This is an optimization exercise on Yosys and OpenROAD, whose aim is small area, not a production implementation. At most, simulation tests tie the RTL to the original design; equivalence was not proved. Not every run is shown, and edits may drop behaviour that the tests do not exercise. For run 4, only the layout was checked, not whether the RTL still works. The clock input has no modelled driver; a real chip could not lean on it and would need a root buffer or a full tree. No activity file was given, so power comes from the tool's default toggle rates.

### design/flow/design.v
module EF_PSRAM_CTRL_V2 (
    input   wire            clk,
    input   wire            rst,
    input   wire [23:0]     addr,
    input   wire [31: 0]    data_i,
    output  wire [31: 0]    data_o,
    input   wire [2:0]      size,
    input   wire            start,
    output  wire            done,
    input   wire  [3:0]     wait_states,
    input   wire  [7:0]     cmd,
    input   wire            rd_wr,
    input   wire            qspi,
    input   wire            qpi,
    input   wire            short_cmd,
    output  reg             sck,
    output  reg             ce_n,
    input   wire [3:0]      din,
    output  wire [3:0]      dout,
    output  wire [3:0]      douten
);
    localparam  IDLE = 1'b0, 
                BUSY = 1'b1;
    reg         state, nstate;
    reg [7:0]   counter;
    reg [23:0]  saddr;
    reg [7:0]   data [3:0]; 
    always @*
        case (state)
            IDLE: if(start) nstate = BUSY; else nstate = IDLE;
            BUSY: if(done) nstate = IDLE; else nstate = BUSY;
        endcase 
    always @ (posedge clk or posedge rst)
        if(rst) state <= IDLE;
        else state <= nstate;
    always @ (posedge clk or posedge rst)
        if(rst) 
            sck <= 1'b0;
        else if(done) 
            sck <= 1'b0;
        else if(~ce_n) 
            sck <= ~ sck;
    always @ (posedge clk or posedge rst)
        if(rst) 
            ce_n <= 1'b1;
        else if(done)
            ce_n <= 1'b1;
        else if (state == BUSY) 
            ce_n <= 1'b0;
        else 
            ce_n <= 1'b1;
    wire [7:0]  wait_start  = (~qpi ? 8 : 2)                     
                            + ((qpi | qspi) ? 6 : 24);           
    wire [7:0]  data_start  = wait_start + (rd_wr ? wait_states : 0);
    wire [7:0]  data_count  = ((qpi | qspi) ? 2 : 8) * size;    
    wire [7:0]  final_count = short_cmd ? 8 : data_start + data_count;
    assign done     = (counter == final_count);
    always @ (posedge clk or posedge rst)
        if(rst) 
            counter <= 8'b0;
        else if(sck & ~done) 
            counter <= counter + 1'b1;
        else if(state == IDLE) 
            counter <= 8'b0;
    wire [3:0]      dout_spi;
    wire [3:0]      dout_qspi;
    wire [3:0]      dout_qpi;
    wire [7:0]      spi_bit_index = (counter < 40)  ?   39 - (counter)  :
                                    (counter < 48)  ?   55 - (counter)  :
                                    (counter < 56)  ?   71 - (counter)  :
                                    (counter < 64)  ?   87 - (counter)  :
                                    0;
    assign dout_spi =   (counter < 8)   ?   cmd[7 - counter]            :
                        (counter < 32)  ?   addr[31 - counter]          : 
                        data_i[spi_bit_index];
    assign dout_qspi=   (counter < 8)   ?   cmd[7 - counter]            :
                        (counter == 8)  ?   addr[23:20]                 : 
                        (counter == 9)  ?   addr[19:16]                 :
                        (counter == 10) ?   addr[15:12]                 :
                        (counter == 11) ?   addr[11:8]                  :
                        (counter == 12) ?   addr[7:4]                   :
                        (counter == 13) ?   addr[3:0]                   :
                        (counter == 14) ?   data_i[7:4]                 :
                        (counter == 15) ?   data_i[3:0]                 :
                        (counter == 16) ?   data_i[15:12]               :
                        (counter == 17) ?   data_i[11:8]                :
                        (counter == 18) ?   data_i[23:20]               :
                        (counter == 19) ?   data_i[19:16]               :
                        (counter == 20) ?   data_i[31:28]               :                   
                        (counter == 21) ?   data_i[27:24]                 :
                        4'b0000;
    assign dout_qpi =   (counter == 0)  ?   cmd[7:4]                    :
                        (counter == 1)  ?   cmd[3:0]                    :
                        (counter == 2)  ?   addr[23:20]                 : 
                        (counter == 3)  ?   addr[19:16]                 :
                        (counter == 4)  ?   addr[15:12]                 :
                        (counter == 5)  ?   addr[11:8]                  :
                        (counter == 6)  ?   addr[7:4]                   :
                        (counter == 7)  ?   addr[3:0]                   :
                        (counter == 8)  ?   data_i[7:4]                 :
                        (counter == 9)  ?   data_i[3:0]                 :
                        (counter == 10) ?   data_i[15:12]               :
                        (counter == 11) ?   data_i[11:8]                :
                        (counter == 12) ?   data_i[23:20]               :
                        (counter == 13) ?   data_i[19:16]               :
                        (counter == 14) ?   data_i[31:28]               :                   
                        (counter == 15) ?   data_i[27:24]                 :
                        4'b0000;
    assign  dout    =   qpi     ?   dout_qpi    :
                        qspi    ?   dout_qspi   :
                        dout_spi;
    wire [7:0]  byte_index = (counter - data_start) >> ((qpi | qspi) ? 1 : 3);
    always @ (posedge clk)
        if(counter >= data_start && counter <= final_count)
            if(sck) 
                if(qpi | qspi) 
                    data[byte_index] <= {data[byte_index][3:0], din}; 
                else
                    data[byte_index] <= {data[byte_index][6:0], din[1]};  
    assign data_o = {data[3], data[2], data[1], data[0]};
    wire [3:0]  douten_qpi;
    wire [3:0]  douten_qspi;
    wire [3:0]  douten_spi;
    wire        has_wait_states = (wait_states != 0) & rd_wr;
    assign douten_spi   =   4'b0001;
    assign douten_qspi  =   (counter < 8)                               ?   4'b0001 :
                            (counter < 14)                              ?   4'b1111 :
                            ((counter < data_start) & has_wait_states)  ?   4'b0000 :
                            (rd_wr)                                     ?   4'b0000 :
                            4'b1111;
    assign douten_qpi   =   (counter < 2)                               ?   4'b1111 :
                            (counter < 8)                               ?   4'b1111 :
                            ((counter < data_start) & has_wait_states)  ?   4'b0000 :
                            (rd_wr)                                     ?   4'b0000 :
                            4'b1111;
    assign  douten      =   qpi     ?   douten_qpi    :
                            qspi    ?   douten_qspi   :
                            douten_spi;
endmodule
### design/flow/constraint.sdc
create_clock -name core_clock -period 6.5 [get_ports {clk}]
set_input_delay 1.3000 -clock core_clock [delete_from_list [all_inputs] [get_ports {clk}]]
set_output_delay 1.3000 -clock core_clock [all_outputs]
set_load 0.01 [all_outputs]
### design/flow/config.mk
export PLATFORM = sky130hd
export DESIGN_NAME = EF_PSRAM_CTRL_V2
export DESIGN_NICKNAME = EF_PSRAM_CTRL_V2
export VERILOG_FILES = /design/flow/design.v
export SDC_FILE = /design/flow/constraint.sdc
export NUM_CORES = 4
export LEC_CHECK = 0
export CAP_MARGIN = 20
export CORE_MARGIN = 2
export CORE_UTILIZATION = 40
export SLEW_MARGIN = 20
### design/flow/run.sh
#!/bin/bash
# synth_recipe.tcl (not shown) runs the flow's synth.tcl, then flattens the netlist and writes it again
# the make line also repeats each setting of config.mk as NAME=value (left out here)
make -C /OpenROAD-flow-scripts/flow DESIGN_CONFIG=/design/flow/config.mk WORK_HOME=/design/flow/orfs CLKGATE_MAP_FILE= SYNTH_SCRIPT=/design/flow/synth_recipe.tcl finish
Run 1, where the registers sit:
The bar under the picture is 20 um long.
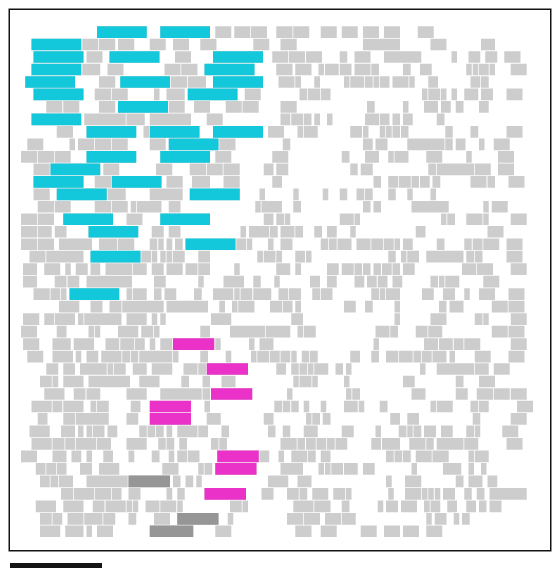
Cyan stands for `data`, flops 32, where upper left. Magenta stands for `counter`, flops 8, where bottom centre.
Another 3 sequential cells are not coloured.
Seq power: 411 uW
sequential cell area share: 0.179
Seq. cell area: 1240 um^2
fin util: 0.547

Run 1, placement by cell class:
The bar under the picture is 20 um long.
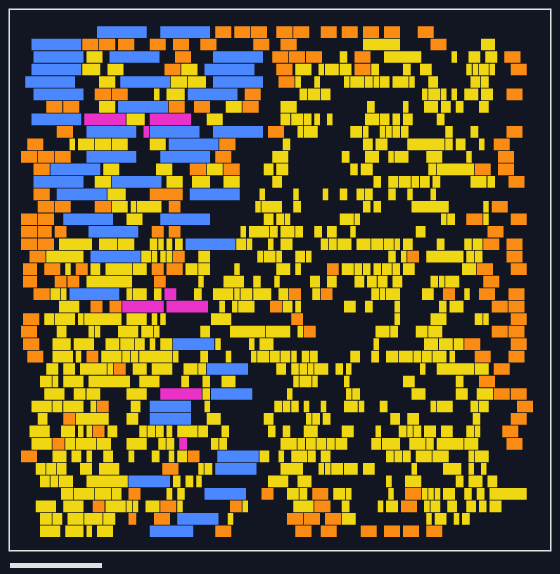
Blue stands for sequential cells, cells 43. Orange stands for remaining buffers and delay cells, cells 156. Magenta stands for clock drivers and dummy loads, cells 8. Yellow stands for combinational and other logic, cells 538.
design area: 6900 um^2
FP Rows: 41
CORE AREA: 12600 um^2

Run 1, wire density map:
The bar under the picture is 20 um long. The die is cut into 24 by 24 equal tiles; dark blue is low, red is high, scaled to the fullest tile. Values are wire area over tile area, all layers added.
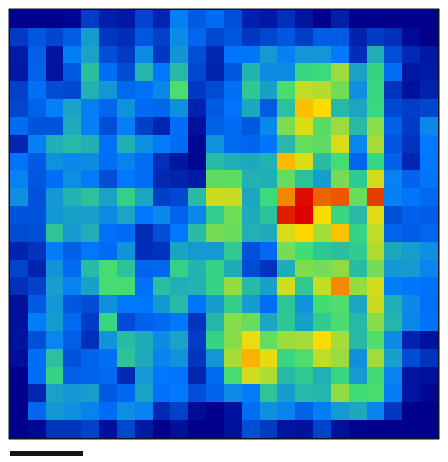
The fullest tile reaches 0.81. The densest ninth of the die: middle right. 16% of the tiles are over half the peak.

[run 1: layout make-up]
| class | instances | area [um^2] |
|---|---|---|
| clock buffer | 6 | 129 |
| clock inverter | 2 | 12.5 |
| multi-input combinational | 500 | 3680 |
| tap | 172 | 215 |
| timing repair buffer | 156 | 1490 |
| inverter | 38 | 143 |
| sequential | 43 | 1240 |
| fill | 1230 | 5720 |
[run 1: per-stage QoR]
| stage | setup WS, ns | setup TNS, ns |
|---|---|---|
| 6_report | 0.177 | 0 |
| 5_1_grt | 0.0305 | 0 |
| 4_1_cts | 0.0111 | 0 |
| 3_5_place_dp | -0.581 | -4.96 |
| 3_3_place_gp | -0.435 | -0.435 |
| 2_1_floorplan | 0.121 | 0 |
[run 1: power by group]
part	internal, uW	total, uW	switching [uW]
logic	663	1590	927
clock network	142	241	99.7
registers	361	411	50.1
[run 1: flip-flops by register name, indices dropped and copies added, names as in the netlist]
register / count
ce_n: 1
counter: 8
data: 32
sck: 1
state: 1
[run 1: cell usage after synthesis, drive strengths merged (11+ instances only)]
cell / instances
ha: 33
nor3: 15
inv: 37
buf: 21
nand2: 55
o21ai: 45
nor2: 45
a211oi: 14
clkbuf: 18
edfxtp: 32
a21oi: 29
and3: 12
o211ai: 15
mux2i: 30
nor2b: 11
nand3: 32
[run 1: what timing repair did]
action	CTS	global route
pin swaps	5	4
resized for setup	13	9
endpoints found under the setup margin	1	1
buffers inserted	2	0
[run 1: critical path: cells and delay by family]
kind	cells	cell delay, ns
and+or+nand+nor	5	0.93
adders and majority gates	6	1.72
AOI/OAI and AO/OA	2	0.33
buffers and inverters	5	0.73
[run 1: kinds of logic (layout without fill, tap and decap cells)]
group / Yosys count / in the layout / share of synthesized area
simple gates: 227 / 227 / 0.229
fa+ha+maj: 38 / 38 / 0.0992
other cells: 1 / 1 / 0.000725
mux: 47 / 47 / 0.113
compound gates: 175 / 175 / 0.234
flops: 43 / 43 / 0.239
xor+xnor: 12 / 12 / 0.0203
buf+inv: 77 / 202 / 0.0641
[run 1: routing by layer]
layer | up-vias | wire length (um)
li1 | 2597 | -
met1 | 2729 | 8410
met2 | 284 | 9880
met3 | 56 | 1470
met4 | 0 | 781
met5 | - | 0
[run 1: worst min-delay path by stage]
stage	startpoint	to	slack, ns	cells after the start
final	state	ce_n	0.51	1
after CTS	state	ce_n	0.52	1
after floorplan	state	ce_n	0.44	1
after detailed placement	state	ce_n	0.50	1
after global routing	state	ce_n	0.55	1
after global placement	state	ce_n	0.49	1
==> metrics.csv, run 1 <==
stage,metric,value,unit
floorplanning,Die Y,118,um
global_routing,initial antenna violation count,0,
global_routing,met1 GRT Util,0.366,
floorplanning,Initial Util,0.410,
floorplanning,boundary pin count,125,
global_routing,grt total ovfl,0,
cts,Clock Latency Late Sink,0.28,ns
status,run status,no timing/DRC/antenna violations,
logic_synthesis,Synth Cell Area,5170,um^2
setup_path,worst setup path start,wait_states[1],
cts,total CTS buffers,5,
cts,clk buf depth,2,
drt,DRT antenna net count,0,
setup_path,worst r2r src,counter[0],
drt,residual DRC count,0,
drt,First DRT Iteration DRCs,434,
global_routing,grt peak-use layer,met2,
cells_and_area,"commonest non-fill, non-tap cell in the layout",clkdlybuf4s50_1,
cells_and_area,antenna cell count,0,
cts,clk sinks,43,
setup_path,r2r setup slk,2.86,ns
logic_synthesis,Ys Warns,1,
power_and_ir_drop,VDD IR max,218,uV
cells_and_area,fraction of layout cells with a size suffix above 1,0.115,
placement,Placer Congestion,0.981,
global_routing,GR Layer Usage met3,0.0407,
logic_synthesis,library cells used by synthesis,82,
timing,slew margin rel.,0.413,
timing,WHS,0.513,ns
setup_path,Worst Path Arrival,5.02,ns
timing,FMAX,158,MHz
setup_path,CP cell instances,clkdlybuf4s50_1 > and2_1 > fa_2 > ha_1 > inv_2 > fa_2 > inv_2 > ha_4 > ha_1 > a21o_1 > a21oi_2 > nor2b_1 > or3_4 > ha_4 > and4_4 > nand3_2 > inv_1 > buf_2,
global_routing,grt met2 use,0.494,
logic_synthesis,sequential-to-total area share from yosys stat,0.239,
setup_path,Slowest Stage Delay on Critical Path,0.45,ns
setup_path,Setup crit start kind,input pin,
cts,CTS Hold Bufs,0,
drt,Via Count,5666,
cells_and_area,area grow syn2layout,33.4,%
logic_synthesis,syn_nets,740,
placement,dpl cells,907,
cells_and_area,final instance count without filler cells,917,
cells_and_area,most frequent cells in the layout,"clkdlybuf4s50_1, nand2_1, nor2_1",
placement,DPL Wire Length,15.8,mm
logic_synthesis,"Async S/R FF share, synth",0.256,
drt,final WL,20.5,mm
placement,Post-DP Area,6680,um^2
global_routing,largest net degree at the start of global routing,38,
logic_synthesis,Synth area leaders,"edfxtp_1, ha_1, mux2i_1",
power_and_ir_drop,LEAKAGE,0.00278,uW
job,Max Cap Viol,0,
logic_synthesis,mean post-synth cell area,8.34,um^2
logic_synthesis,area share of the largest cell type after synthesis,0.186,
power_and_ir_drop,"Power, Total",2240,uW
timing,Max Slew Vio Count,0,
timing,clk_skew,0.00279,ns
floorplanning,die width,118,um
setup_path,required time worst endpoint,5.20,ns
drt,Vias/cell,6.18,
global_routing,first-pass GRT wire length,32.3,mm
logic_synthesis,#FFs+latches synth,43,
setup_path,Critical-path top delay cell,fa_2,
cts,Clock Pin Slew Worst Setup and Hold Paths,0.06,ns
drt,Wirelength per Cell,22.4,um
cts,H-tree Lvls,2,
floorplanning,die area,13800,um^2
setup_path,capturing point of the worst reg2reg path,data[2][7],
timing,final setup violation count,0,
timing,worst-margin pin slew,0.879,ns
power_and_ir_drop,P per Cell Area,325,nW/um^2
placement,I/O Buffers,124,
drt,router iterations before antenna repair,5,
global_routing,gr usage total,0.291,
cts,clk root buf,clkbuf_16,
setup_path,Crit. End Element,output pin,
cells_and_area,final net count,864,
setup_path,Worst Reg-to-Reg Cells,11,
setup_path,Worst Path Max Fanout,2,
logic_synthesis,Synth area leader,edfxtp_1,
setup_path,Setup CP Type,in2out,
logic_synthesis,"EDFF count, synth",32,
setup_path,crit path to,done,
timing,Tcrit/Tclk final,0.973,
timing,RSZ-0062 raised after global routing,false,
cts,CTS tree,yes,
timing,Final min period,6.32,ns
worst_hold_path,Tightest Hold Check Type,reg2reg,
logic_synthesis,Most used DFF post-synth,edfxtp_1,
timing,Final Hold Viols,0,
logic_synthesis,Post-Syn Instances,620,
global_routing,vias in the first global route,5770,
==> run 1 -> run 2 <==
==> design/flow/design.v (replaced) <==
module EF_PSRAM_CTRL_V2 (
    input   wire            clk,
    input   wire            rst,
    input   wire [23:0]     addr,
    input   wire [31: 0]    data_i,
    output  wire [31: 0]    data_o,
    input   wire [2:0]      size,
    input   wire            start,
    output  wire            done,
    input   wire  [3:0]     wait_states,
    input   wire  [7:0]     cmd,
    input   wire            rd_wr,
    input   wire            qspi,
    input   wire            qpi,
    input   wire            short_cmd,
    output  reg             sck,
    output  reg             ce_n,
    input   wire [3:0]      din,
    output  wire [3:0]      dout,
    output  wire [3:0]      douten
);
    reg         busy;
    reg [6:0]   counter;
    wire        quad = qpi | qspi;
    wire [6:0]  base        = qpi ? 7'd8 : (qspi ? 7'd14 : 7'd32);
    wire [6:0]  data_count  = quad ? {3'd0, size, 1'b0} : {1'b0, size, 3'd0};
    wire [6:0]  final_count = short_cmd ? 7'd8 :
                              base + (rd_wr ? {3'd0, wait_states} : 7'd0) + data_count;
    assign done = (counter == final_count);
    always @(posedge clk or posedge rst)
        if (rst)
            busy <= 1'b0;
        else if (busy)
            busy <= ~done;
        else
            busy <= start;
    always @(posedge clk or posedge rst)
        if (rst)
            ce_n <= 1'b1;
        else
            ce_n <= done | ~busy;
    always @(posedge clk or posedge rst)
        if (rst) begin
            counter <= 7'd0;
            sck     <= 1'b0;
        end else if (ce_n) begin
            counter <= 7'd0;
            sck     <= 1'b0;
        end else if (~done)
            {counter, sck} <= {counter, sck} + 8'd1;
    wire [63:0] stream;
    genvar gi;
    generate
        for (gi = 0; gi < 8; gi = gi + 1) begin : g_cmd
            assign stream[gi] = cmd[7 - gi];
        end
        for (gi = 0; gi < 24; gi = gi + 1) begin : g_addr
            assign stream[8 + gi] = addr[23 - gi];
        end
        for (gi = 0; gi < 32; gi = gi + 1) begin : g_data
            assign stream[32 + gi] = data_i[8 * (gi / 8) + 7 - (gi % 8)];
        end
    endgenerate
    wire        serial = ~qpi & (~qspi | (counter < 7'd8));
    wire [4:0]  nib    = qpi ? counter[4:0] : (counter[4:0] - 5'd6);
    wire [3:0]  m      = serial ? counter[5:2] : nib[3:0];
    wire        zero   = ~serial & nib[4];
    wire [3:0]  q;
    generate
        for (gi = 0; gi < 4; gi = gi + 1) begin : g_q
            wire [15:0] lane;
            genvar gk;
            for (gk = 0; gk < 16; gk = gk + 1) begin : g_l
                assign lane[gk] = stream[4 * gk + gi];
            end
            assign q[gi] = lane[m];
        end
    endgenerate
    wire [1:0]  bsel = serial ? counter[1:0] : 2'b11;
    assign dout[0] = (serial & counter[6]) ? data_i[0] : (~zero & q[bsel]);
    assign dout[1] = ~zero & q[2];
    assign dout[2] = ~zero & q[1];
    assign dout[3] = ~zero & q[0];
    wire        lt8  = (counter < 7'd8);
    wire        lt14 = (counter < 7'd14);
    assign douten[0]   = ~quad | ~rd_wr | lt8 | (~qpi & lt14);
    assign douten[3:1] = {3{qpi ? (lt8 | ~rd_wr) : (qspi & ~lt8 & (lt14 | ~rd_wr))}};
    reg  [31:0] data;
    wire [1:0]  phase = counter[1:0] - wait_states[1:0];
    wire [3:0]  lane_en;
    wire [3:0]  src;
    wire [3:0]  entry = {1'b1, size == 3'd3, size == 3'd2, size == 3'd1};
    generate
        for (gi = 0; gi < 4; gi = gi + 1) begin : g_lane
            assign lane_en[gi] = sck & (quad | (phase == 2'd3 - gi));
            assign src[gi]     = quad ? din[gi] : din[1];
        end
    endgenerate
    genvar gb, gj;
    generate
        for (gb = 0; gb < 4; gb = gb + 1) begin : g_byte
            for (gj = 0; gj < 4; gj = gj + 1) begin : g_bit
                wire chain_in;
                if (gb == 3) begin : g_top
                    assign chain_in = src[gj];
                end else begin : g_mid
                    assign chain_in = entry[gb] ? src[gj] : data[8 * gb + 12 + gj];
                end
                always @(posedge clk)
                    if (lane_en[gj]) begin
                        data[8 * gb + 4 + gj] <= data[8 * gb + gj];
                        data[8 * gb + gj]     <= chain_in;
                    end
            end
        end
    endgenerate
    assign data_o = data;
endmodule
--- a/design/flow/config.mk
+++ b/design/flow/config.mk
@@ -6,4 +6,5 @@
 export NUM_CORES = 4
 export LEC_CHECK = 0
+export ABC_AREA = 1
 export CAP_MARGIN = 20
 export CORE_MARGIN = 2
Run 2, signal wires by layer:
The bar under the picture is 20 um long.
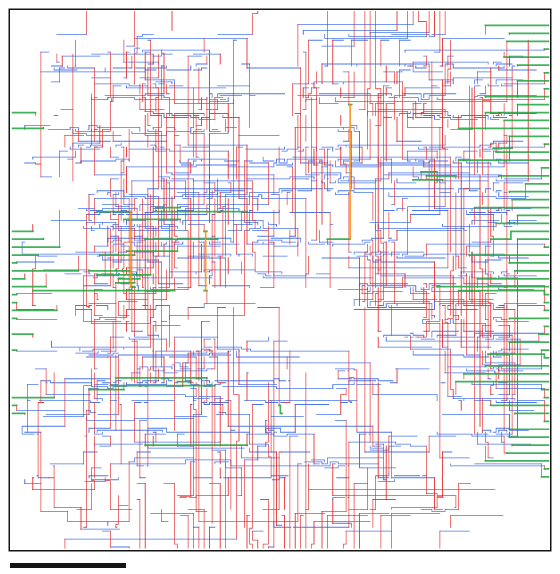
Red stands for metal 2, wire length 4090 um. Blue stands for metal 1, wire length 4450 um. Orange stands for metal 4, wire length 46.2 um. Green stands for metal 3, wire length 665 um.

Run 2, placement by cell class:
The bar under the picture is 20 um long.
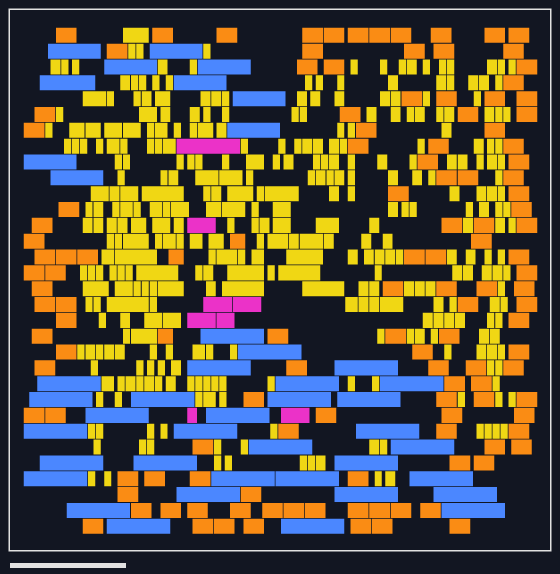
Magenta stands for clock drivers and dummy loads, cells 8. Orange stands for remaining buffers and delay cells, cells 127. Yellow stands for combinational and other logic, cells 348. Blue stands for sequential cells, cells 42.

==> run 2 against run 1 <==
Clock skew rose by 0.0062 ns; sequential share of layout area rose by 8.7 points; maximum frequency rose by 3.0%; hold slack got worse by 0.098 ns; clock power fell by 13%; worst setup slack improved by 0.18 ns; still clean on timing, DRC and antenna; largest cell class unchanged; routed wire length fell by 55%; flip-flop and latch count fell by 1; non-clock buffer count fell by 29.
==> metrics.csv, run 2 <==
stage,metric,value,unit,change
drt,DRT antenna net count,0,,unchanged
power_and_ir_drop,Switching Share,0.383,,-0.0974
cells_and_area,Fill cells,687,,-44%
power_and_ir_drop,"Power, Total",1360,uW,-39%
cells_and_area,final instance count without filler cells,627,,-32%
setup_path,Setup CP Type,in2out,,
cells_and_area,biggest regs,"data: 32 flops, counter: 7 flops",,
timing,final setup violation count,0,,unchanged
global_routing,first-pass GRT wire length,14.6,mm,-55%
drt,Vias/cell,5.03,,-19%
logic_synthesis,#FFs+latches synth,42,,-2.3%
floorplanning,boundary pin count,125,,unchanged
status,run status,no timing/DRC/antenna violations,,
placement,I/O Buffers,124,,unchanged
setup_path,r2r setup slk,3.94,ns,+1.08 ns
cells_and_area,most frequent cells in the layout,"nand2_1, clkdlybuf4s50_1, nand3_1",,
drt,residual DRC count,0,,unchanged
cells_and_area,fraction of layout cells with a size suffix above 1,0.0686,,-0.0469
setup_path,worst r2r src,counter[0],,
drt,First DRT Iteration DRCs,143,,-67%
logic_synthesis,library cells used by synthesis,34,,-59%
drt,Via Count,3151,,-44%
global_routing,vias in the first global route,2921,,-49%
cts,clk buf depth,2,,unchanged
cts,cts repair resizes,0,,-13
power_and_ir_drop,cell internal pwr,840,uW,-28%
cts,total CTS buffers,5,,unchanged
power_and_ir_drop,Combinational Power Share,0.492,,-0.217
drt,final WL,9.25,mm,-55%
power_and_ir_drop,LEAKAGE,0.00193,uW,-31%
setup_path,worst setup path start,qpi,,
logic_synthesis,Most used DFF post-synth,edfxtp_1,,
logic_synthesis,Synth area leaders,"edfxtp_1, nand2_1, nand3_1",,
floorplanning,CORE AREA,7690,um^2,-39%
cts,total setup buffers inserted after CTS,0,,-2
logic_synthesis,Post-Syn Instances,403,,-35%
setup_path,required time worst endpoint,5.20,ns,about the same
timing,Tcrit/Tclk final,0.944,,-0.0284
cts,clk sinks,42,,-2.3%
cells_and_area,design area,4550,um^2,-34%
global_routing,largest net degree at the start of global routing,32,,-16%
logic_synthesis,Commonest cells post-synth,"nand2_1, nand3_1, edfxtp_1",,
timing,slew margin rel.,0.358,,-0.0553
cts,Clock Pin Slew Worst Setup and Hold Paths,0.09,ns,+0.03 ns
timing,Final Hold Viols,0,,unchanged
logic_synthesis,"EDFF count, synth",32,,unchanged
drt,Wirelength per Cell,14.8,um,-34%
logic_synthesis,Synth area leader,edfxtp_1,,
setup_path,CP cell instances,clkdlybuf4s50_1 > buf_4 > inv_4 > nand2_2 > inv_2 > fa_1 > ha_1 > fa_1 > a21oi_1 > o21ai_0 > xor2_1 > a21oi_1 > nand2_1 > nor2_1 > nand2_2 > inv_1 > clkdlybuf4s50_1,,
timing,RSZ-0062 raised after global routing,false,,
logic_synthesis,"Async S/R FF share, synth",0.238,,-0.0177
global_routing,gr usage total,0.213,,-0.0783
drt,router iterations before antenna repair,5,,unchanged
logic_synthesis,area share of the largest cell type after synthesis,0.305,,+0.119
placement,Placer Congestion,0.875,,-11%
global_routing,grt total ovfl,0,,unchanged
logic_synthesis,Ys Warns,1,,unchanged
timing,setup_tns,0,ns,unchanged
setup_path,Worst Path Max Fanout,10,,+8
cells_and_area,antenna cell count,0,,unchanged
logic_synthesis,mean post-synth cell area,7.82,um^2,-6.2%
logic_synthesis,Synth Cell Area,3150,um^2,-39%
cts,clk root buf,clkbuf_8,,
logic_synthesis,sequential-to-total area share from yosys stat,0.385,,+0.145
floorplanning,Initial Util,0.410,,about the same
floorplanning,FP Rows,32,,-22%
setup_path,crit path to,done,,
cells_and_area,Top reg by flops,data,,
worst_hold_path,Tightest Hold Check Type,reg2reg,,
placement,DPL Wire Length,7.00,mm,-56%
cells_and_area,"commonest non-fill, non-tap cell in the layout",nand2_1,,
cts,Clock Latency Late Sink,0.29,ns,about the same
timing,worst setup margin,0.362,ns,+0.185 ns
power_and_ir_drop,sequential share of power,0.354,,+0.171
logic_synthesis,syn_nets,495,,-33%
power_and_ir_drop,part of the power in the clock network,0.154,,+0.046
timing,worst-margin pin slew,0.956,ns,+0.0773 ns
timing,Final min period,6.14,ns,-0.185 ns
floorplanning,die area,8600,um^2,-38%
power_and_ir_drop,P per Cell Area,299,nW/um^2,-7.9%
cells_and_area,max reg flops,32,,unchanged
placement,dpl cells,619,,-32%
setup_path,Worst Path Arrival,4.84,ns,-0.18 ns
placement,Post-DP Area,4430,um^2,-34%
timing,Max Slew Vio Count,0,,unchanged
cts,CTS Hold Bufs,0,,unchanged
setup_path,Critical-path top delay cell,clkdlybuf4s50_1,,
setup_path,Crit. End Element,output pin,,
floorplanning,Die Y,92.8,um,-21%
timing,FMAX,163,MHz,+3.0%
cells_and_area,final net count,616,,-29%
setup_path,Worst Reg-to-Reg Cells,7,,-4
cells_and_area,area grow syn2layout,44.4,%,
logic_synthesis,most common cell in the synthesized netlist,nand2_1,,
power_and_ir_drop,VDD IR max,182,uV,-16%
setup_path,Slowest Stage Delay on Critical Path,0.53,ns,+0.08 ns
cts,CTS tree,yes,,
timing,clk_skew,0.00897,ns,+0.00618 ns
floorplanning,die width,92.8,um,-21%
global_routing,initial antenna violation count,0,,unchanged
cts,H-tree Lvls,2,,unchanged
placement,pre-CTS setup slack,0.363,ns,+0.944 ns
job,Max Cap Viol,0,,unchanged
power_and_ir_drop,Net Sw Power,521,uW,-52%
setup_path,capturing point of the worst reg2reg path,data[25],,
setup_path,Setup crit start kind,input pin,,
run 2: logic make-up (layout without fill, tap and decap cells):
logic type	count (synthesis)	after routing	share of synthesized area
and+or+nand+nor	264	264	0.403
buffers and inverters	47	169	0.0766
xor gates and xnor gates	11	11	0.0306
AOI/OAI and AO/OA	29	29	0.0552
DFF	42	42	0.385
adders and majority gates	10	10	0.0492
run 2: worst min path at each step:
stage                     start    to  slack, ns  depth (start not counted)
after global routing       busy  ce_n       0.45                          1
after detailed placement   busy  ce_n       0.40                          1
after global placement     busy  ce_n       0.40                          1
final                      busy  ce_n       0.41                          1
after floorplan            busy  ce_n       0.38                          1
after CTS                  busy  ce_n       0.42                          1
run 2: routing by layer:
metal	track usage	wire length [um]
met1	0.307	4450
met3	0.0374	665
met4	0.0527	46
met5	0	0
met2	0.333	4090
run 2: per-stage QoR:
| step | hold WS [ns] | util |
|---|---|---|
| after floorplan | 0.382 | - |
| after global placement | 0.401 | 0.577 |
| after detailed placement | 0.403 | 0.577 |
| after CTS | 0.418 | 0.591 |
| after global routing | 0.455 | 0.592 |
| final | 0.414 | 0.592 |
run 2: worst max-delay path: cells and delay by family:
family | cells | cell delay [ns]
adder cells (fa/ha/maj) | 3 | 1.14
buffers and inverters | 6 | 1.45
XOR/XNOR | 1 | 0.15
AND/OR/NAND/NOR | 4 | 0.42
AO/OA/AOI/OAI | 3 | 0.37
run 2: final cells by class:
class | count | area, um^2 | area share
clock inverter | 3 | 43.8 | 0.00963
timing repair buffer | 127 | 1260 | 0.278
sequential | 42 | 1210 | 0.267
clock buffer | 5 | 68.8 | 0.0151
tap | 102 | 128 | 0.0281
inverter | 34 | 133 | 0.0292
multi-input combinational | 314 | 1700 | 0.374
run 2: power by group through the flow:
| stage | Sequential, uW | Clock (uW) | Combinational, uW |
|---|---|---|---|
| after floorplan | 512 | 0 | 349 |
| after global placement | 484 | 0 | 673 |
| after detailed placement | 488 | 0 | 672 |
| after CTS | 483 | 215 | 675 |
| after global routing | 494 | 225 | 739 |
| final | 482 | 210 | 670 |
Run 2, full-chip view from the flow's report step:
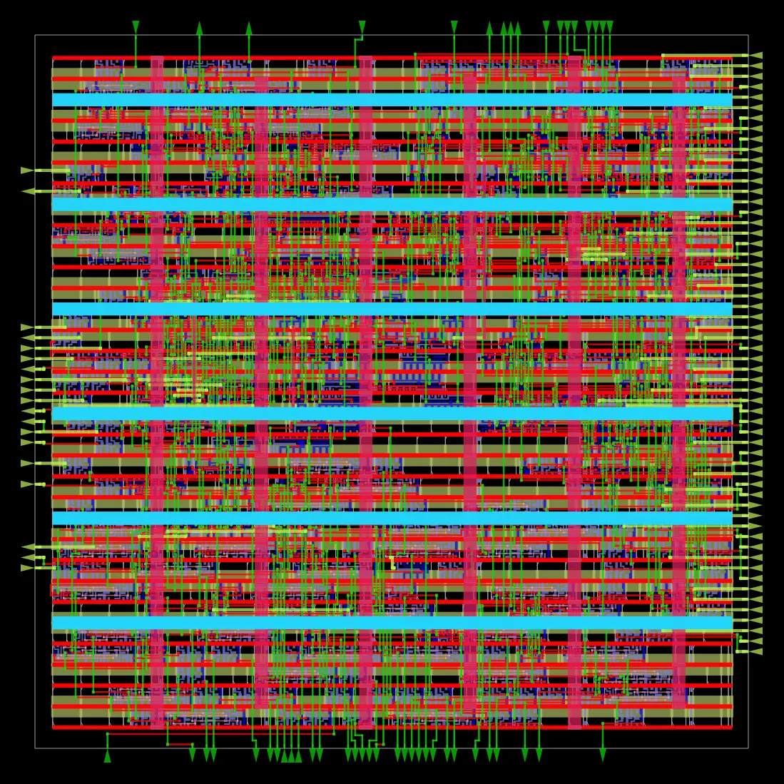

==> run 2 -> run 3 <==
==> design/flow/flow/run.sh (new file) <==
#!/bin/bash
# Standard layout, with the smallest buffer on each input and output port.
set -euo pipefail
export BUFFER_PORTS_ARGS="-buffer_cell sky130_fd_sc_hd__buf_1"
bash standard.sh > standard.log 2>&1
==> design/flow/standard.sh (new file) <==
#!/bin/bash
# synth_recipe.tcl (not shown) runs the flow's synth.tcl, then flattens the netlist and writes it again
# the make line also repeats each setting of config.mk as NAME=value (left out here)
make -C /OpenROAD-flow-scripts/flow DESIGN_CONFIG=/design/flow/config.mk WORK_HOME=/design/flow/orfs CLKGATE_MAP_FILE= SYNTH_SCRIPT=/design/flow/synth_recipe.tcl "${@:-finish}"
removed: design/flow/run.sh
Run 3, full-chip view from the flow's report step:
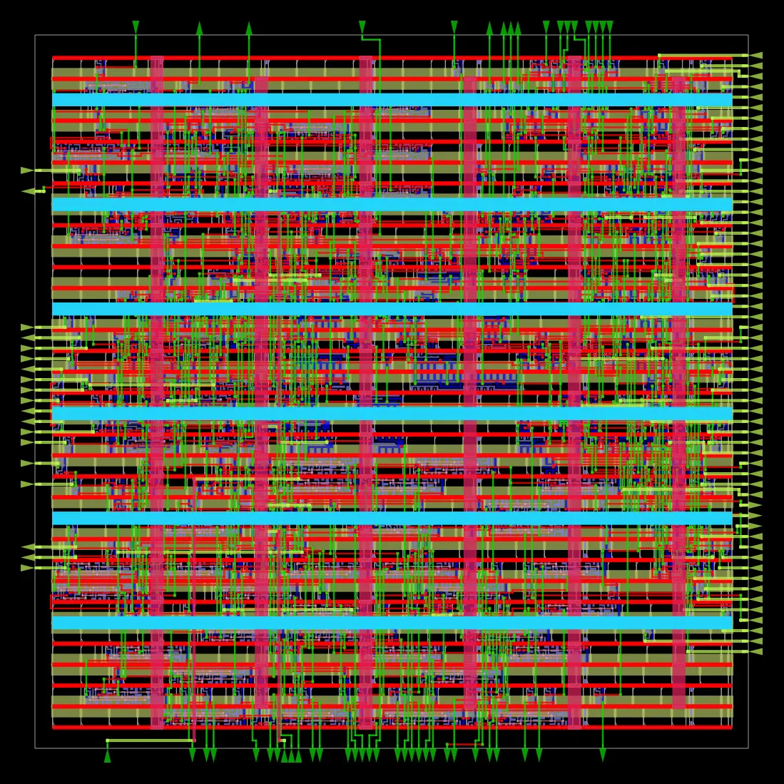
boundary pin count: 125
die width: 92.8 um

==> run 3 against run 2 <==
Still clean on timing, DRC and antenna; flip-flop and latch count unchanged; area after synthesis unchanged; maximum frequency increased by 5.7%; sequential share of layout area increased by 5.9 points; synthesized cell count unchanged; via count decreased by 3.2%; clock skew about the same; worst setup slack improved by 0.33 ns; die area unchanged; register-to-register slack improved by 0.05 ns; utilization decreased by 11 points; largest cell class unchanged; largest power group unchanged.
==> metrics.csv, run 3 <==
stage,metric,value,unit,change
setup_path,Worst Path Arrival,4.51,ns,-0.33 ns
logic_synthesis,Synth Cell Area,3150,um^2,unchanged
cts,clk sinks,42,,unchanged
cells_and_area,final net count,613,,-0.49%
logic_synthesis,Ys Warns,1,,unchanged
setup_path,CP cell instances,buf_1 > nor2_1 > o21ai_0 > fa_1 > inv_1 > fa_1 > a21oi_1 > o21ai_0 > xor2_1 > a21oi_1 > nand2_1 > nor2_1 > nand2_2 > inv_1 > buf_1,,
setup_path,Critical-path top delay cell,nor2_1,,
status,run status,no timing/DRC/antenna violations,,
cts,Clock Latency Late Sink,0.29,ns,about the same
logic_synthesis,library cells used by synthesis,34,,unchanged
timing,final setup violation count,0,,unchanged
setup_path,Slowest Stage Delay on Critical Path,0.67,ns,+0.14 ns
drt,final WL,8.56,mm,-7.5%
power_and_ir_drop,Net Sw Power,509,uW,-2.4%
floorplanning,FP Rows,32,,unchanged
power_and_ir_drop,cell internal pwr,663,uW,-21%
cts,CTS Hold Bufs,0,,unchanged
floorplanning,die area,8600,um^2,unchanged
global_routing,gr usage total,0.198,,-0.0149
power_and_ir_drop,P per Cell Area,315,nW/um^2,+5.2%
timing,Tcrit/Tclk final,0.894,,-0.0508
logic_synthesis,mean post-synth cell area,7.82,um^2,unchanged
setup_path,required time worst endpoint,5.20,ns,about the same
drt,Vias/cell,4.89,,-2.7%
placement,DPL Wire Length,6.70,mm,-4.3%
job,Max Cap Viol,0,,unchanged
setup_path,Crit. End Element,output pin,,
logic_synthesis,"Async S/R FF share, synth",0.238,,unchanged
drt,router iterations before antenna repair,7,,+2
drt,First DRT Iteration DRCs,130,,-9.1%
cts,Clock Pin Slew Worst Setup and Hold Paths,0.08,ns,about the same
worst_hold_path,Tightest Hold Check Type,reg2reg,,
logic_synthesis,Most used DFF post-synth,edfxtp_1,,
global_routing,vias in the first global route,2818,,-3.5%
setup_path,Setup CP Type,in2out,,
global_routing,largest net degree at the start of global routing,32,,unchanged
cells_and_area,Top reg by flops,data,,
logic_synthesis,"EDFF count, synth",32,,unchanged
timing,RSZ-0062 raised after global routing,false,,
timing,Max Slew Vio Count,0,,unchanged
cells_and_area,biggest regs,"data: 32 flops, counter: 7 flops",,
setup_path,Setup crit start kind,input pin,,
cts,total setup buffers inserted after CTS,0,,unchanged
cells_and_area,most frequent cells in the layout,"nand2_1, buf_1, nand3_1",,
timing,FMAX,172,MHz,+5.7%
power_and_ir_drop,Combinational Power Share,0.447,,-0.045
cells_and_area,antenna cell count,0,,unchanged
drt,DRT antenna net count,0,,unchanged
setup_path,Worst Path Max Fanout,11,,+1
logic_synthesis,area share of the largest cell type after synthesis,0.305,,unchanged
logic_synthesis,Synth area leader,edfxtp_1,,
cts,H-tree Lvls,2,,unchanged
logic_synthesis,syn_nets,495,,unchanged
cts,clk root buf,clkbuf_8,,
power_and_ir_drop,Switching Share,0.434,,+0.0515
power_and_ir_drop,sequential share of power,0.409,,+0.055
global_routing,initial antenna violation count,0,,unchanged
global_routing,first-pass GRT wire length,13.7,mm,-6.0%
floorplanning,CORE AREA,7690,um^2,unchanged
logic_synthesis,#FFs+latches synth,42,,unchanged
power_and_ir_drop,part of the power in the clock network,0.143,,-0.011
global_routing,grt total ovfl,0,,unchanged
drt,Via Count,3051,,-3.2%
logic_synthesis,sequential-to-total area share from yosys stat,0.385,,unchanged
cells_and_area,area grow syn2layout,18.1,%,
cells_and_area,fraction of layout cells with a size suffix above 1,0.0594,,-0.00918
timing,worst-margin pin slew,0.956,ns,+0.000323 ns
floorplanning,Initial Util,0.410,,unchanged
cts,total CTS buffers,5,,unchanged
placement,Placer Congestion,0.880,,+0.57%
cts,cts repair resizes,0,,unchanged
placement,I/O Buffers,124,,unchanged
logic_synthesis,Synth area leaders,"edfxtp_1, nand2_1, nand3_1",,
drt,Wirelength per Cell,13.7,um,-7.0%
timing,Final Hold Viols,0,,unchanged
power_and_ir_drop,VDD IR max,156,uV,-14%
drt,residual DRC count,0,,unchanged
logic_synthesis,most common cell in the synthesized netlist,nand2_1,,
logic_synthesis,Commonest cells post-synth,"nand2_1, nand3_1, edfxtp_1",,
logic_synthesis,Post-Syn Instances,403,,unchanged
cells_and_area,"commonest non-fill, non-tap cell in the layout",nand2_1,,
cells_and_area,max reg flops,32,,unchanged
power_and_ir_drop,LEAKAGE,0.00157,uW,-19%
timing,Final min period,5.81,ns,-0.330 ns
timing,clk_skew,0.00935,ns,+0.000384 ns
cts,CTS tree,yes,,
timing,WHS,0.412,ns,-0.00223 ns
timing,slew margin rel.,0.357,,about the same
cts,clk buf depth,2,,unchanged
timing,setup_tns,0,ns,unchanged
Run 3, placement by cell class:
The bar under the picture is 20 um long.
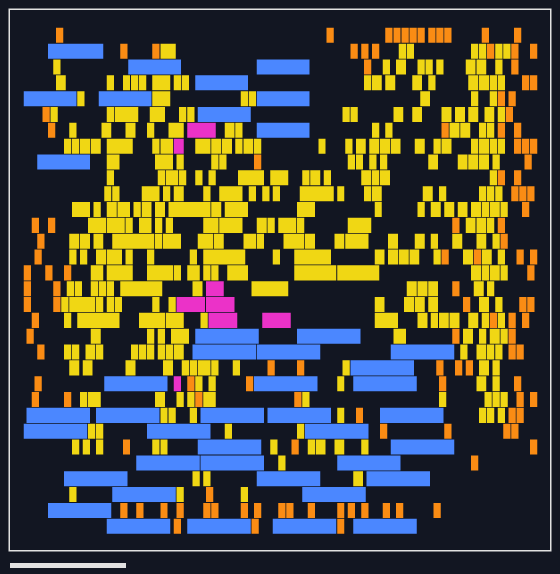
Blue stands for sequential cells, cells 42. Orange stands for remaining buffers and delay cells, cells 124. Magenta stands for clock drivers and dummy loads, cells 8. Yellow stands for combinational and other logic, cells 348.

[run 3: cell counts after synthesis]
Identical to the previous run, type by type.
[run 3: layer usage]
layer  vias up  track usage  part of all wire
met1      1332        0.282              0.47
met5         -            0                 0
met3         7       0.0203             0.071
li1       1590            -                 -
met2       122        0.327              0.44
met4         0       0.0417             0.011
[run 3: final timing paths]
check | startpoint | to | slack (ns) | depth (start not counted)
max in group asynchronous | rst | ce_n | 5.25 | 2
setup reg to reg | counter[0] | data[18] | 3.99 | 6
hold / removal | busy | ce_n | 0.41 | 1
setup / recovery | qspi | done | 0.69 | 15
hold reg to reg | busy | ce_n | 0.41 | 1
min in group asynchronous | rst | counter[1] | 0.94 | 2
[run 3: kinds of logic (layout without fill, tap and decap cells)]
logic type      after synthesis  in the layout  share of synthesized area
fa+ha+maj                    10             10                     0.0492
xor+xnor                     11             11                     0.0306
buf+inv                      47            166                     0.0766
compound gates               29             29                     0.0552
simple gates                264            264                      0.403
flops                        42             42                      0.385
[run 3: power groups by stage]
| stage | clock network [uW] | registers (uW) | logic (uW) |
|---|---|---|---|
| floorplan | 0 | 512 | 349 |
| global placement | 0 | 485 | 523 |
| detailed placement | 0 | 488 | 529 |
| CTS | 171 | 482 | 531 |
| global route | 181 | 493 | 598 |
| finish | 168 | 480 | 524 |
[run 3: layout make-up]
cell class	instances	area [um^2]
timing repair buffer	124	465
sequential	42	1210
multi-input combinational	314	1700
clock buffer	6	72.6
fill	862	3970
clock inverter	2	13.8
inverter	34	133
tap	102	128
[run 3: stage by stage]
| stage | std cells | utilization | total power (uW) | cell area [um^2] | worst slack [ns] |
|---|---|---|---|---|---|
| floorplan | 403 | - | 861 | 3150 | 1.56 |
| global placement | 616 | 0.473 | 1010 | 3630 | 0.798 |
| detailed placement | 616 | 0.473 | 1020 | 3630 | 0.717 |
| CTS | 624 | 0.484 | 1180 | 3720 | 0.712 |
| global route | 624 | 0.484 | 1270 | 3720 | 0.382 |
| finish | 624 | 0.484 | 1170 | 3720 | 0.692 |
[run 3: worst max-delay path: cells and delay by family]
kind                       cells  cell delay, ns
xor gates and xnor gates       1            0.16
adders and majority gates      2            0.97
buffers and inverters          4            0.48
AOI/OAI and AO/OA              4            0.59
and+or+nand+nor                4            1.00
==> run 3 -> run 4 <==
--- a/design/flow/design.v
+++ b/design/flow/design.v
@@ -66,4 +66,10 @@
     wire [3:0]  m      = serial ? counter[5:2] : nib[3:0];
     wire        zero   = ~serial & nib[4];
+    wire [15:0] sel;
+    generate
+        for (gi = 0; gi < 16; gi = gi + 1) begin : g_sel
+            assign sel[gi] = (m == gi);
+        end
+    endgenerate
     wire [3:0]  q;
     generate
@@ -74,5 +80,5 @@
                 assign lane[gk] = stream[4 * gk + gi];
             end
-            assign q[gi] = lane[m];
+            assign q[gi] = |(lane & sel);
         end
     endgenerate
==> design/flow/flow/run.sh (replaced) <==
#!/bin/bash
# Standard layout, with two changes: an area-oriented ABC script for the
# technology mapping, and the smallest buffer on each input and output port.
set -euo pipefail
here=$(pwd)
export BUFFER_PORTS_ARGS="-buffer_cell sky130_fd_sc_hd__buf_1"
export AREA_ABC_SCRIPT=$here/flow/area.abc
cat flow/abc_override.tcl synth_recipe.tcl > area_synth.tcl
bash standard.sh SYNTH_SCRIPT=$here/area_synth.tcl finish > standard.log 2>&1
==> design/flow/flow/abc_override.tcl (new file) <==
# Map with an area-oriented ABC script in place of ORFS's.
proc abc {args} {
  set i [lsearch -exact $args -script]
  if { $i >= 0 } { lset args [expr { $i + 1 }] $::env(AREA_ABC_SCRIPT) }
  yosys abc {*}$args
}
==> design/flow/flow/area.abc (new file) <==
strash
dc2
dch -f
amap
--- a/design/flow/config.mk
+++ b/design/flow/config.mk
@@ -10,3 +10,4 @@
 export CORE_MARGIN = 2
 export CORE_UTILIZATION = 40
+export GPL_TIMING_DRIVEN = 0
 export SLEW_MARGIN = 20
==> run 4 against run 3 <==
Still clean; maximum frequency decreased by 7.9%; clock power up 4%; combinational power grew 15%; critical path depth is 1 higher; critical endpoint is now dout[0]; largest cell class unchanged.
==> metrics.csv, run 4 <==
stage,metric,value,unit,change
setup_path,Worst Path Max Fanout,8,,-3
worst_hold_path,Worst Hold Depth,1,,unchanged
placement,I/O Buffers,124,,unchanged
global_routing,grt total ovfl,0,,unchanged
logic_synthesis,"Async S/R FF share, synth",0.238,,unchanged
drt,router iterations before antenna repair,7,,unchanged
drt,final WL,7.87,mm,-8.1%
drt,First DRT Iteration DRCs,229,,+76%
drt,Wirelength per Cell,16.1,um,+17%
timing,Final Hold Viols,0,,unchanged
power_and_ir_drop,P per Cell Area,365,nW/um^2,+16%
drt,Via Count,2825,,-7.4%
cts,clk buf depth,2,,unchanged
cts,CTS Hold Bufs,0,,unchanged
cells_and_area,final net count,504,,-18%
setup_path,required time worst endpoint,5.20,ns,about the same
timing,RSZ-0062 raised after global routing,true,,
timing,clk_skew,0.0123,ns,+0.00291 ns
floorplanning,boundary pin count,125,,unchanged
logic_synthesis,Synth area leader,edfxtp_1,,
cts,Clock Pin Slew Worst Setup and Hold Paths,0.08,ns,about the same
logic_synthesis,#FFs+latches synth,42,,unchanged
cells_and_area,antenna cell count,0,,unchanged
global_routing,gr usage total,0.211,,+0.0128
global_routing,first-pass GRT wire length,11.9,mm,-13%
placement,Placer Congestion,0.949,,+7.8%
cts,H-tree Lvls,2,,unchanged
power_and_ir_drop,VDD IR max,198,uV,+27%
setup_path,Crit. End Element,output pin,,
timing,FMAX,159,MHz,-7.9%
cts,total CTS buffers,5,,unchanged
timing,slew margin rel.,0.404,,+0.0462
global_routing,initial antenna violation count,0,,unchanged
logic_synthesis,mean post-synth cell area,9.33,um^2,+19%
timing,worst-margin pin slew,0.886,ns,-0.0702 ns
logic_synthesis,Synth area leaders,"edfxtp_1, dfrtp_1, nor2_1",,
logic_synthesis,sequential-to-total area share from yosys stat,0.472,,+0.0876
global_routing,largest net degree at the start of global routing,16,,-50%
logic_synthesis,Ys Warns,1,,unchanged
timing,final setup violation count,0,,unchanged
drt,residual DRC count,0,,unchanged
cells_and_area,max reg flops,32,,unchanged
cells_and_area,"commonest non-fill, non-tap cell in the layout",buf_1,,
cts,CTS tree,yes,,
logic_synthesis,Synth Cell Area,2570,um^2,-19%
global_routing,vias in the first global route,2522,,-11%
floorplanning,Initial Util,0.409,,-0.00102
logic_synthesis,"EDFF count, synth",32,,unchanged
logic_synthesis,Most used DFF post-synth,edfxtp_1,,
setup_path,Worst Path Arrival,5.01,ns,+0.50 ns
logic_synthesis,library cells used by synthesis,29,,-15%
timing,setup_tns,0,ns,unchanged
cells_and_area,biggest regs,"data: 32 flops, counter: 7 flops",,
cells_and_area,most frequent cells in the layout,"buf_1, nor2_1, edfxtp_1",,
status,run status,no timing/DRC/antenna violations,,
power_and_ir_drop,LEAKAGE,0.00112,uW,-28%
logic_synthesis,most common cell in the synthesized netlist,nor2_1,,
logic_synthesis,syn_nets,367,,-26%
floorplanning,CORE AREA,6280,um^2,-18%
logic_synthesis,Commonest cells post-synth,"nor2_1, clkinv_1, edfxtp_1",,
setup_path,Setup CP Type,in2out,,
setup_path,Setup crit start kind,input pin,,
floorplanning,FP Rows,29,,-9.4%
logic_synthesis,Post-Syn Instances,275,,-32%
cells_and_area,Top reg by flops,data,,
cells_and_area,Fill cells,573,,-34%
cells_and_area,area grow syn2layout,34.5,%,
logic_synthesis,area share of the largest cell type after synthesis,0.374,,+0.0694
job,Max Cap Viol,0,,unchanged
cts,clk root buf,clkbuf_8,,
cts,Clock Latency Late Sink,0.31,ns,+0.02 ns
timing,Final min period,6.31,ns,+0.500 ns
floorplanning,die width,84.1,um,-9.3%
setup_path,Worst Reg-to-Reg Cells,12,,+6
worst_hold_path,Tightest Hold Check Type,reg2reg,,
drt,Vias/cell,5.77,,+18%
cts,clk sinks,42,,unchanged
placement,DPL Wire Length,6.01,mm,-10%
floorplanning,die area,7070,um^2,-18%
floorplanning,Die Y,84.1,um,
timing,Tcrit/Tclk final,0.971,,+0.0769
drt,DRT antenna net count,0,,unchanged
cells_and_area,fin util,0.550,,+0.0657
timing,Max Slew Vio Count,0,,unchanged
cells_and_area,fraction of layout cells with a size suffix above 1,0.0944,,+0.0350
[run 4: changes by cell type in the layout (fill, tap and decap cells not counted), sizes merged, moves of 18 or more]
cell / before / now
a222oi: 0 / 18
clkinv: 2 / 33
inv: 34 / 2
nand2: 139 / 19
nand3: 84 / 4
nor2: 28 / 51
[run 4: worst paths after layout]
path / slack, ns / startpoint / end
min in group asynchronous: 0.89 / rst / counter[4]
setup reg to reg: 3.75 / counter[1] / counter[6]
hold reg to reg: 0.41 / busy / ce_n
max in group asynchronous: 5.34 / rst / ce_n
setup / recovery: 0.19 / qpi / dout[0]
hold / removal: 0.41 / busy / ce_n
[run 4: power breakdown]
group	internal, uW	switching, uW	total, uW
Clock	77.5	97.3	175
Combinational	207	394	602
Sequential	417	66.4	484
Total	702	558	1260
[run 4: cells by family (layout without fill, tap and decap cells)]
group,after synthesis,after routing,share of synthesized area
AOI/OAI and AO/OA,76,76,0.216
adders and majority gates,10,10,0.0605
buffers and inverters,37,175,0.0570
DFF,42,42,0.472
and+or+nand+nor,110,110,0.194
[run 4: metal layers]
metal  up-vias  global-route usage  part of all wire
met2       158               0.345              0.48
li1       1344                   -                 -
met5         -                   0                 0
met1      1309               0.281              0.41
met4         0              0.0601             0.015
met3        14              0.0475             0.093
[run 4: through the flow]
| step | power [uW] | cells | cell area [um^2] | setup slack [ns] | hold slack (ns) |
|---|---|---|---|---|---|
| after global placement | 994 | 476 | 3130 | -0.555 | 0.391 |
| after detailed placement | 1000 | 476 | 3130 | -0.542 | 0.403 |
| after floorplan | 817 | 275 | 2570 | 0.557 | 0.379 |
| after CTS | 1200 | 489 | 3270 | -0.0459 | 0.417 |
| final | 1260 | 490 | 3450 | 0.192 | 0.413 |
| after global routing | 1350 | 490 | 3450 | -0.202 | 0.423 |
[run 4: timing repair]
item                                    CTS  global route
pin swaps                                 3             1
cloned                                    0             0
endpoints found under the setup margin    4             5
gates resized for setup                   3            27
setup buffers                             5             1
[run 4: final cells by class]
class                   instances  area [um^2]  area share
plain buffers                   2         15.0     0.00435
clock buffers                   5         68.8      0.0199
clock inverters                 3         25.0     0.00725
inverters                      35          140      0.0406
multi-input cells             196         1380       0.401
flip-flops and latches         42         1210       0.351
well taps                      77         96.3      0.0279
repair buffers                130          510       0.148
[run 4: worst max-delay path, stage by stage]
cell	delay (ns)
buf_1	0.22
clkinv_1	0.21
a21oi_2	0.38
clkinv_1	0.27
a222oi_1	0.27
buf_4	0.18
clkinv_1	0.34
nor4_2	0.60
a222oi_1	0.19
nand4_1	0.15
nand3b_1	0.14
nor3_1	0.06
a31oi_1	0.18
nor2_1	0.06
o41ai_1	0.26
buf_1	0.19
Run 4, signal wires by layer:
The bar under the picture is 20 um long.
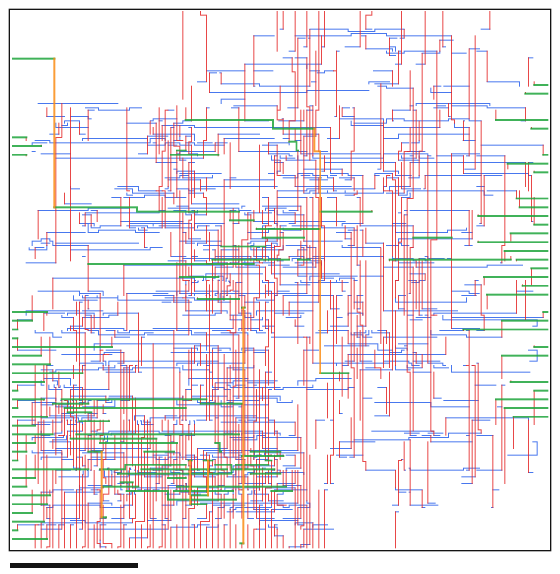
Blue stands for metal 1, wire length 3260 um. Orange stands for metal 4, wire length 121 um. Green stands for metal 3, wire length 736 um. Red stands for metal 2, wire length 3750 um.

Run 4, placement by cell class:
The bar under the picture is 20 um long.
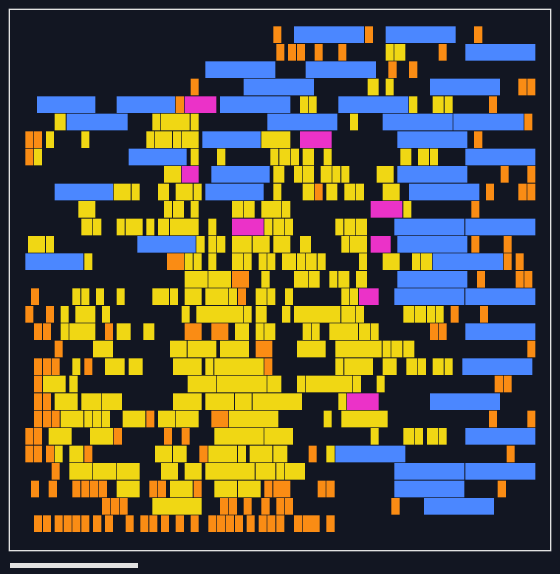
Magenta stands for clock drivers and dummy loads, cells 8. Yellow stands for combinational and other logic, cells 231. Blue stands for sequential cells, cells 42. Orange stands for remaining buffers and delay cells, cells 132.

==> run 4 -> run 5 <==
--- a/design/flow/design.v
+++ b/design/flow/design.v
@@ -23,9 +23,9 @@
     reg [6:0]   counter;
     wire        quad = qpi | qspi;
-    wire [6:0]  base        = qpi ? 7'd8 : (qspi ? 7'd14 : 7'd32);
-    wire [6:0]  data_count  = quad ? {3'd0, size, 1'b0} : {1'b0, size, 3'd0};
-    wire [6:0]  final_count = short_cmd ? 7'd8 :
-                              base + (rd_wr ? {3'd0, wait_states} : 7'd0) + data_count;
-    assign done = (counter == final_count);
+    wire [6:0]  cq = (qspi & ~qpi) ? counter - 7'd6 : counter;
+    wire [6:0]  k  = quad ? {2'b00, size[2], ~size[2], size[1:0], 1'b0}
+                          : {size[2], ~size[2], size[1:0], 3'b000};
+    wire [6:0]  w  = rd_wr ? {3'd0, wait_states} : 7'd0;
+    assign done = short_cmd ? (counter == 7'd8) : (cq == k + w);
     always @(posedge clk or posedge rst)
         if (rst)
@@ -63,13 +63,5 @@
     endgenerate
     wire        serial = ~qpi & (~qspi | (counter < 7'd8));
-    wire [4:0]  nib    = qpi ? counter[4:0] : (counter[4:0] - 5'd6);
-    wire [3:0]  m      = serial ? counter[5:2] : nib[3:0];
-    wire        zero   = ~serial & nib[4];
-    wire [15:0] sel;
-    generate
-        for (gi = 0; gi < 16; gi = gi + 1) begin : g_sel
-            assign sel[gi] = (m == gi);
-        end
-    endgenerate
+    wire [4:0]  m      = serial ? counter[6:2] : cq[4:0];
     wire [3:0]  q;
     generate
@@ -80,12 +72,12 @@
                 assign lane[gk] = stream[4 * gk + gi];
             end
-            assign q[gi] = |(lane & sel);
+            assign q[gi] = lane[m[3:0]] & ~m[4];
         end
     endgenerate
     wire [1:0]  bsel = serial ? counter[1:0] : 2'b11;
-    assign dout[0] = (serial & counter[6]) ? data_i[0] : (~zero & q[bsel]);
-    assign dout[1] = ~zero & q[2];
-    assign dout[2] = ~zero & q[1];
-    assign dout[3] = ~zero & q[0];
+    assign dout[0] = q[bsel] | (serial & counter[6] & data_i[0]);
+    assign dout[1] = q[2];
+    assign dout[2] = q[1];
+    assign dout[3] = q[0];
     wire        lt8  = (counter < 7'd8);
     wire        lt14 = (counter < 7'd14);
==> design/flow/flow/run.sh (replaced) <==
#!/bin/bash
# Standard layout, with three changes: an area-oriented ABC script for the
# technology mapping, the smallest buffer on each input and output port, and
# a clock tree of small buffers without dummy loads.
set -euo pipefail
here=$(pwd)
export BUFFER_PORTS_ARGS="-buffer_cell sky130_fd_sc_hd__buf_1"
export AREA_ABC_SCRIPT=$here/flow/area.abc
export CTS_ARGS="-repair_clock_nets -buf_list sky130_fd_sc_hd__clkbuf_16 -dont_use_dummy_load"
cat flow/abc_override.tcl synth_recipe.tcl > area_synth.tcl
bash standard.sh SYNTH_SCRIPT=$here/area_synth.tcl finish > standard.log 2>&1
--- a/design/flow/config.mk
+++ b/design/flow/config.mk
@@ -10,4 +10,3 @@
 export CORE_MARGIN = 2
 export CORE_UTILIZATION = 40
-export GPL_TIMING_DRIVEN = 0
 export SLEW_MARGIN = 20
==> run 5 against run 4 <==
Flip-flop and latch count stayed put; clock skew is 0.0014 ns lower; hold slack worse by 0.0070 ns.
==> metrics.csv, run 5 <==
stage,metric,value,unit,change
setup_path,Setup CP Type,in2out,,
drt,Wirelength per Cell,15.1,um,-6.0%
timing,Max Slew Vio Count,0,,unchanged
timing,FMAX,168,MHz,+6.3%
cts,Clock Latency Late Sink,0.28,ns,-0.03 ns
power_and_ir_drop,VDD IR max,209,uV,+5.5%
cts,clk buf depth,2,,unchanged
logic_synthesis,Synth area leaders,"edfxtp_1, dfrtp_1, o22ai_1",,
timing,WHS,0.406,ns,-0.00696 ns
timing,Final Hold Viols,0,,unchanged
cells_and_area,antenna cell count,0,,unchanged
setup_path,r2r setup slk,3.38,ns,-0.37 ns
cts,clk root buf,clkbuf_16,,
timing,worst-margin pin slew,0.981,ns,+0.0951 ns
logic_synthesis,area share of the largest cell type after synthesis,0.374,,-0.000729
timing,final setup violation count,0,,unchanged
drt,Via Count,2700,,-4.4%
cts,CTS tree,yes,,
placement,Placer Congestion,0.837,,-12%
setup_path,Setup crit start kind,input pin,,
worst_hold_path,Worst Hold Depth,1,,unchanged
logic_synthesis,"EDFF count, synth",32,,unchanged
cells_and_area,Fill cells,638,,+11%
timing,Tcrit/Tclk final,0.913,,-0.0574
worst_hold_path,Tightest Hold Check Type,reg2reg,,
setup_path,worst r2r src,counter[1],,
drt,First DRT Iteration DRCs,144,,-37%
setup_path,Worst Reg-to-Reg Cells,13,,+1
timing,setup_tns,0,ns,unchanged
logic_synthesis,#FFs+latches synth,42,,unchanged
setup_path,capturing point of the worst reg2reg path,counter[6],,
cts,H-tree Lvls,2,,unchanged
logic_synthesis,syn_nets,375,,+2.2%
logic_synthesis,"Async S/R FF share, synth",0.238,,unchanged
logic_synthesis,Commonest cells post-synth,"nor2_1, clkinv_1, edfxtp_1, o22ai_1, a21oi_1",,
cells_and_area,biggest regs,"data: 32 flops, counter: 7 flops",,
cts,clk sinks,42,,unchanged
cells_and_area,area grow syn2layout,27.8,%,
floorplanning,die width,84.2,um,about the same
cells_and_area,Top reg by flops,data,,
drt,Vias/cell,5.45,,-5.4%
cells_and_area,final net count,509,,+0.99%
placement,DPL Wire Length,5.96,mm,-0.80%
floorplanning,Die Y,84.2,um,about the same
cts,Clock Pin Slew Worst Setup and Hold Paths,0.05,ns,-0.03 ns
power_and_ir_drop,LEAKAGE,0.00111,uW,-0.56%
cts,total CTS buffers,5,,unchanged
setup_path,Worst Path Arrival,4.64,ns,-0.37 ns
timing,RSZ-0062 raised after global routing,false,,
status,run status,no timing/DRC/antenna violations,,
timing,clk_skew,0.0109,ns,-0.00137 ns
global_routing,largest net degree at the start of global routing,33,,+17
global_routing,initial antenna violation count,0,,unchanged
logic_synthesis,Ys Warns,1,,unchanged
logic_synthesis,Synth area leader,edfxtp_1,,
cells_and_area,most frequent cells in the layout,"buf_1, nor2_1, clkinv_1",,
global_routing,gr usage total,0.213,,+0.00207
drt,router iterations before antenna repair,4,,-3
logic_synthesis,library cells used by synthesis,31,,+6.9%
power_and_ir_drop,P per Cell Area,414,nW/um^2,+13%
drt,DRT antenna net count,0,,unchanged
floorplanning,die area,7090,um^2,+0.19%
timing,slew margin rel.,0.341,,-0.0630
cts,total setup buffers inserted after CTS,0,,-5
logic_synthesis,mean post-synth cell area,8.99,um^2,-3.7%
timing,Final min period,5.94,ns,-0.373 ns
global_routing,grt total ovfl,0,,unchanged
floorplanning,CORE AREA,6280,um^2,unchanged
global_routing,vias in the first global route,2559,,+1.5%
power_and_ir_drop,"Power, Total",1360,uW,+8.0%
global_routing,first-pass GRT wire length,12.0,mm,+0.75%
setup_path,crit path to,dout[0],,
logic_synthesis,Synth Cell Area,2570,um^2,+0.20%
setup_path,worst setup path start,qspi,,
cells_and_area,"commonest non-fill, non-tap cell in the layout",buf_1,,
job,Max Cap Viol,0,,unchanged
drt,final WL,7.47,mm,-5.0%
cells_and_area,fraction of layout cells with a size suffix above 1,0.0287,,-0.0657
floorplanning,Initial Util,0.410,,+0.000797
placement,I/O Buffers,124,,unchanged
drt,residual DRC count,0,,unchanged
logic_synthesis,Post-Syn Instances,286,,+4.0%
setup_path,required time worst endpoint,5.20,ns,about the same
cells_and_area,max reg flops,32,,unchanged
setup_path,Worst Path Max Fanout,25,,+17
logic_synthesis,Most used DFF post-synth,edfxtp_1,,
floorplanning,boundary pin count,125,,unchanged
cts,cts repair resizes,0,,-3
logic_synthesis,most common cell in the synthesized netlist,nor2_1,,
cts,CTS Hold Bufs,0,,unchanged
floorplanning,FP Rows,29,,unchanged
setup_path,Crit. End Element,output pin,,
logic_synthesis,sequential-to-total area share from yosys stat,0.472,,-0.000920
==> run 5: area by class of cell <==
type | count | area [um^2] | share of cell area
inverter | 35 | 131 | 0.0400
tap | 77 | 96.3 | 0.0293
sequential | 42 | 1210 | 0.369
timing repair buffer | 129 | 503 | 0.153
clock buffer | 5 | 125 | 0.0381
multi-input combinational | 207 | 1220 | 0.371
==> run 5: logic make-up (layout without fill, tap and decap cells) <==
logic type | count (synthesis) | after routing | share of synthesized area
buffers and inverters | 37 | 169 | 0.0569
adder cells (fa/ha/maj) | 7 | 7 | 0.0370
AO/OA/AOI/OAI | 112 | 112 | 0.293
XOR/XNOR | 1 | 1 | 0.00341
AND/OR/NAND/NOR | 87 | 87 | 0.138
flip-flops | 42 | 42 | 0.472
==> run 5: power breakdown <==
part	internal, uW	total, uW	switching, uW
combinational	219	634	415
sequential	432	503	70.5
clock	136	225	89.0
==> run 5: layer usage <==
layer	GRT usage	routed length (um)	up-vias
met5	0	0	-
met4	0.0587	92	0
met3	0.0383	343	7
met2	0.356	3630	76
met1	0.286	3410	1236
li1	-	-	1381
==> run 5: worst min-delay path by stage <==
stage,from,endpoint,slack (ns)
floorplan,busy,ce_n,0.38
global placement,busy,ce_n,0.39
detailed placement,busy,ce_n,0.40
CTS,busy,ce_n,0.41
global route,data[2],data[6],0.44
finish,busy,ce_n,0.41
==> run 5: critical path, stage by stage <==
cell,delay (ns)
buf_1,0.10
nor2_1,0.06
buf_4,0.17
a21oi_1,0.43
clkinv_1,0.30
o22ai_2,0.23
clkinv_1,0.56
o22ai_1,0.42
o32ai_1,0.12
nor2_1,0.10
a31oi_1,0.06
o22ai_1,0.26
nor3_1,0.07
nor3_1,0.20
o32ai_1,0.10
buf_1,0.15
==> run 5: through the flow <==
step	setup slack [ns]	util	area, um^2	std cells
2_1_floorplan	0.440	-	2580	286
3_3_place_gp	0.754	0.504	3160	490
3_5_place_dp	0.597	0.504	3160	490
4_1_cts	0.582	0.524	3290	495
5_1_grt	0.0796	0.524	3290	495
6_report	0.565	0.524	3290	495
Run 5, where the registers sit:
The bar under the picture is 20 um long.
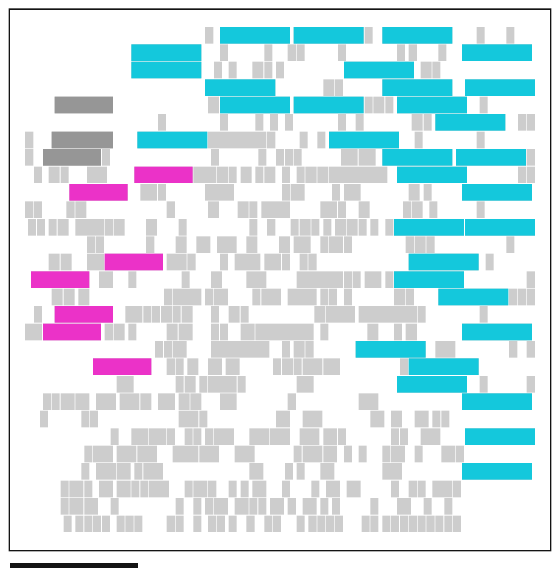
Cyan stands for `data`, flops 32. Magenta stands for `counter`, flops 7, where middle left.

Run 5, wire density map:
The bar under the picture is 20 um long. The die is cut into 17 by 17 equal tiles; dark blue is low, red is high, scaled to the fullest tile. Values are wire area over tile area, all layers added.
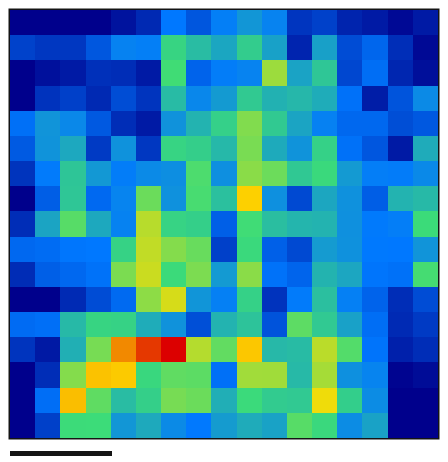
The mean over all tiles is 0.17. 6.6% of the tiles are nearly empty. The emptiest ninth of the die: upper left. The fullest tile reaches 0.53.

==> run 5 -> run 6 <==
--- a/design/flow/flow/run.sh
+++ b/design/flow/flow/run.sh
@@ -7,5 +7,6 @@
 export BUFFER_PORTS_ARGS="-buffer_cell sky130_fd_sc_hd__buf_1"
 export AREA_ABC_SCRIPT=$here/flow/area.abc
-export CTS_ARGS="-repair_clock_nets -buf_list sky130_fd_sc_hd__clkbuf_16 -dont_use_dummy_load"
+export GPL_KEEP_OVERFLOW=0
+export CTS_ARGS="-sink_clustering_enable -repair_clock_nets -dont_use_dummy_load"
 cat flow/abc_override.tcl synth_recipe.tcl > area_synth.tcl
 bash standard.sh SYNTH_SCRIPT=$here/area_synth.tcl finish > standard.log 2>&1
==> run 6 against run 5 <==
Clock power decreased by 35%; register-to-register slack about the same; synthesized cell count unchanged; still clean on timing, DRC and antenna; first-iteration DRC count increased by 28%; clock skew increased by 0.0059 ns.
==> metrics.csv, run 6 <==
stage,metric,value,unit,change
status,run status,no timing/DRC/antenna violations,,
timing,Max Slew Vio Count,0,,unchanged
power_and_ir_drop,VDD IR max,208,uV,-0.48%
cts,CTS Hold Bufs,0,,unchanged
cells_and_area,Seq. cell area,1210,um^2,unchanged
logic_synthesis,Synth area leaders,"edfxtp_1, dfrtp_1, o22ai_1",,
timing,slew margin rel.,0.360,,+0.0193
timing,Final Hold Viols,0,,unchanged
setup_path,CP dominant cell by count,clkinv_1,,
floorplanning,Initial Util,0.410,,unchanged
cts,CTS tree,yes,,
logic_synthesis,"EDFF count, synth",32,,unchanged
timing,worst-margin pin slew,0.953,ns,-0.0288 ns
logic_synthesis,Most used DFF post-synth,edfxtp_1,,
timing,setup_tns,0,ns,unchanged
cells_and_area,fraction of layout cells with a size suffix above 1,0.0290,,+0.000277
timing,clk_skew,0.0167,ns,+0.00586 ns
global_routing,initial antenna violation count,0,,unchanged
setup_path,critical path depth,11,,-5
drt,residual DRC count,0,,unchanged
logic_synthesis,Synth area leader,edfxtp_1,,
cells_and_area,Multi-input gate area,1260,um^2,+3.3%
cells_and_area,antenna cell count,0,,unchanged
power_and_ir_drop,P per Cell Area,403,nW/um^2,-2.8%
cells_and_area,most frequent cells in the layout,"buf_1, nor2_1, clkinv_1",,
job,Max Cap Viol,0,,unchanged
floorplanning,boundary pin count,125,,unchanged
cells_and_area,area grow syn2layout,25.8,%,
setup_path,Setup CP Type,in2out,,
cells_and_area,Fill cells,630,,-1.3%
floorplanning,CORE AREA,6280,um^2,unchanged
floorplanning,FP Rows,29,,unchanged
logic_synthesis,mean post-synth cell area,8.99,um^2,unchanged
timing,WHS,0.412,ns,+0.00575 ns
drt,DRT antenna net count,0,,unchanged
setup_path,"CP delay by family, top",compound AO/OA/AOI/OAI gates,,
cells_and_area,"commonest non-fill, non-tap cell in the layout",buf_1,,
cts,total CTS buffers,5,,unchanged
cts,clk buf depth,2,,unchanged
logic_synthesis,most common cell in the synthesized netlist,nor2_1,,
timing,FMAX,162,MHz,-4.1%
setup_path,Crit. End Element,output pin,,
setup_path,Worst Path Arrival,4.89,ns,+0.25 ns
setup_path,Setup crit start kind,input pin,,
cts,H-tree Lvls,2,,unchanged
setup_path,required time worst endpoint,5.20,ns,about the same
cells_and_area,Top reg by flops,data,,
drt,final WL,7.74,mm,+3.5%
cts,clk root buf,clkbuf_8,,
cts,clk sinks,42,,unchanged
placement,DPL Wire Length,5.97,mm,+0.25%
logic_synthesis,Ys Warns,1,,unchanged
timing,final setup violation count,0,,unchanged
worst_hold_path,Worst Hold Depth,1,,unchanged
logic_synthesis,#FFs+latches synth,42,,unchanged
logic_synthesis,Synth Cell Area,2570,um^2,unchanged
logic_synthesis,library cells used by synthesis,31,,unchanged
drt,Via Count,2822,,+4.5%
cts,Clock Latency Late Sink,0.29,ns,about the same
cells_and_area,final net count,505,,-0.79%
drt,router iterations before antenna repair,4,,unchanged
placement,Placer Congestion,0.887,,+6.0%
drt,Vias/cell,5.75,,+5.4%
timing,RSZ-0062 raised after global routing,false,,
global_routing,grt total ovfl,0,,unchanged
setup_path,Critical-path top delay cell,clkinv_1,,
cts,total setup buffers inserted after CTS,0,,unchanged
drt,First DRT Iteration DRCs,185,,+28%
placement,I/O Buffers,124,,unchanged
cells_and_area,biggest regs,"data: 32 flops, counter: 7 flops",,
logic_synthesis,"Async S/R FF share, synth",0.238,,unchanged
timing,Tcrit/Tclk final,0.952,,+0.0394
cells_and_area,max reg flops,32,,unchanged
logic_synthesis,syn_nets,375,,unchanged
power_and_ir_drop,LEAKAGE,0.00107,uW,-3.6%
setup_path,Worst Path Max Fanout,17,,-32%
cts,Clock Pin Slew Worst Setup and Hold Paths,0.06,ns,about the same
logic_synthesis,area share of the largest cell type after synthesis,0.374,,unchanged
worst_hold_path,Tightest Hold Check Type,reg2reg,,
setup_path,CP bufs+invs,5,,unchanged
global_routing,largest net degree at the start of global routing,33,,unchanged
setup_path,CP cell instances,buf_1 > clkinv_1 > a21oi_2 > clkinv_1 > o22ai_4 > clkinv_1 > a221oi_1 > o32ai_1 > o221a_1 > o32ai_1 > buf_1,,
global_routing,first-pass GRT wire length,12.7,mm,+5.2%
global_routing,vias in the first global route,2659,,+3.9%
logic_synthesis,Post-Syn Instances,286,,unchanged
setup_path,Slowest Stage Delay on Critical Path,0.54,ns,-0.02 ns
logic_synthesis,sequential-to-total area share from yosys stat,0.472,,unchanged
logic_synthesis,Commonest cells post-synth,"nor2_1, clkinv_1, edfxtp_1, o22ai_1, a21oi_1",,
setup_path,Worst Reg-to-Reg Cells,13,,unchanged
## run 6: changes by cell type in the layout (fill, tap and decap cells not counted), sizes merged
cell	before	now
buf	129	124
clkinv	35	34
inv	0	1
o22ai	32	33
## run 6: final cells by class
class,instances,area share
clock buffers,5,0.0213
inverters,35,0.0414
multi-input cells,208,0.389
flip-flops and latches,42,0.375
well taps,77,0.0298
repair buffers,124,0.144
## run 6: where the power goes
group	internal [uW]	total, uW	switching, uW
sequential	432	510	78.0
combinational	218	645	427
clock	69.2	147	78.3
## run 6: routing by layer
metal  share of wire  global-route usage
met4           0.012              0.0411
met3           0.063              0.0423
met2            0.49               0.361
met5               0                   0
met1            0.44               0.299
## run 6: repair_timing
item                       in CTS  in global routing
cloned                          1                  0
gates resized for setup         2                  3
pin swaps                       1                  0
setup endpoints to repair       4                  2
## run 6: cell families (layout without fill, tap and decap cells)
family / after synthesis / count (layout) / synth area share
adders and majority gates: 7 / 7 / 0.0370
DFF: 42 / 42 / 0.472
buffers and inverters: 37 / 164 / 0.0569
AOI/OAI and AO/OA: 112 / 113 / 0.293
and+or+nand+nor: 87 / 87 / 0.138
xor gates and xnor gates: 1 / 1 / 0.00341
## run 6: final timing paths
check,startpoint,slack [ns],endpoint
min reg2reg,busy,0.41,ce_n
max,qpi,0.31,dout[0]
min,busy,0.41,ce_n
max reg2reg,counter[2],3.37,counter[6]
min in group asynchronous,rst,0.91,busy
max in group asynchronous,rst,5.32,ce_n
## run 6: through the flow
step | util | instance area [um^2] | total power (uW) | setup WS, ns | cells
after floorplan | - | 2580 | 923 | 0.440 | 286
after global placement | 0.498 | 3120 | 1120 | -0.685 | 485
after detailed placement | 0.500 | 3140 | 1140 | -0.505 | 485
after CTS | 0.514 | 3220 | 1300 | 0.219 | 491
after global routing | 0.515 | 3240 | 1400 | 0.0542 | 491
final | 0.515 | 3240 | 1300 | 0.309 | 491
Run 6, signal wires by layer:
The bar under the picture is 20 um long.
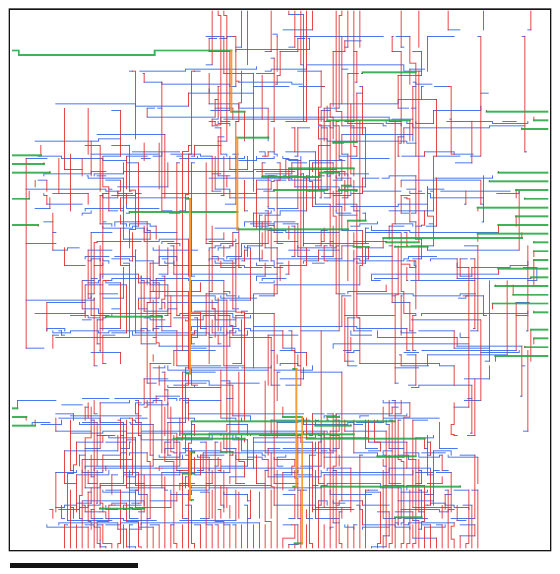
Red stands for metal 2, wire length 3770 um. Green stands for metal 3, wire length 485 um. Blue stands for metal 1, wire length 3390 um. Orange stands for metal 4, wire length 96.6 um.
gr usage total: 0.217
Wirelength per Cell: 15.8 um

Run 6, full-chip view from the flow's report step:
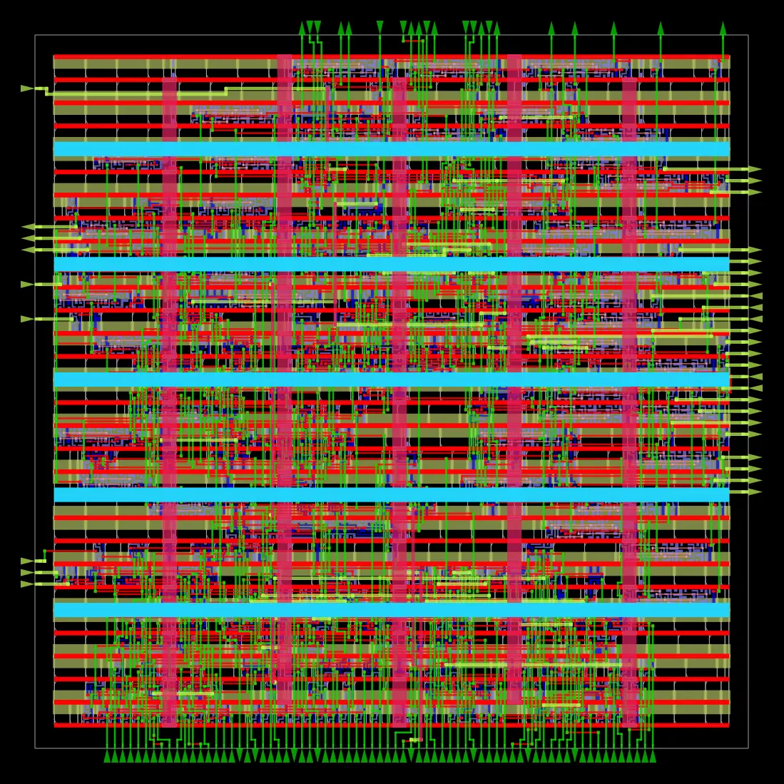
fin util: 0.515
Die Y: 84.2 um
die area: 7090 um^2
design area: 3240 um^2
die width: 84.2 um

==> run 6 -> run 7 <==
--- a/design/flow/flow/run.sh
+++ b/design/flow/flow/run.sh
@@ -7,5 +7,4 @@
 export BUFFER_PORTS_ARGS="-buffer_cell sky130_fd_sc_hd__buf_1"
 export AREA_ABC_SCRIPT=$here/flow/area.abc
-export GPL_KEEP_OVERFLOW=0
 export CTS_ARGS="-sink_clustering_enable -repair_clock_nets -dont_use_dummy_load"
 cat flow/abc_override.tcl synth_recipe.tcl > area_synth.tcl
==> run 7 against run 6 <==
Still clean; utilization decreased by 0.080 points; combinational power decreased by 2%; worst setup slack improved by 0.28 ns; register-to-register slack about the same; first-iteration DRC count decreased by 37%; routed wire length decreased by 3.7%; power decreased by 1.3%; clock skew increased by 0.0024 ns; non-clock buffer count increased by 5; flip-flop and latch count unchanged; via count decreased by 4.6%; critical endpoint unchanged; largest power group unchanged.
==> metrics.csv, run 7 <==
stage,metric,value,unit,change
status,run status,no timing/DRC/antenna violations,,
drt,Wirelength per Cell,15.1,um,-4.5%
logic_synthesis,library cells used by synthesis,31,,unchanged
global_routing,first-pass GRT wire length,12.0,mm,-5.4%
floorplanning,Die Y,84.2,um,unchanged
cells_and_area,area grow syn2layout,25.6,%,
setup_path,Crit. End Element,output pin,,
global_routing,vias in the first global route,2567,,-3.5%
cts,CTS Hold Bufs,0,,unchanged
global_routing,largest net degree at the start of global routing,33,,unchanged
timing,Max Slew Vio Count,0,,unchanged
power_and_ir_drop,P per Cell Area,398,nW/um^2,-1.2%
logic_synthesis,Post-Syn Instances,286,,unchanged
floorplanning,CORE AREA,6280,um^2,unchanged
power_and_ir_drop,sequential share of power,0.390,,-0.002
cts,H-tree Lvls,2,,unchanged
setup_path,Worst Path Max Fanout,25,,+8
timing,Final min period,5.92,ns,
placement,dpl cells,490,,+1.0%
timing,clk_skew,0.0191,ns,+0.00240 ns
power_and_ir_drop,VDD IR max,203,uV,-2.8%
drt,router iterations before antenna repair,4,,unchanged
cells_and_area,antenna cell count,0,,unchanged
logic_synthesis,Synth area leaders,"edfxtp_1, dfrtp_1, o22ai_1",,
job,Max Cap Viol,0,,unchanged
power_and_ir_drop,Switching Share,0.440,,-0.00771
power_and_ir_drop,Net Sw Power,566,uW,-3.0%
power_and_ir_drop,part of the power in the clock network,0.118,,+0.005
floorplanning,FP Rows,29,,unchanged
cells_and_area,final instance count without filler cells,495,,+0.81%
timing,final setup violation count,0,,unchanged
timing,RSZ-0062 raised after global routing,false,,
logic_synthesis,Synth Cell Area,2570,um^2,unchanged
cts,Clock Latency Late Sink,0.30,ns,about the same
cts,total CTS buffers,5,,unchanged
timing,worst-margin pin slew,0.954,ns,+0.00138 ns
timing,Tcrit/Tclk final,0.910,,-0.0424
logic_synthesis,Synth area leader,edfxtp_1,,
logic_synthesis,#FFs+latches synth,42,,unchanged
cells_and_area,fraction of layout cells with a size suffix above 1,0.0287,,-0.000277
logic_synthesis,Commonest cells post-synth,"nor2_1, clkinv_1, edfxtp_1, o22ai_1, a21oi_1",,
cts,CTS tree,yes,,
cells_and_area,final net count,509,,+0.79%
global_routing,initial antenna violation count,0,,unchanged
cells_and_area,"commonest non-fill, non-tap cell in the layout",buf_1,,
logic_synthesis,"EDFF count, synth",32,,unchanged
logic_synthesis,mean post-synth cell area,8.99,um^2,unchanged
cells_and_area,most frequent cells in the layout,"buf_1, nor2_1, clkinv_1",,
logic_synthesis,sequential-to-total area share from yosys stat,0.472,,unchanged
drt,First DRT Iteration DRCs,116,,-37%
cts,cts repair resizes,0,,-2
timing,setup_tns,0,ns,unchanged
drt,residual DRC count,0,,unchanged
power_and_ir_drop,LEAKAGE,0.00109,uW,+1.3%
drt,Vias/cell,5.44,,-5.3%
global_routing,grt total ovfl,0,,unchanged
logic_synthesis,area share of the largest cell type after synthesis,0.374,,unchanged
logic_synthesis,"Async S/R FF share, synth",0.238,,unchanged
setup_path,Worst Path Arrival,4.62,ns,-0.27 ns
timing,FMAX,169,MHz,+4.7%
power_and_ir_drop,cell internal pwr,719,uW,about the same
worst_hold_path,Tightest Hold Check Type,reg2reg,,
drt,DRT antenna net count,0,,unchanged
placement,DPL Wire Length,5.96,mm,-0.25%
cells_and_area,max reg flops,32,,unchanged
cells_and_area,Top reg by flops,data,,
logic_synthesis,syn_nets,375,,unchanged
setup_path,required time worst endpoint,5.20,ns,about the same
logic_synthesis,Most used DFF post-synth,edfxtp_1,,
logic_synthesis,Ys Warns,1,,unchanged
placement,I/O Buffers,124,,unchanged
timing,slew margin rel.,0.359,,-0.000929
timing,Final Hold Viols,0,,unchanged
cts,clk sinks,42,,unchanged
logic_synthesis,most common cell in the synthesized netlist,nor2_1,,
setup_path,Setup CP Type,in2out,,
cts,clk buf depth,2,,unchanged
cts,clk root buf,clkbuf_8,,
cells_and_area,biggest regs,"data: 32 flops, counter: 7 flops",,
floorplanning,boundary pin count,125,,unchanged
placement,Placer Congestion,0.837,,-5.6%
power_and_ir_drop,Combinational Power Share,0.492,,-0.003
setup_path,Setup crit start kind,input pin,,
cts,Clock Pin Slew Worst Setup and Hold Paths,0.07,ns,about the same
floorplanning,Initial Util,0.410,,unchanged
floorplanning,die width,84.2,um,unchanged
floorplanning,die area,7090,um^2,unchanged
cts,total setup buffers inserted after CTS,0,,unchanged
run 7: path summary, 6_finish.rpt:
check                      cells after the start  slack, ns          to       start
setup reg to reg                              13       3.38  counter[6]  counter[1]
max in group asynchronous                      2       5.34        ce_n         rst
setup / recovery                              16       0.58     dout[0]         qpi
min in group asynchronous                      2       0.90  counter[0]         rst
hold / removal                                 1       0.41        ce_n        busy
hold reg to reg                                1       0.41        ce_n        busy
run 7: cells by family (layout without fill, tap and decap cells):
family / after synthesis / count (layout) / synth area share
AND/OR/NAND/NOR: 87 / 87 / 0.138
XOR/XNOR: 1 / 1 / 0.00341
adder cells (fa/ha/maj): 7 / 7 / 0.0370
flip-flops: 42 / 42 / 0.472
AO/OA/AOI/OAI: 112 / 112 / 0.293
buffers and inverters: 37 / 169 / 0.0569
run 7: per-layer routing:
layer / vias up / part of all wire / track usage
met1: 1237 / 0.46 / 0.283
met5: - / 0 / 0
met3: 7 / 0.038 / 0.0354
met4: 0 / 0.0091 / 0.0411
li1: 1385 / - / -
met2: 64 / 0.49 / 0.357
run 7: power by group through the flow:
stage               Clock (uW)  Combinational [uW]  Sequential [uW]
global route               168                 703              517
floorplan                    0                 390              533
finish                     151                 633              502
CTS                        156                 634              504
global placement             0                 621              505
detailed placement           0                 631              510
run 7: layout make-up:
class / count / area [um^2]
Fill cell: 646 / 3050
Clock buffer: 5 / 68.8
Timing Repair Buffer: 129 / 503
Tap cell: 77 / 96.3
Multi-Input combinational cell: 207 / 1220
Inverter: 35 / 131
Sequential cell: 42 / 1210
run 7: stage by stage:
| step | total power, uW | hold WS (ns) | area (um^2) | setup WS (ns) |
|---|---|---|---|---|
| 2_1_floorplan | 923 | 0.379 | 2580 | 0.440 |
| 6_report | 1290 | 0.409 | 3230 | 0.585 |
| 3_3_place_gp | 1130 | 0.392 | 3160 | 0.754 |
| 5_1_grt | 1390 | 0.445 | 3230 | 0.0801 |
| 4_1_cts | 1290 | 0.414 | 3230 | 0.582 |
| 3_5_place_dp | 1140 | 0.403 | 3160 | 0.597 |
run 7: critical path: stages:
cell	delay [ns]
buf_1	0.10
nor2_1	0.06
buf_4	0.17
a21oi_1	0.43
clkinv_1	0.30
o22ai_2	0.23
clkinv_1	0.55
o22ai_1	0.42
o32ai_1	0.12
nor2_1	0.10
a31oi_1	0.06
o22ai_1	0.26
nor3_1	0.07
nor3_1	0.20
o32ai_1	0.10
buf_1	0.15
Run 7, where the registers sit:
The bar under the picture is 20 um long.
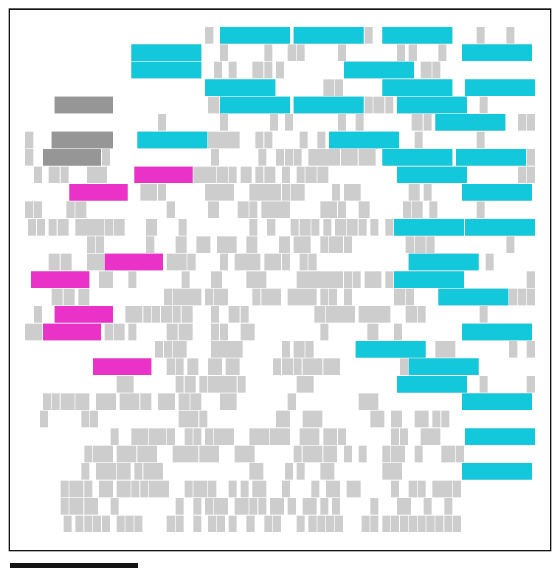
Cyan stands for `data`, flops 32. Magenta stands for `counter`, flops 7, where middle left.
sequential cell area share: 0.375
Seq power: 502 uW
Seq. cell area: 1210 um^2
fin util: 0.515

Run 7, signal wires by layer:
The bar under the picture is 20 um long.
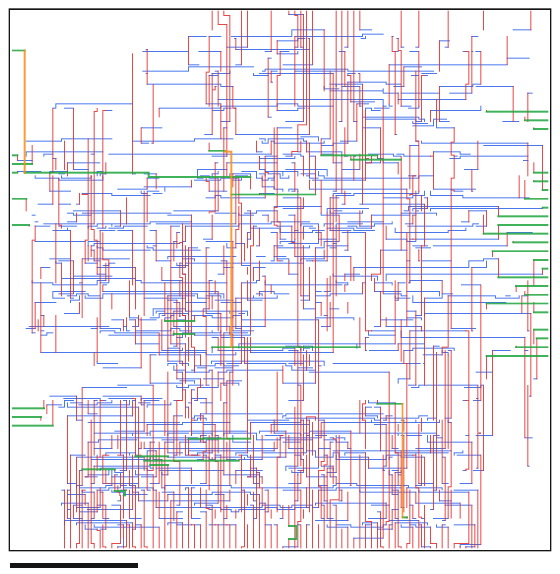
Green stands for metal 3, wire length 286 um. Blue stands for metal 1, wire length 3450 um. Orange stands for metal 4, wire length 68.2 um. Red stands for metal 2, wire length 3650 um.
gr usage total: 0.209
Via Count: 2693
final WL: 7.45 mm

==> run 7 -> run 8 <==
==> design/flow/flow/run.sh (replaced) <==
#!/bin/bash
# Standard layout, with these changes: an area-oriented ABC script for the
# technology mapping, the smallest buffer on each input and output port, and
# a clock tree without dummy loads whose root buffer is removed after CTS (the
# clock port drives the tree's few leaf buffers directly).
set -euo pipefail
here=$(pwd)
export BUFFER_PORTS_ARGS="-buffer_cell sky130_fd_sc_hd__buf_1"
export AREA_ABC_SCRIPT=$here/flow/area.abc
export CTS_ARGS="-sink_clustering_enable -repair_clock_nets -dont_use_dummy_load"
cat flow/abc_override.tcl synth_recipe.tcl > area_synth.tcl
bash standard.sh SYNTH_SCRIPT=$here/area_synth.tcl cts > standard_cts.log 2>&1
CTS_ODB=$here/orfs/results/$FLOW_PLATFORM/EF_PSRAM_CTRL_V2/base/4_cts.odb \
  openroad -no_init -no_splash -exit $here/flow/clock_tree.tcl > clock_tree.log 2>&1
bash standard.sh SYNTH_SCRIPT=$here/area_synth.tcl finish > standard.log 2>&1
==> design/flow/flow/clock_tree.tcl (new file) <==
read_db $::env(CTS_ODB)
set block [ord::get_db_block]
set clk_net [$block findNet clk]
set root ""
foreach it [$clk_net getITerms] {
  if { [string match sky130_fd_sc_hd__clkbuf_* [[[$it getInst] getMaster] getName]] } {
    set root [$it getInst]
  }
}
if { $root == "" || [llength [$clk_net getITerms]] != 1 } { error "unexpected clock root" }
set root_out [[$root findITerm X] getNet]
set loads {}
foreach it [$root_out getITerms] {
  if { [$it getInst] != $root } { lappend loads $it }
}
set ok [expr { [llength $loads] <= 4 }]
foreach it $loads {
  if { ![string match sky130_fd_sc_hd__clkbuf_* [[[$it getInst] getMaster] getName]] } { set ok 0 }
}
if { $ok } {
  foreach it $loads {
    $it disconnect
    $it connect $clk_net
  }
  [$root findITerm A] disconnect
  [$root findITerm X] disconnect
  odb::dbInst_destroy $root
  odb::dbNet_destroy $root_out
  puts "clock tree: removed root buffer; the clock port drives [llength $loads] buffers"
} else {
  puts "clock tree: kept as built"
}
write_db $::env(CTS_ODB)
--- a/design/flow/config.mk
+++ b/design/flow/config.mk
@@ -9,4 +9,4 @@
 export CAP_MARGIN = 20
 export CORE_MARGIN = 2
-export CORE_UTILIZATION = 40
+export CORE_UTILIZATION = 75
 export SLEW_MARGIN = 20
==> run 8 against run 7 <==
The flow now stops in 3_3_place_gp; area after synthesis did not move; synthesized cell count unchanged.
==> metrics.csv, run 8 <==
stage,metric,value,unit,change
logic_synthesis,Commonest cells post-synth,"nor2_1, clkinv_1, edfxtp_1, o22ai_1, a21oi_1",,
logic_synthesis,Synth area leaders,"edfxtp_1, dfrtp_1, o22ai_1",,
logic_synthesis,syn_nets,375,,unchanged
logic_synthesis,Post-Syn Instances,286,,unchanged
status,Log Error,[ERROR GPL-0301] Utilization 103.618 % exceeds 100%.,,
logic_synthesis,area share of the largest cell type after synthesis,0.374,,unchanged
status,Failed at,3_3_place_gp,,
logic_synthesis,"EDFF count, synth",32,,unchanged
logic_synthesis,"Async S/R FF share, synth",0.238,,unchanged
logic_synthesis,#FFs+latches synth,42,,unchanged
logic_synthesis,most common cell in the synthesized netlist,nor2_1,,
logic_synthesis,mean post-synth cell area,8.99,um^2,unchanged
logic_synthesis,Ys Warns,1,,unchanged
logic_synthesis,Synth Cell Area,2570,um^2,unchanged
status,run status,did not finish,,
logic_synthesis,sequential-to-total area share from yosys stat,0.472,,unchanged
floorplanning,FP Rows,21,,-28%
floorplanning,Initial Util,0.777,,+0.367
floorplanning,die width,62.6,um,-26%
floorplanning,Die Y,62.6,um,-26%
logic_synthesis,library cells used by synthesis,31,,unchanged
floorplanning,boundary pin count,125,,unchanged
logic_synthesis,Most used DFF post-synth,edfxtp_1,,
logic_synthesis,Synth area leader,edfxtp_1,,
placement,I/O Buffers,124,,unchanged
==> run 8: cell counts after synthesis <==
Identical to the previous run, type by type.
==> run 8: cells by family after synthesis <==
family / synth area share
buffers and inverters: 0.0569
AO/OA/AOI/OAI: 0.293
XOR/XNOR: 0.00341
adder cells (fa/ha/maj): 0.0370
flip-flops: 0.472
AND/OR/NAND/NOR: 0.138
==> run 8 -> run 9 <==
--- a/design/flow/config.mk
+++ b/design/flow/config.mk
@@ -9,4 +9,4 @@
 export CAP_MARGIN = 20
 export CORE_MARGIN = 2
-export CORE_UTILIZATION = 75
+export CORE_UTILIZATION = 60
 export SLEW_MARGIN = 20
==> run 9 against run 8 <==
The run now finishes clean; synthesized cell count unchanged; area after synthesis unchanged.
==> metrics.csv, run 9 <==
stage,metric,value,unit,change
cts,Clock Latency Late Sink,0.15,ns,
cells_and_area,final net count,509,,
cells_and_area,final instance count without filler cells,468,,
floorplanning,die width,69.5,um,+11%
cells_and_area,Top reg by flops,data,,
timing,slew margin rel.,0.324,,
drt,Via Count,2911,,
setup_path,Setup CP Type,in2out,,
logic_synthesis,Post-Syn Instances,286,,unchanged
setup_path,Worst Path Arrival,4.76,ns,
floorplanning,CORE AREA,4060,um^2,
power_and_ir_drop,P per Cell Area,401,nW/um^2,
setup_path,CP bufs+invs,5,,
cells_and_area,Seq. cell area,1210,um^2,
logic_synthesis,Commonest cells post-synth,"nor2_1, clkinv_1, edfxtp_1, o22ai_1, a21oi_1",,
setup_path,"CP delay by family, top",compound AO/OA/AOI/OAI gates,,
logic_synthesis,Synth Cell Area,2570,um^2,unchanged
logic_synthesis,most common cell in the synthesized netlist,nor2_1,,
power_and_ir_drop,"Power, Total",1280,uW,
timing,final setup violation count,0,,
drt,Wirelength per Cell,16.2,um,
cells_and_area,most frequent cells in the layout,"buf_1, nor2_1, clkinv_1",,
logic_synthesis,Synth area leader,edfxtp_1,,
logic_synthesis,Ys Warns,1,,unchanged
floorplanning,FP Rows,23,,+9.5%
placement,dpl cells,464,,
floorplanning,Die Y,69.5,um,+11%
logic_synthesis,#FFs+latches synth,42,,unchanged
logic_synthesis,area share of the largest cell type after synthesis,0.374,,unchanged
placement,I/O Buffers,124,,unchanged
timing,setup_tns,0,ns,
cells_and_area,Multi-input gate area,1220,um^2,
timing,worst-margin pin slew,1.01,ns,
cts,clk sinks,42,,
cts,Clock Pin Slew Worst Setup and Hold Paths,0.07,ns,
logic_synthesis,Most used DFF post-synth,edfxtp_1,,
logic_synthesis,"Async S/R FF share, synth",0.238,,unchanged
worst_hold_path,Worst Hold Depth,1,,
timing,Tcrit/Tclk final,0.933,,
job,Max Cap Viol,0,,
logic_synthesis,Synth area leaders,"edfxtp_1, dfrtp_1, o22ai_1",,
placement,DPL Wire Length,5.85,mm,
floorplanning,boundary pin count,125,,unchanged
setup_path,r2r setup slk,3.28,ns,
worst_hold_path,Tightest Hold Check Type,reg2reg,,
logic_synthesis,syn_nets,375,,unchanged
setup_path,Crit. End Element,output pin,,
drt,DRT antenna net count,0,,
timing,Final Hold Viols,0,,
setup_path,required time worst endpoint,5.20,ns,
drt,router iterations before antenna repair,5,,
timing,clk_skew,0.0183,ns,
setup_path,CP dominant cell by count,nor2_1,,
worst_hold_path,hold endpoint,ce_n,,
setup_path,worst setup path start,qspi,,
logic_synthesis,"EDFF count, synth",32,,unchanged
drt,First DRT Iteration DRCs,343,,
status,run status,no timing/DRC/antenna violations,,
cts,cts repair resizes,0,,
logic_synthesis,mean post-synth cell area,8.99,um^2,unchanged
global_routing,vias in the first global route,2638,,
logic_synthesis,library cells used by synthesis,31,,unchanged
setup_path,Slowest Stage Delay on Critical Path,0.59,ns,
logic_synthesis,sequential-to-total area share from yosys stat,0.472,,unchanged
drt,final WL,7.60,mm,
drt,Vias/cell,6.22,,
floorplanning,Initial Util,0.634,,-0.143
==> run 9: cells by family (layout without fill, tap and decap cells) <==
logic type	Yosys count	after routing	synth area share
AO/OA/AOI/OAI	112	112	0.293
AND/OR/NAND/NOR	87	87	0.138
flip-flops	42	42	0.472
buffers and inverters	37	169	0.0569
adder cells (fa/ha/maj)	7	7	0.0370
XOR/XNOR	1	1	0.00341
==> run 9: worst register-to-register path: stages, from the launching register on <==
cell       delay, ns
dfrtp_1         0.39
clkinv_1        0.24
o21ai_0         0.37
nor2_1          0.08
a221oi_1        0.21
o221ai_1        0.15
a2111o_1        0.37
a2111oi_0       0.54
nor2_1          0.23
and3_1          0.25
nand3_1         0.10
nor2_1          0.05
a211oi_1        0.18
==> run 9: worst max-delay path by stage <==
| stage | endpoint | slack (ns) | depth (start not counted) |
|---|---|---|---|
| 2_1_floorplan | dout[0] | 0.44 | 13 |
| 3_3_place_gp | done | 0.66 | 16 |
| 3_5_place_dp | dout[0] | 0.49 | 13 |
| 4_1_cts | dout[0] | 0.48 | 13 |
| 5_1_grt | dout[0] | 0.08 | 13 |
| 6_report | done | 0.44 | 16 |
==> run 9: per-stage QoR <==
stage	instance area [um^2]	util	setup slack, ns
after floorplan	2580	-	0.440
after global placement	3140	0.773	0.660
after detailed placement	3140	0.773	0.492
after CTS	3200	0.790	0.482
after global routing	3190	0.786	0.0830
final	3190	0.786	0.436
==> run 9: power by group <==
part / leakage (uW) / total (uW) / switching [uW] / internal (uW)
Combinational: 0.000625 / 648 / 423 / 224
Sequential: 0.000431 / 508 / 75.4 / 432
Clock: 0.0000288 / 125 / 69.2 / 56.2
==> run 9: area by class of cell <==
type / instances / area share
timing repair buffer: 130 / 0.160
sequential: 42 / 0.380
inverter: 35 / 0.0412
clock buffer: 4 / 0.0173
multi-input combinational: 207 / 0.382
tap: 50 / 0.0196
==> run 9: routing by layer <==
metal | track usage | share of wire | vias up
met5 | 0 | 0 | -
met2 | 0.540 | 0.48 | 199
met4 | 0.133 | 0.031 | 0
li1 | - | - | 1376
met3 | 0.0494 | 0.091 | 18
met1 | 0.405 | 0.40 | 1318
Run 9, where the registers sit:
The bar under the picture is 20 um long.
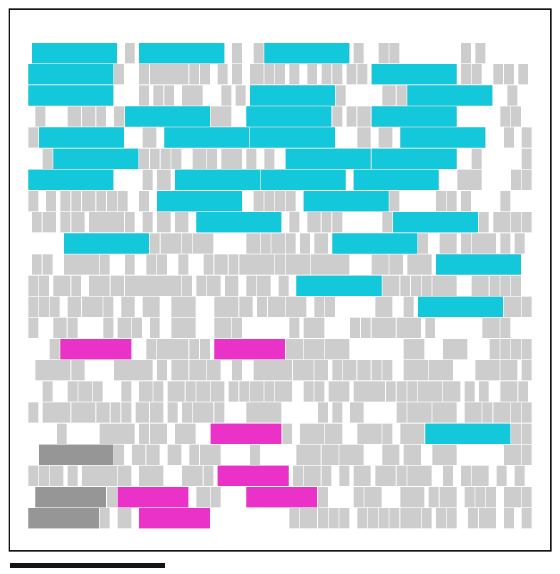
Cyan stands for `data`, flops 32. Magenta stands for `counter`, flops 7, where bottom centre.
Another 3 sequential cells are not coloured.
Seq power: 508 uW
fin util: 0.786

Run 9, wire density map:
The bar under the picture is 20 um long. The die is cut into 14 by 14 equal tiles; dark blue is low, red is high, scaled to the fullest tile. Values are wire area over tile area, all layers added.
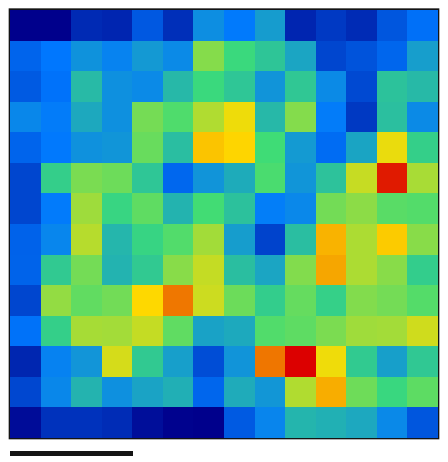
The fullest tile reaches 0.65. The emptiest ninth of the die: upper left. The densest ninth of the die: middle right.

==> run 9 -> run 10 <==
--- a/design/flow/config.mk
+++ b/design/flow/config.mk
@@ -9,4 +9,4 @@
 export CAP_MARGIN = 20
 export CORE_MARGIN = 2
-export CORE_UTILIZATION = 60
+export CORE_UTILIZATION = 40
 export SLEW_MARGIN = 20
==> run 10 against run 9 <==
Still clean; register-to-register slack gained 0.10 ns; first-iteration DRC count shrank 57%; area after synthesis is the same; critical path depth unchanged; die area grew 47%; worst setup slack improved by 0.14 ns; largest power group unchanged.
==> metrics.csv, run 10 <==
stage,metric,value,unit,change
setup_path,Critical-path top delay cell,clkinv_1,,
floorplanning,die width,84.2,um,+21%
setup_path,Setup CP Type,in2out,,
cts,clk sinks,42,,unchanged
logic_synthesis,Commonest cells post-synth,"nor2_1, clkinv_1, edfxtp_1, o22ai_1, a21oi_1",,
cells_and_area,most frequent cells in the layout,"buf_1, nor2_1, clkinv_1",,
placement,DPL Wire Length,5.96,mm,+1.9%
setup_path,CP bufs+invs,5,,unchanged
timing,worst-margin pin slew,0.977,ns,-0.0284 ns
cts,Clock Latency Late Sink,0.15,ns,about the same
setup_path,Slowest Stage Delay on Critical Path,0.55,ns,-0.04 ns
timing,setup_tns,0,ns,unchanged
status,run status,no timing/DRC/antenna violations,,
logic_synthesis,"EDFF count, synth",32,,unchanged
logic_synthesis,most common cell in the synthesized netlist,nor2_1,,
logic_synthesis,xor/xnor cell area share of the yosys netlist,0.00341,,unchanged
floorplanning,Die Y,84.2,um,+21%
logic_synthesis,library cells used by synthesis,31,,unchanged
logic_synthesis,area share of the largest cell type after synthesis,0.374,,unchanged
setup_path,required time worst endpoint,5.20,ns,about the same
timing,final setup violation count,0,,unchanged
logic_synthesis,Synth area leaders,"edfxtp_1, dfrtp_1, o22ai_1",,
setup_path,r2r setup slk,3.38,ns,+0.10 ns
logic_synthesis,syn_nets,375,,unchanged
drt,residual DRC count,0,,
power_and_ir_drop,P per Cell Area,390,nW/um^2,-2.8%
logic_synthesis,Synth Cell Area,2570,um^2,unchanged
logic_synthesis,sequential-to-total area share from yosys stat,0.472,,unchanged
setup_path,Crit. End Element,output pin,,
setup_path,worst r2r src,counter[1],,
logic_synthesis,mean post-synth cell area,8.99,um^2,unchanged
placement,I/O Buffers,124,,unchanged
drt,router iterations before antenna repair,4,,-1
timing,slew margin rel.,0.343,,+0.0191
cells_and_area,Top reg by flops,data,,
cells_and_area,design area,3220,um^2,+0.82%
worst_hold_path,Tightest Hold Check Type,reg2reg,,
timing,Final Hold Viols,0,,unchanged
timing,Tcrit/Tclk final,0.911,,-0.0218
logic_synthesis,Synth area leader,edfxtp_1,,
cells_and_area,final net count,508,,-0.20%
global_routing,vias in the first global route,2554,,-3.2%
cells_and_area,final instance count without filler cells,494,,+5.6%
floorplanning,FP Rows,29,,+26%
setup_path,Worst Path Arrival,4.62,ns,-0.14 ns
placement,Post-DP Area,3160,um^2,+0.84%
drt,Vias/cell,5.48,,-12%
job,Max Cap Viol,0,,unchanged
timing,clk_skew,0.0192,ns,+0.000958 ns
logic_synthesis,Most used DFF post-synth,edfxtp_1,,
drt,final WL,7.42,mm,-2.4%
logic_synthesis,Post-Syn Instances,286,,unchanged
power_and_ir_drop,"Power, Total",1260,uW,-2.0%
drt,Wirelength per Cell,15.0,um,-7.5%
global_routing,gr usage total,0.208,,
setup_path,"CP delay by family, top",compound AO/OA/AOI/OAI gates,,
cts,cts repair resizes,0,,unchanged
logic_synthesis,"Async S/R FF share, synth",0.238,,unchanged
logic_synthesis,post-synthesis simple-gate area fraction,0.138,,unchanged
logic_synthesis,largest family of logic cells by synthesized area,compound AO/OA/AOI/OAI gates,,
logic_synthesis,#FFs+latches synth,42,,unchanged
drt,Via Count,2706,,-7.0%
logic_synthesis,proportion of synthesized area in mux cells,0,,unchanged
floorplanning,Initial Util,0.410,,-0.224
logic_synthesis,Ys Warns,1,,unchanged
floorplanning,CORE AREA,6280,um^2,+55%
placement,dpl cells,490,,+5.6%
logic_synthesis,post-synthesis compound-gate area fraction,0.293,,unchanged
drt,First DRT Iteration DRCs,146,,-57%
cts,Clock Pin Slew Worst Setup and Hold Paths,0.07,ns,about the same
floorplanning,boundary pin count,125,,unchanged
setup_path,worst setup path start,qspi,,
cells_and_area,"commonest non-fill, non-tap cell in the layout",buf_1,,
[run 10: cell counts after synthesis]
No cell type changed its count.
[run 10: cell type report]
| type | count | area, um^2 | share of cell area |
|---|---|---|---|
| inverter | 35 | 131 | 0.0408 |
| tap | 77 | 96.3 | 0.0299 |
| multi-input combinational | 207 | 1220 | 0.379 |
| clock buffer | 4 | 55.1 | 0.0171 |
| sequential | 42 | 1210 | 0.377 |
| timing repair buffer | 129 | 503 | 0.156 |
[run 10: path summary, 6_finish.rpt]
| kind | depth (start not counted) | endpoint |
|---|---|---|
| setup / recovery | 16 | dout[0] |
| hold / removal | 1 | ce_n |
| setup reg to reg | 13 | counter[6] |
| hold reg to reg | 1 | ce_n |
| max in group asynchronous | 2 | ce_n |
| min in group asynchronous | 2 | counter[0] |
[run 10: per-layer routing]
| metal | part of all wire | GRT usage |
|---|---|---|
| met4 | 0.0085 | 0.0367 |
| met2 | 0.49 | 0.357 |
| met1 | 0.45 | 0.283 |
| met5 | 0 | 0 |
| met3 | 0.048 | 0.0324 |
[run 10: worst register-to-register path, stage by stage, from the launching register on]
cell       delay [ns]
dfrtp_1          0.39
clkinv_1         0.25
o21ai_0          0.37
nor2_1           0.07
a221oi_1         0.22
o221ai_1         0.15
a2111o_1         0.36
a2111oi_0        0.43
nor2_1           0.22
clkinv_1         0.15
nor3_1           0.09
nand3_1          0.10
nor2_1           0.05
a211oi_1         0.18
[run 10: stage by stage]
step	util	hold slack, ns	setup WS [ns]
after floorplan	-	0.379	0.440
after global placement	0.504	0.392	0.754
after detailed placement	0.504	0.403	0.597
after CTS	0.515	0.414	0.582
after global routing	0.512	0.445	0.0801
final	0.512	0.409	0.578
[run 10: cell families (layout without fill, tap and decap cells)]
family | after synthesis | in the layout
adder cells (fa/ha/maj) | 7 | 7
AO/OA/AOI/OAI | 112 | 112
AND/OR/NAND/NOR | 87 | 87
XOR/XNOR | 1 | 1
flip-flops | 42 | 42
buffers and inverters | 37 | 168
[run 10: power breakdown]
| part | switching [uW] | total [uW] | leakage [uW] | internal, uW |
|---|---|---|---|---|
| logic | 413 | 631 | 0.000620 | 219 |
| registers | 70.1 | 502 | 0.000431 | 432 |
| clock network | 66.7 | 123 | 0.0000288 | 56.2 |
| total | 549 | 1260 | 0.00108 | 706 |
Run 10, wire density map:
The bar under the picture is 20 um long. The die is cut into 17 by 17 equal tiles; dark blue is low, red is high, scaled to the fullest tile. Values are wire area over tile area, all layers added.
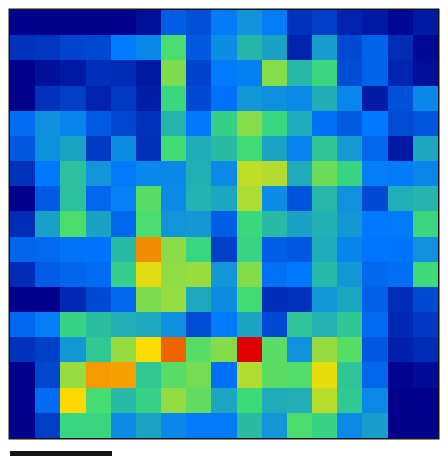
The emptiest ninth of the die: upper left. The mean over all tiles is 0.16. The fullest tile reaches 0.54. 6.9% of the tiles are nearly empty. 16% of the tiles are over half the peak.

Run 10, placement by cell class:
The bar under the picture is 20 um long.
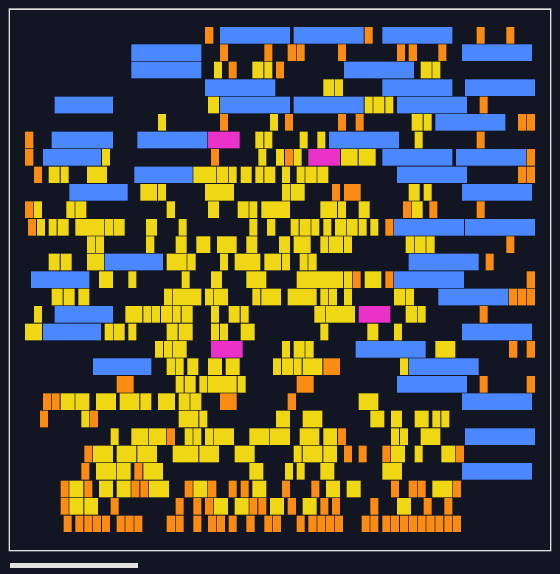
Blue stands for sequential cells, cells 42. Magenta stands for clock drivers, cells 4. Yellow stands for combinational and other logic, cells 242. Orange stands for remaining buffers and delay cells, cells 129.

==> run 10 -> run 11 <==
--- a/design/flow/config.mk
+++ b/design/flow/config.mk
@@ -7,6 +7,6 @@
 export LEC_CHECK = 0
 export ABC_AREA = 1
-export CAP_MARGIN = 20
+export CAP_MARGIN = 0
 export CORE_MARGIN = 2
 export CORE_UTILIZATION = 40
-export SLEW_MARGIN = 20
+export SLEW_MARGIN = 0
Run 11, where the registers sit:
The bar under the picture is 20 um long.
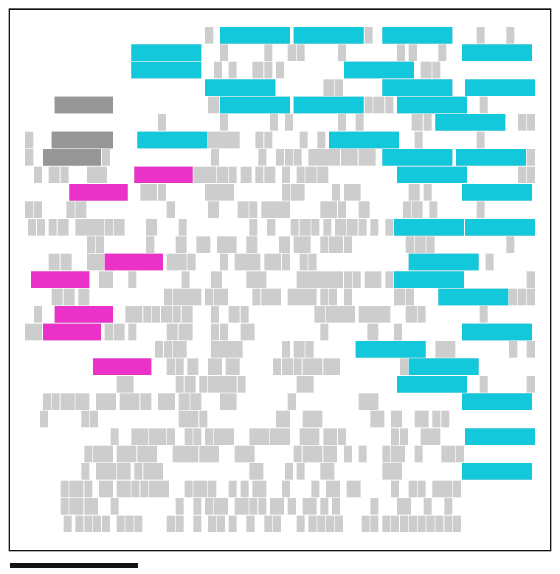
Magenta stands for `counter`, flops 7, where middle left. Cyan stands for `data`, flops 32.

Run 11, full-chip view from the flow's report step:
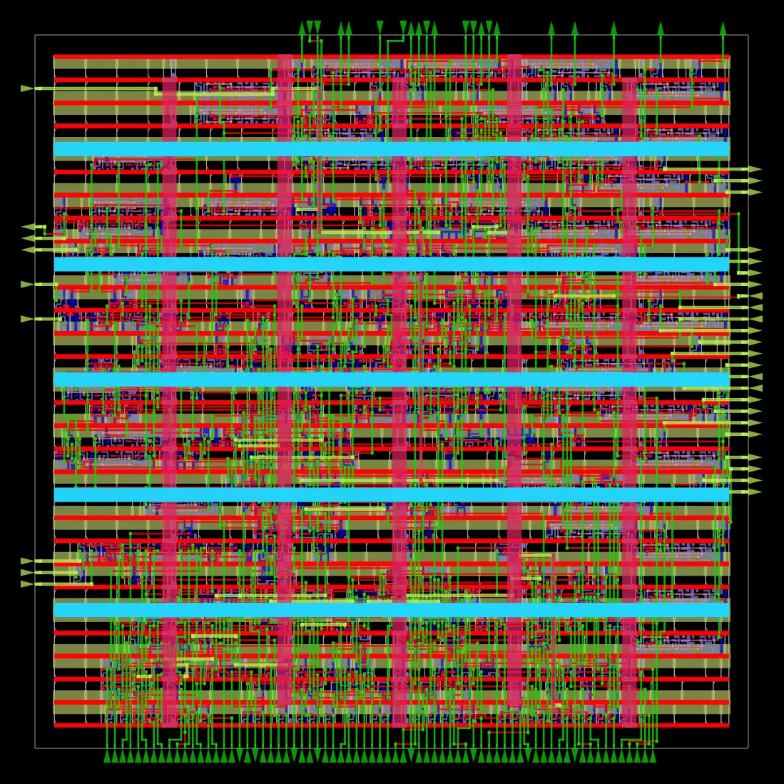
FP Rows: 29
fin util: 0.512
final instance count without filler cells: 494

==> run 11 against run 10 <==
Largest power group unchanged; still clean; area after synthesis did not move; largest cell class unchanged; routed wire length did not move; power did not move; worst setup slack did not move; register-to-register slack barely moved.
==> metrics.csv, run 11 <==
stage,metric,value,unit,change
timing,setup_tns,0,ns,unchanged
drt,Wirelength per Cell,15.0,um,unchanged
worst_hold_path,Worst Hold Depth,1,,unchanged
timing,slew margin rel.,0.343,,unchanged
logic_synthesis,Most used DFF post-synth,edfxtp_1,,
logic_synthesis,library cells used by synthesis,31,,unchanged
setup_path,capturing point of the worst reg2reg path,counter[6],,
setup_path,Worst Reg-to-Reg Cells,13,,unchanged
worst_hold_path,Tightest Hold Check Type,reg2reg,,
logic_synthesis,syn_nets,375,,unchanged
cts,Clock Latency Late Sink,0.15,ns,about the same
cts,cts repair resizes,0,,unchanged
setup_path,worst r2r src,counter[1],,
cells_and_area,final net count,508,,unchanged
setup_path,r2r setup slk,3.38,ns,about the same
cells_and_area,"commonest non-fill, non-tap cell in the layout",buf_1,,
logic_synthesis,proportion of synthesized area in mux cells,0,,unchanged
floorplanning,Initial Util,0.410,,unchanged
cts,clk sinks,42,,unchanged
logic_synthesis,Synth area leader,edfxtp_1,,
drt,final WL,7.42,mm,unchanged
timing,worst-margin pin slew,0.977,ns,unchanged
global_routing,vias in the first global route,2554,,unchanged
floorplanning,die width,84.2,um,unchanged
timing,Final Hold Viols,0,,unchanged
timing,Tcrit/Tclk final,0.911,,unchanged
setup_path,Setup CP Type,in2out,,
cells_and_area,design area,3220,um^2,unchanged
timing,Max Slew Vio Count,0,,
status,run status,no timing/DRC/antenna violations,,
logic_synthesis,post-synthesis simple-gate area fraction,0.138,,unchanged
logic_synthesis,xor/xnor cell area share of the yosys netlist,0.00341,,unchanged
floorplanning,Die Y,84.2,um,unchanged
global_routing,largest net degree at the start of global routing,33,,
cells_and_area,most frequent cells in the layout,"buf_1, nor2_1, clkinv_1",,
drt,Via Count,2706,,unchanged
placement,pre-CTS setup slack,0.597,ns,unchanged
logic_synthesis,largest family of logic cells by synthesized area,compound AO/OA/AOI/OAI gates,,
logic_synthesis,area share of the largest cell type after synthesis,0.374,,unchanged
placement,Post-DP Area,3160,um^2,unchanged
global_routing,gr usage total,0.208,,unchanged
logic_synthesis,"Async S/R FF share, synth",0.238,,unchanged
drt,Vias/cell,5.48,,unchanged
floorplanning,boundary pin count,125,,unchanged
logic_synthesis,Synth Cell Area,2570,um^2,unchanged
power_and_ir_drop,"Power, Total",1260,uW,unchanged
worst_hold_path,hold endpoint,ce_n,,
logic_synthesis,"EDFF count, synth",32,,unchanged
cts,Clock Pin Slew Worst Setup and Hold Paths,0.07,ns,about the same
logic_synthesis,post-synthesis compound-gate area fraction,0.293,,unchanged
power_and_ir_drop,P per Cell Area,390,nW/um^2,unchanged
job,Max Cap Viol,0,,unchanged
logic_synthesis,Post-Syn Instances,286,,unchanged
logic_synthesis,Synth area leaders,"edfxtp_1, dfrtp_1, o22ai_1",,
logic_synthesis,Ys Warns,1,,unchanged
setup_path,required time worst endpoint,5.20,ns,about the same
setup_path,Crit. End Element,output pin,,
timing,WHS,0.409,ns,unchanged
cells_and_area,Top reg by flops,data,,
placement,DPL Wire Length,5.96,mm,unchanged
floorplanning,CORE AREA,6280,um^2,unchanged
logic_synthesis,most common cell in the synthesized netlist,nor2_1,,
drt,residual DRC count,0,,unchanged
timing,worst setup margin,0.578,ns,unchanged
logic_synthesis,Commonest cells post-synth,"nor2_1, clkinv_1, edfxtp_1, o22ai_1, a21oi_1",,
drt,router iterations before antenna repair,4,,unchanged
logic_synthesis,#FFs+latches synth,42,,unchanged
timing,Final min period,5.92,ns,
logic_synthesis,sequential-to-total area share from yosys stat,0.472,,unchanged
logic_synthesis,mean post-synth cell area,8.99,um^2,unchanged
timing,clk_skew,0.0192,ns,unchanged
placement,I/O Buffers,124,,unchanged
setup_path,Worst Path Arrival,4.62,ns,about the same
timing,final setup violation count,0,,unchanged
-- run 11: cell counts in the layout (fill, tap and decap cells not counted) --
Identical to the previous run, type by type.
-- run 11: where the power goes --
| part | leakage (uW) | internal, uW | total (uW) | switching, uW |
|---|---|---|---|---|
| sequential | 0.000431 | 432 | 502 | 70.1 |
| combinational | 0.000620 | 219 | 631 | 413 |
| clock | 0.0000288 | 56.2 | 123 | 66.7 |
| total | 0.00108 | 706 | 1260 | 549 |
-- run 11: kinds of logic (layout without fill, tap and decap cells) --
logic type               count (synthesis)  count (layout)
buffers and inverters                   37             168
adder cells (fa/ha/maj)                  7               7
flip-flops                              42              42
AND/OR/NAND/NOR                         87              87
XOR/XNOR                                 1               1
AO/OA/AOI/OAI                          112             112
-- run 11: worst max-delay path by stage --
stage | startpoint | to | slack [ns] | cells after the start
final | qspi | dout[0] | 0.58 | 16
after global routing | qpi | dout[0] | 0.08 | 16
after CTS | qpi | dout[0] | 0.58 | 16
after detailed placement | qpi | dout[0] | 0.60 | 16
after global placement | qpi | dout[0] | 0.75 | 16
after floorplan | qspi | dout[0] | 0.44 | 13
-- run 11: stage by stage --
stage	util	cells
3_5_place_dp	0.504	490
2_1_floorplan	-	286
4_1_cts	0.515	495
6_report	0.512	494
5_1_grt	0.512	494
3_3_place_gp	0.504	490
-- run 11: area by class of cell --
cell class,instances,area (um^2)
Tap cell,77,96.3
Fill cell,646,3060
Inverter,35,131
Timing Repair Buffer,129,503
Multi-Input combinational cell,207,1220
Sequential cell,42,1210
Clock buffer,4,55.1
-- run 11: layer usage --
metal / routed length [um] / track usage
met2: 3650 / 0.357
met3: 353 / 0.0324
met4: 63 / 0.0367
met1: 3350 / 0.283
met5: 0 / 0
-- run 11: worst max-delay path, cell delays in order --
cell	delay [ns]
buf_1	0.10
nor2_1	0.06
buf_4	0.17
a21oi_1	0.43
clkinv_1	0.30
o22ai_2	0.23
clkinv_1	0.55
o22ai_1	0.42
o32ai_1	0.12
nor2_1	0.10
a31oi_1	0.06
o22ai_1	0.26
nor3_1	0.07
nor3_1	0.20
o32ai_1	0.10
buf_1	0.15

==> notes/layouts.md <==
Pictures saved along the way, in no particular order.

Full-chip view from the flow's report step.
shot_01.png
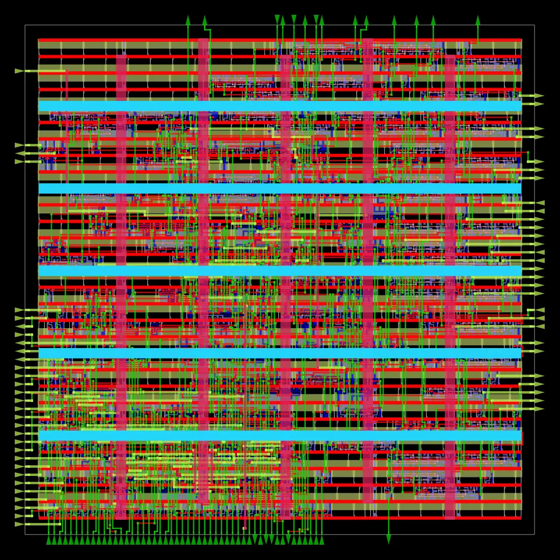
shot_02.png
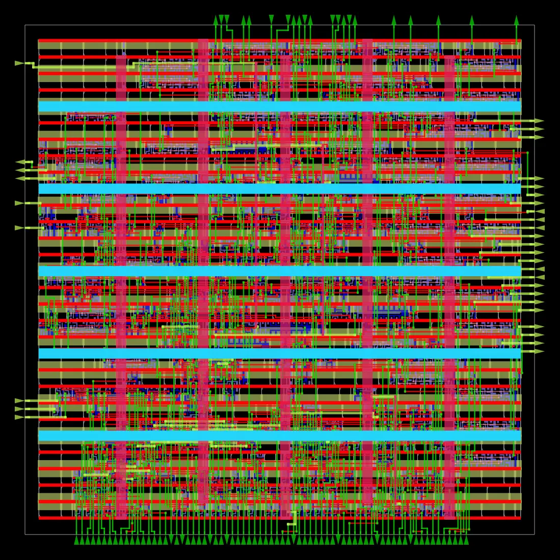
shot_03.png
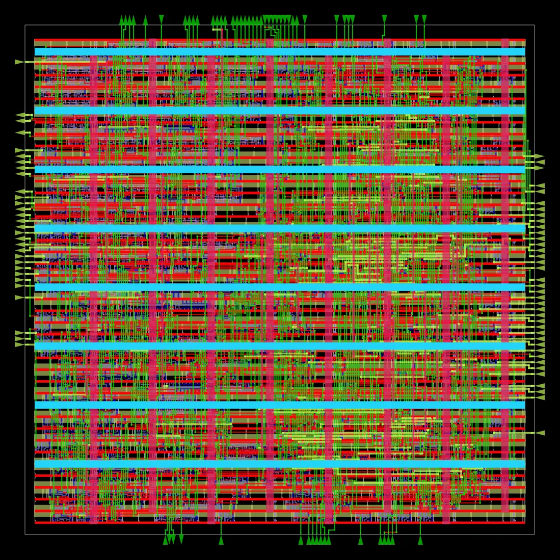
shot_04.png
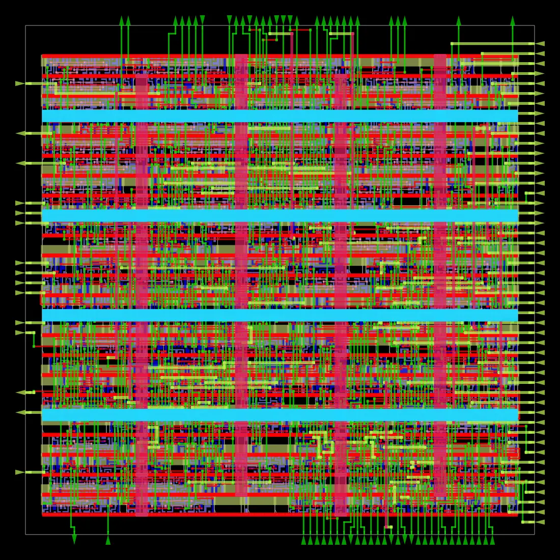
run 5: shot_02.png
run 1: shot_03.png
run 9: shot_04.png
run 4: shot_01.png
The one with the most cells is shot_03.png.
The one with the highest utilization is shot_04.png.


## Gallery

Where the registers sit.
The bar under the picture is 20 um long.
(a)
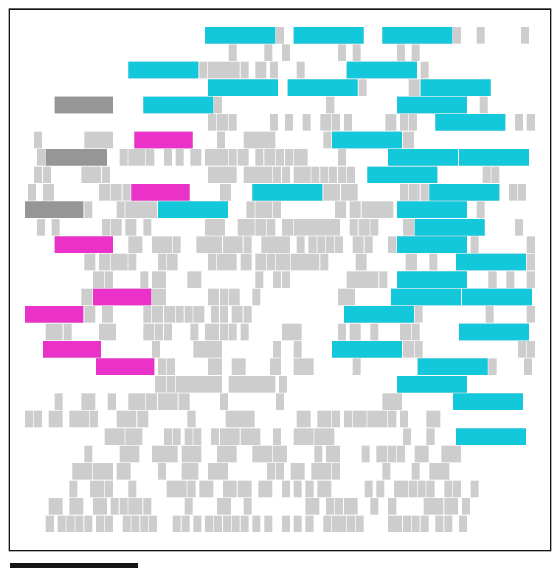
(b)
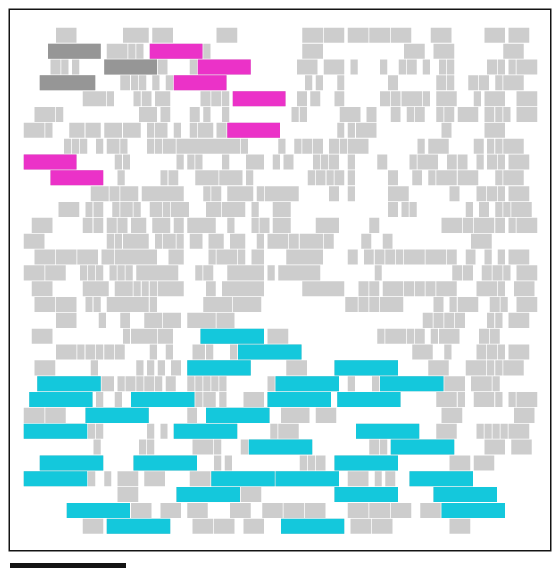
(c)
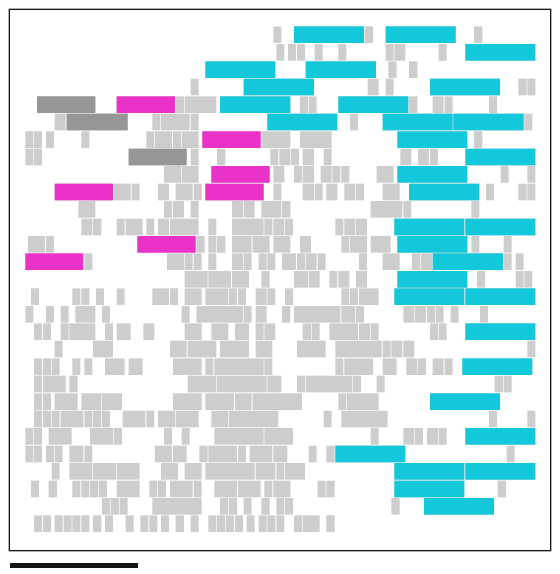
The one with the largest die is (b).
The one with the most cells is (b).
- (c) = run 4
- (a) = run 6
- (b) = run 2

Key to (c):
Cyan stands for `data`, flops 32. Magenta stands for `counter`, flops 7.

==> what the ideal ports hide <==
Ports are ideal in the flow. The routed layouts listed here were re-timed in OpenROAD.
Step 1 assumes that a clkbuf_16 drives the clock port and a buf_2 every other input.
Step 2 moves the port delays by t, midway between the first and last clock arrival at a register: inputs arrive t later, outputs are due t later. That takes back most of the time a late clock gives input paths.
Three values: ideal, step 1, step 2; two values: the first two.
| run | shift t [ns] | setup slack, ns | clock arrival spread, ns | worst register clock-pin slew, ns | worst data-port slew with drivers (ns) |
|---|---|---|---|---|---|
| run 1 | 0.319 | 0.177 / 0.154 / 0.069 | 0.002 / 0.003 | 0.06 / 0.06 | 0.05 |
| run 2 | 0.311 | 0.362 / 0.335 / 0.335 | 0.013 / 0.013 | 0.09 / 0.09 | 0.05 |
| run 3 | 0.314 | 0.692 / 0.668 / 0.668 | 0.011 / 0.010 | 0.09 / 0.09 | 0.05 |
| run 4 | 0.328 | 0.192 / 0.168 / 0.168 | 0.014 / 0.015 | 0.09 / 0.09 | 0.06 |
| run 5 | 0.311 | 0.565 / 0.538 / 0.538 | 0.012 / 0.012 | 0.06 / 0.06 | 0.05 |
| run 6 | 0.307 | 0.309 / 0.285 / 0.285 | 0.017 / 0.017 | 0.08 / 0.08 | 0.05 |
| run 7 | 0.318 | 0.585 / 0.552 / 0.552 | 0.020 / 0.019 | 0.09 / 0.09 | 0.05 |
| run 9 | 0.189 | 0.436 / 0.399 / 0.399 | 0.023 / 0.022 | 0.09 / 0.09 | 0.04 |
| run 10 | 0.192 | 0.578 / 0.546 / 0.546 | 0.020 / 0.020 | 0.09 / 0.09 | 0.05 |
| run 11 | 0.192 | 0.578 / 0.546 / 0.546 | 0.020 / 0.020 | 0.09 / 0.09 | 0.05 |
After both steps setup and hold are still met in every run listed. For run 1, which loses most, drivers alone change the setup slack by -0.023 ns; drivers and shift together by -0.108 ns.
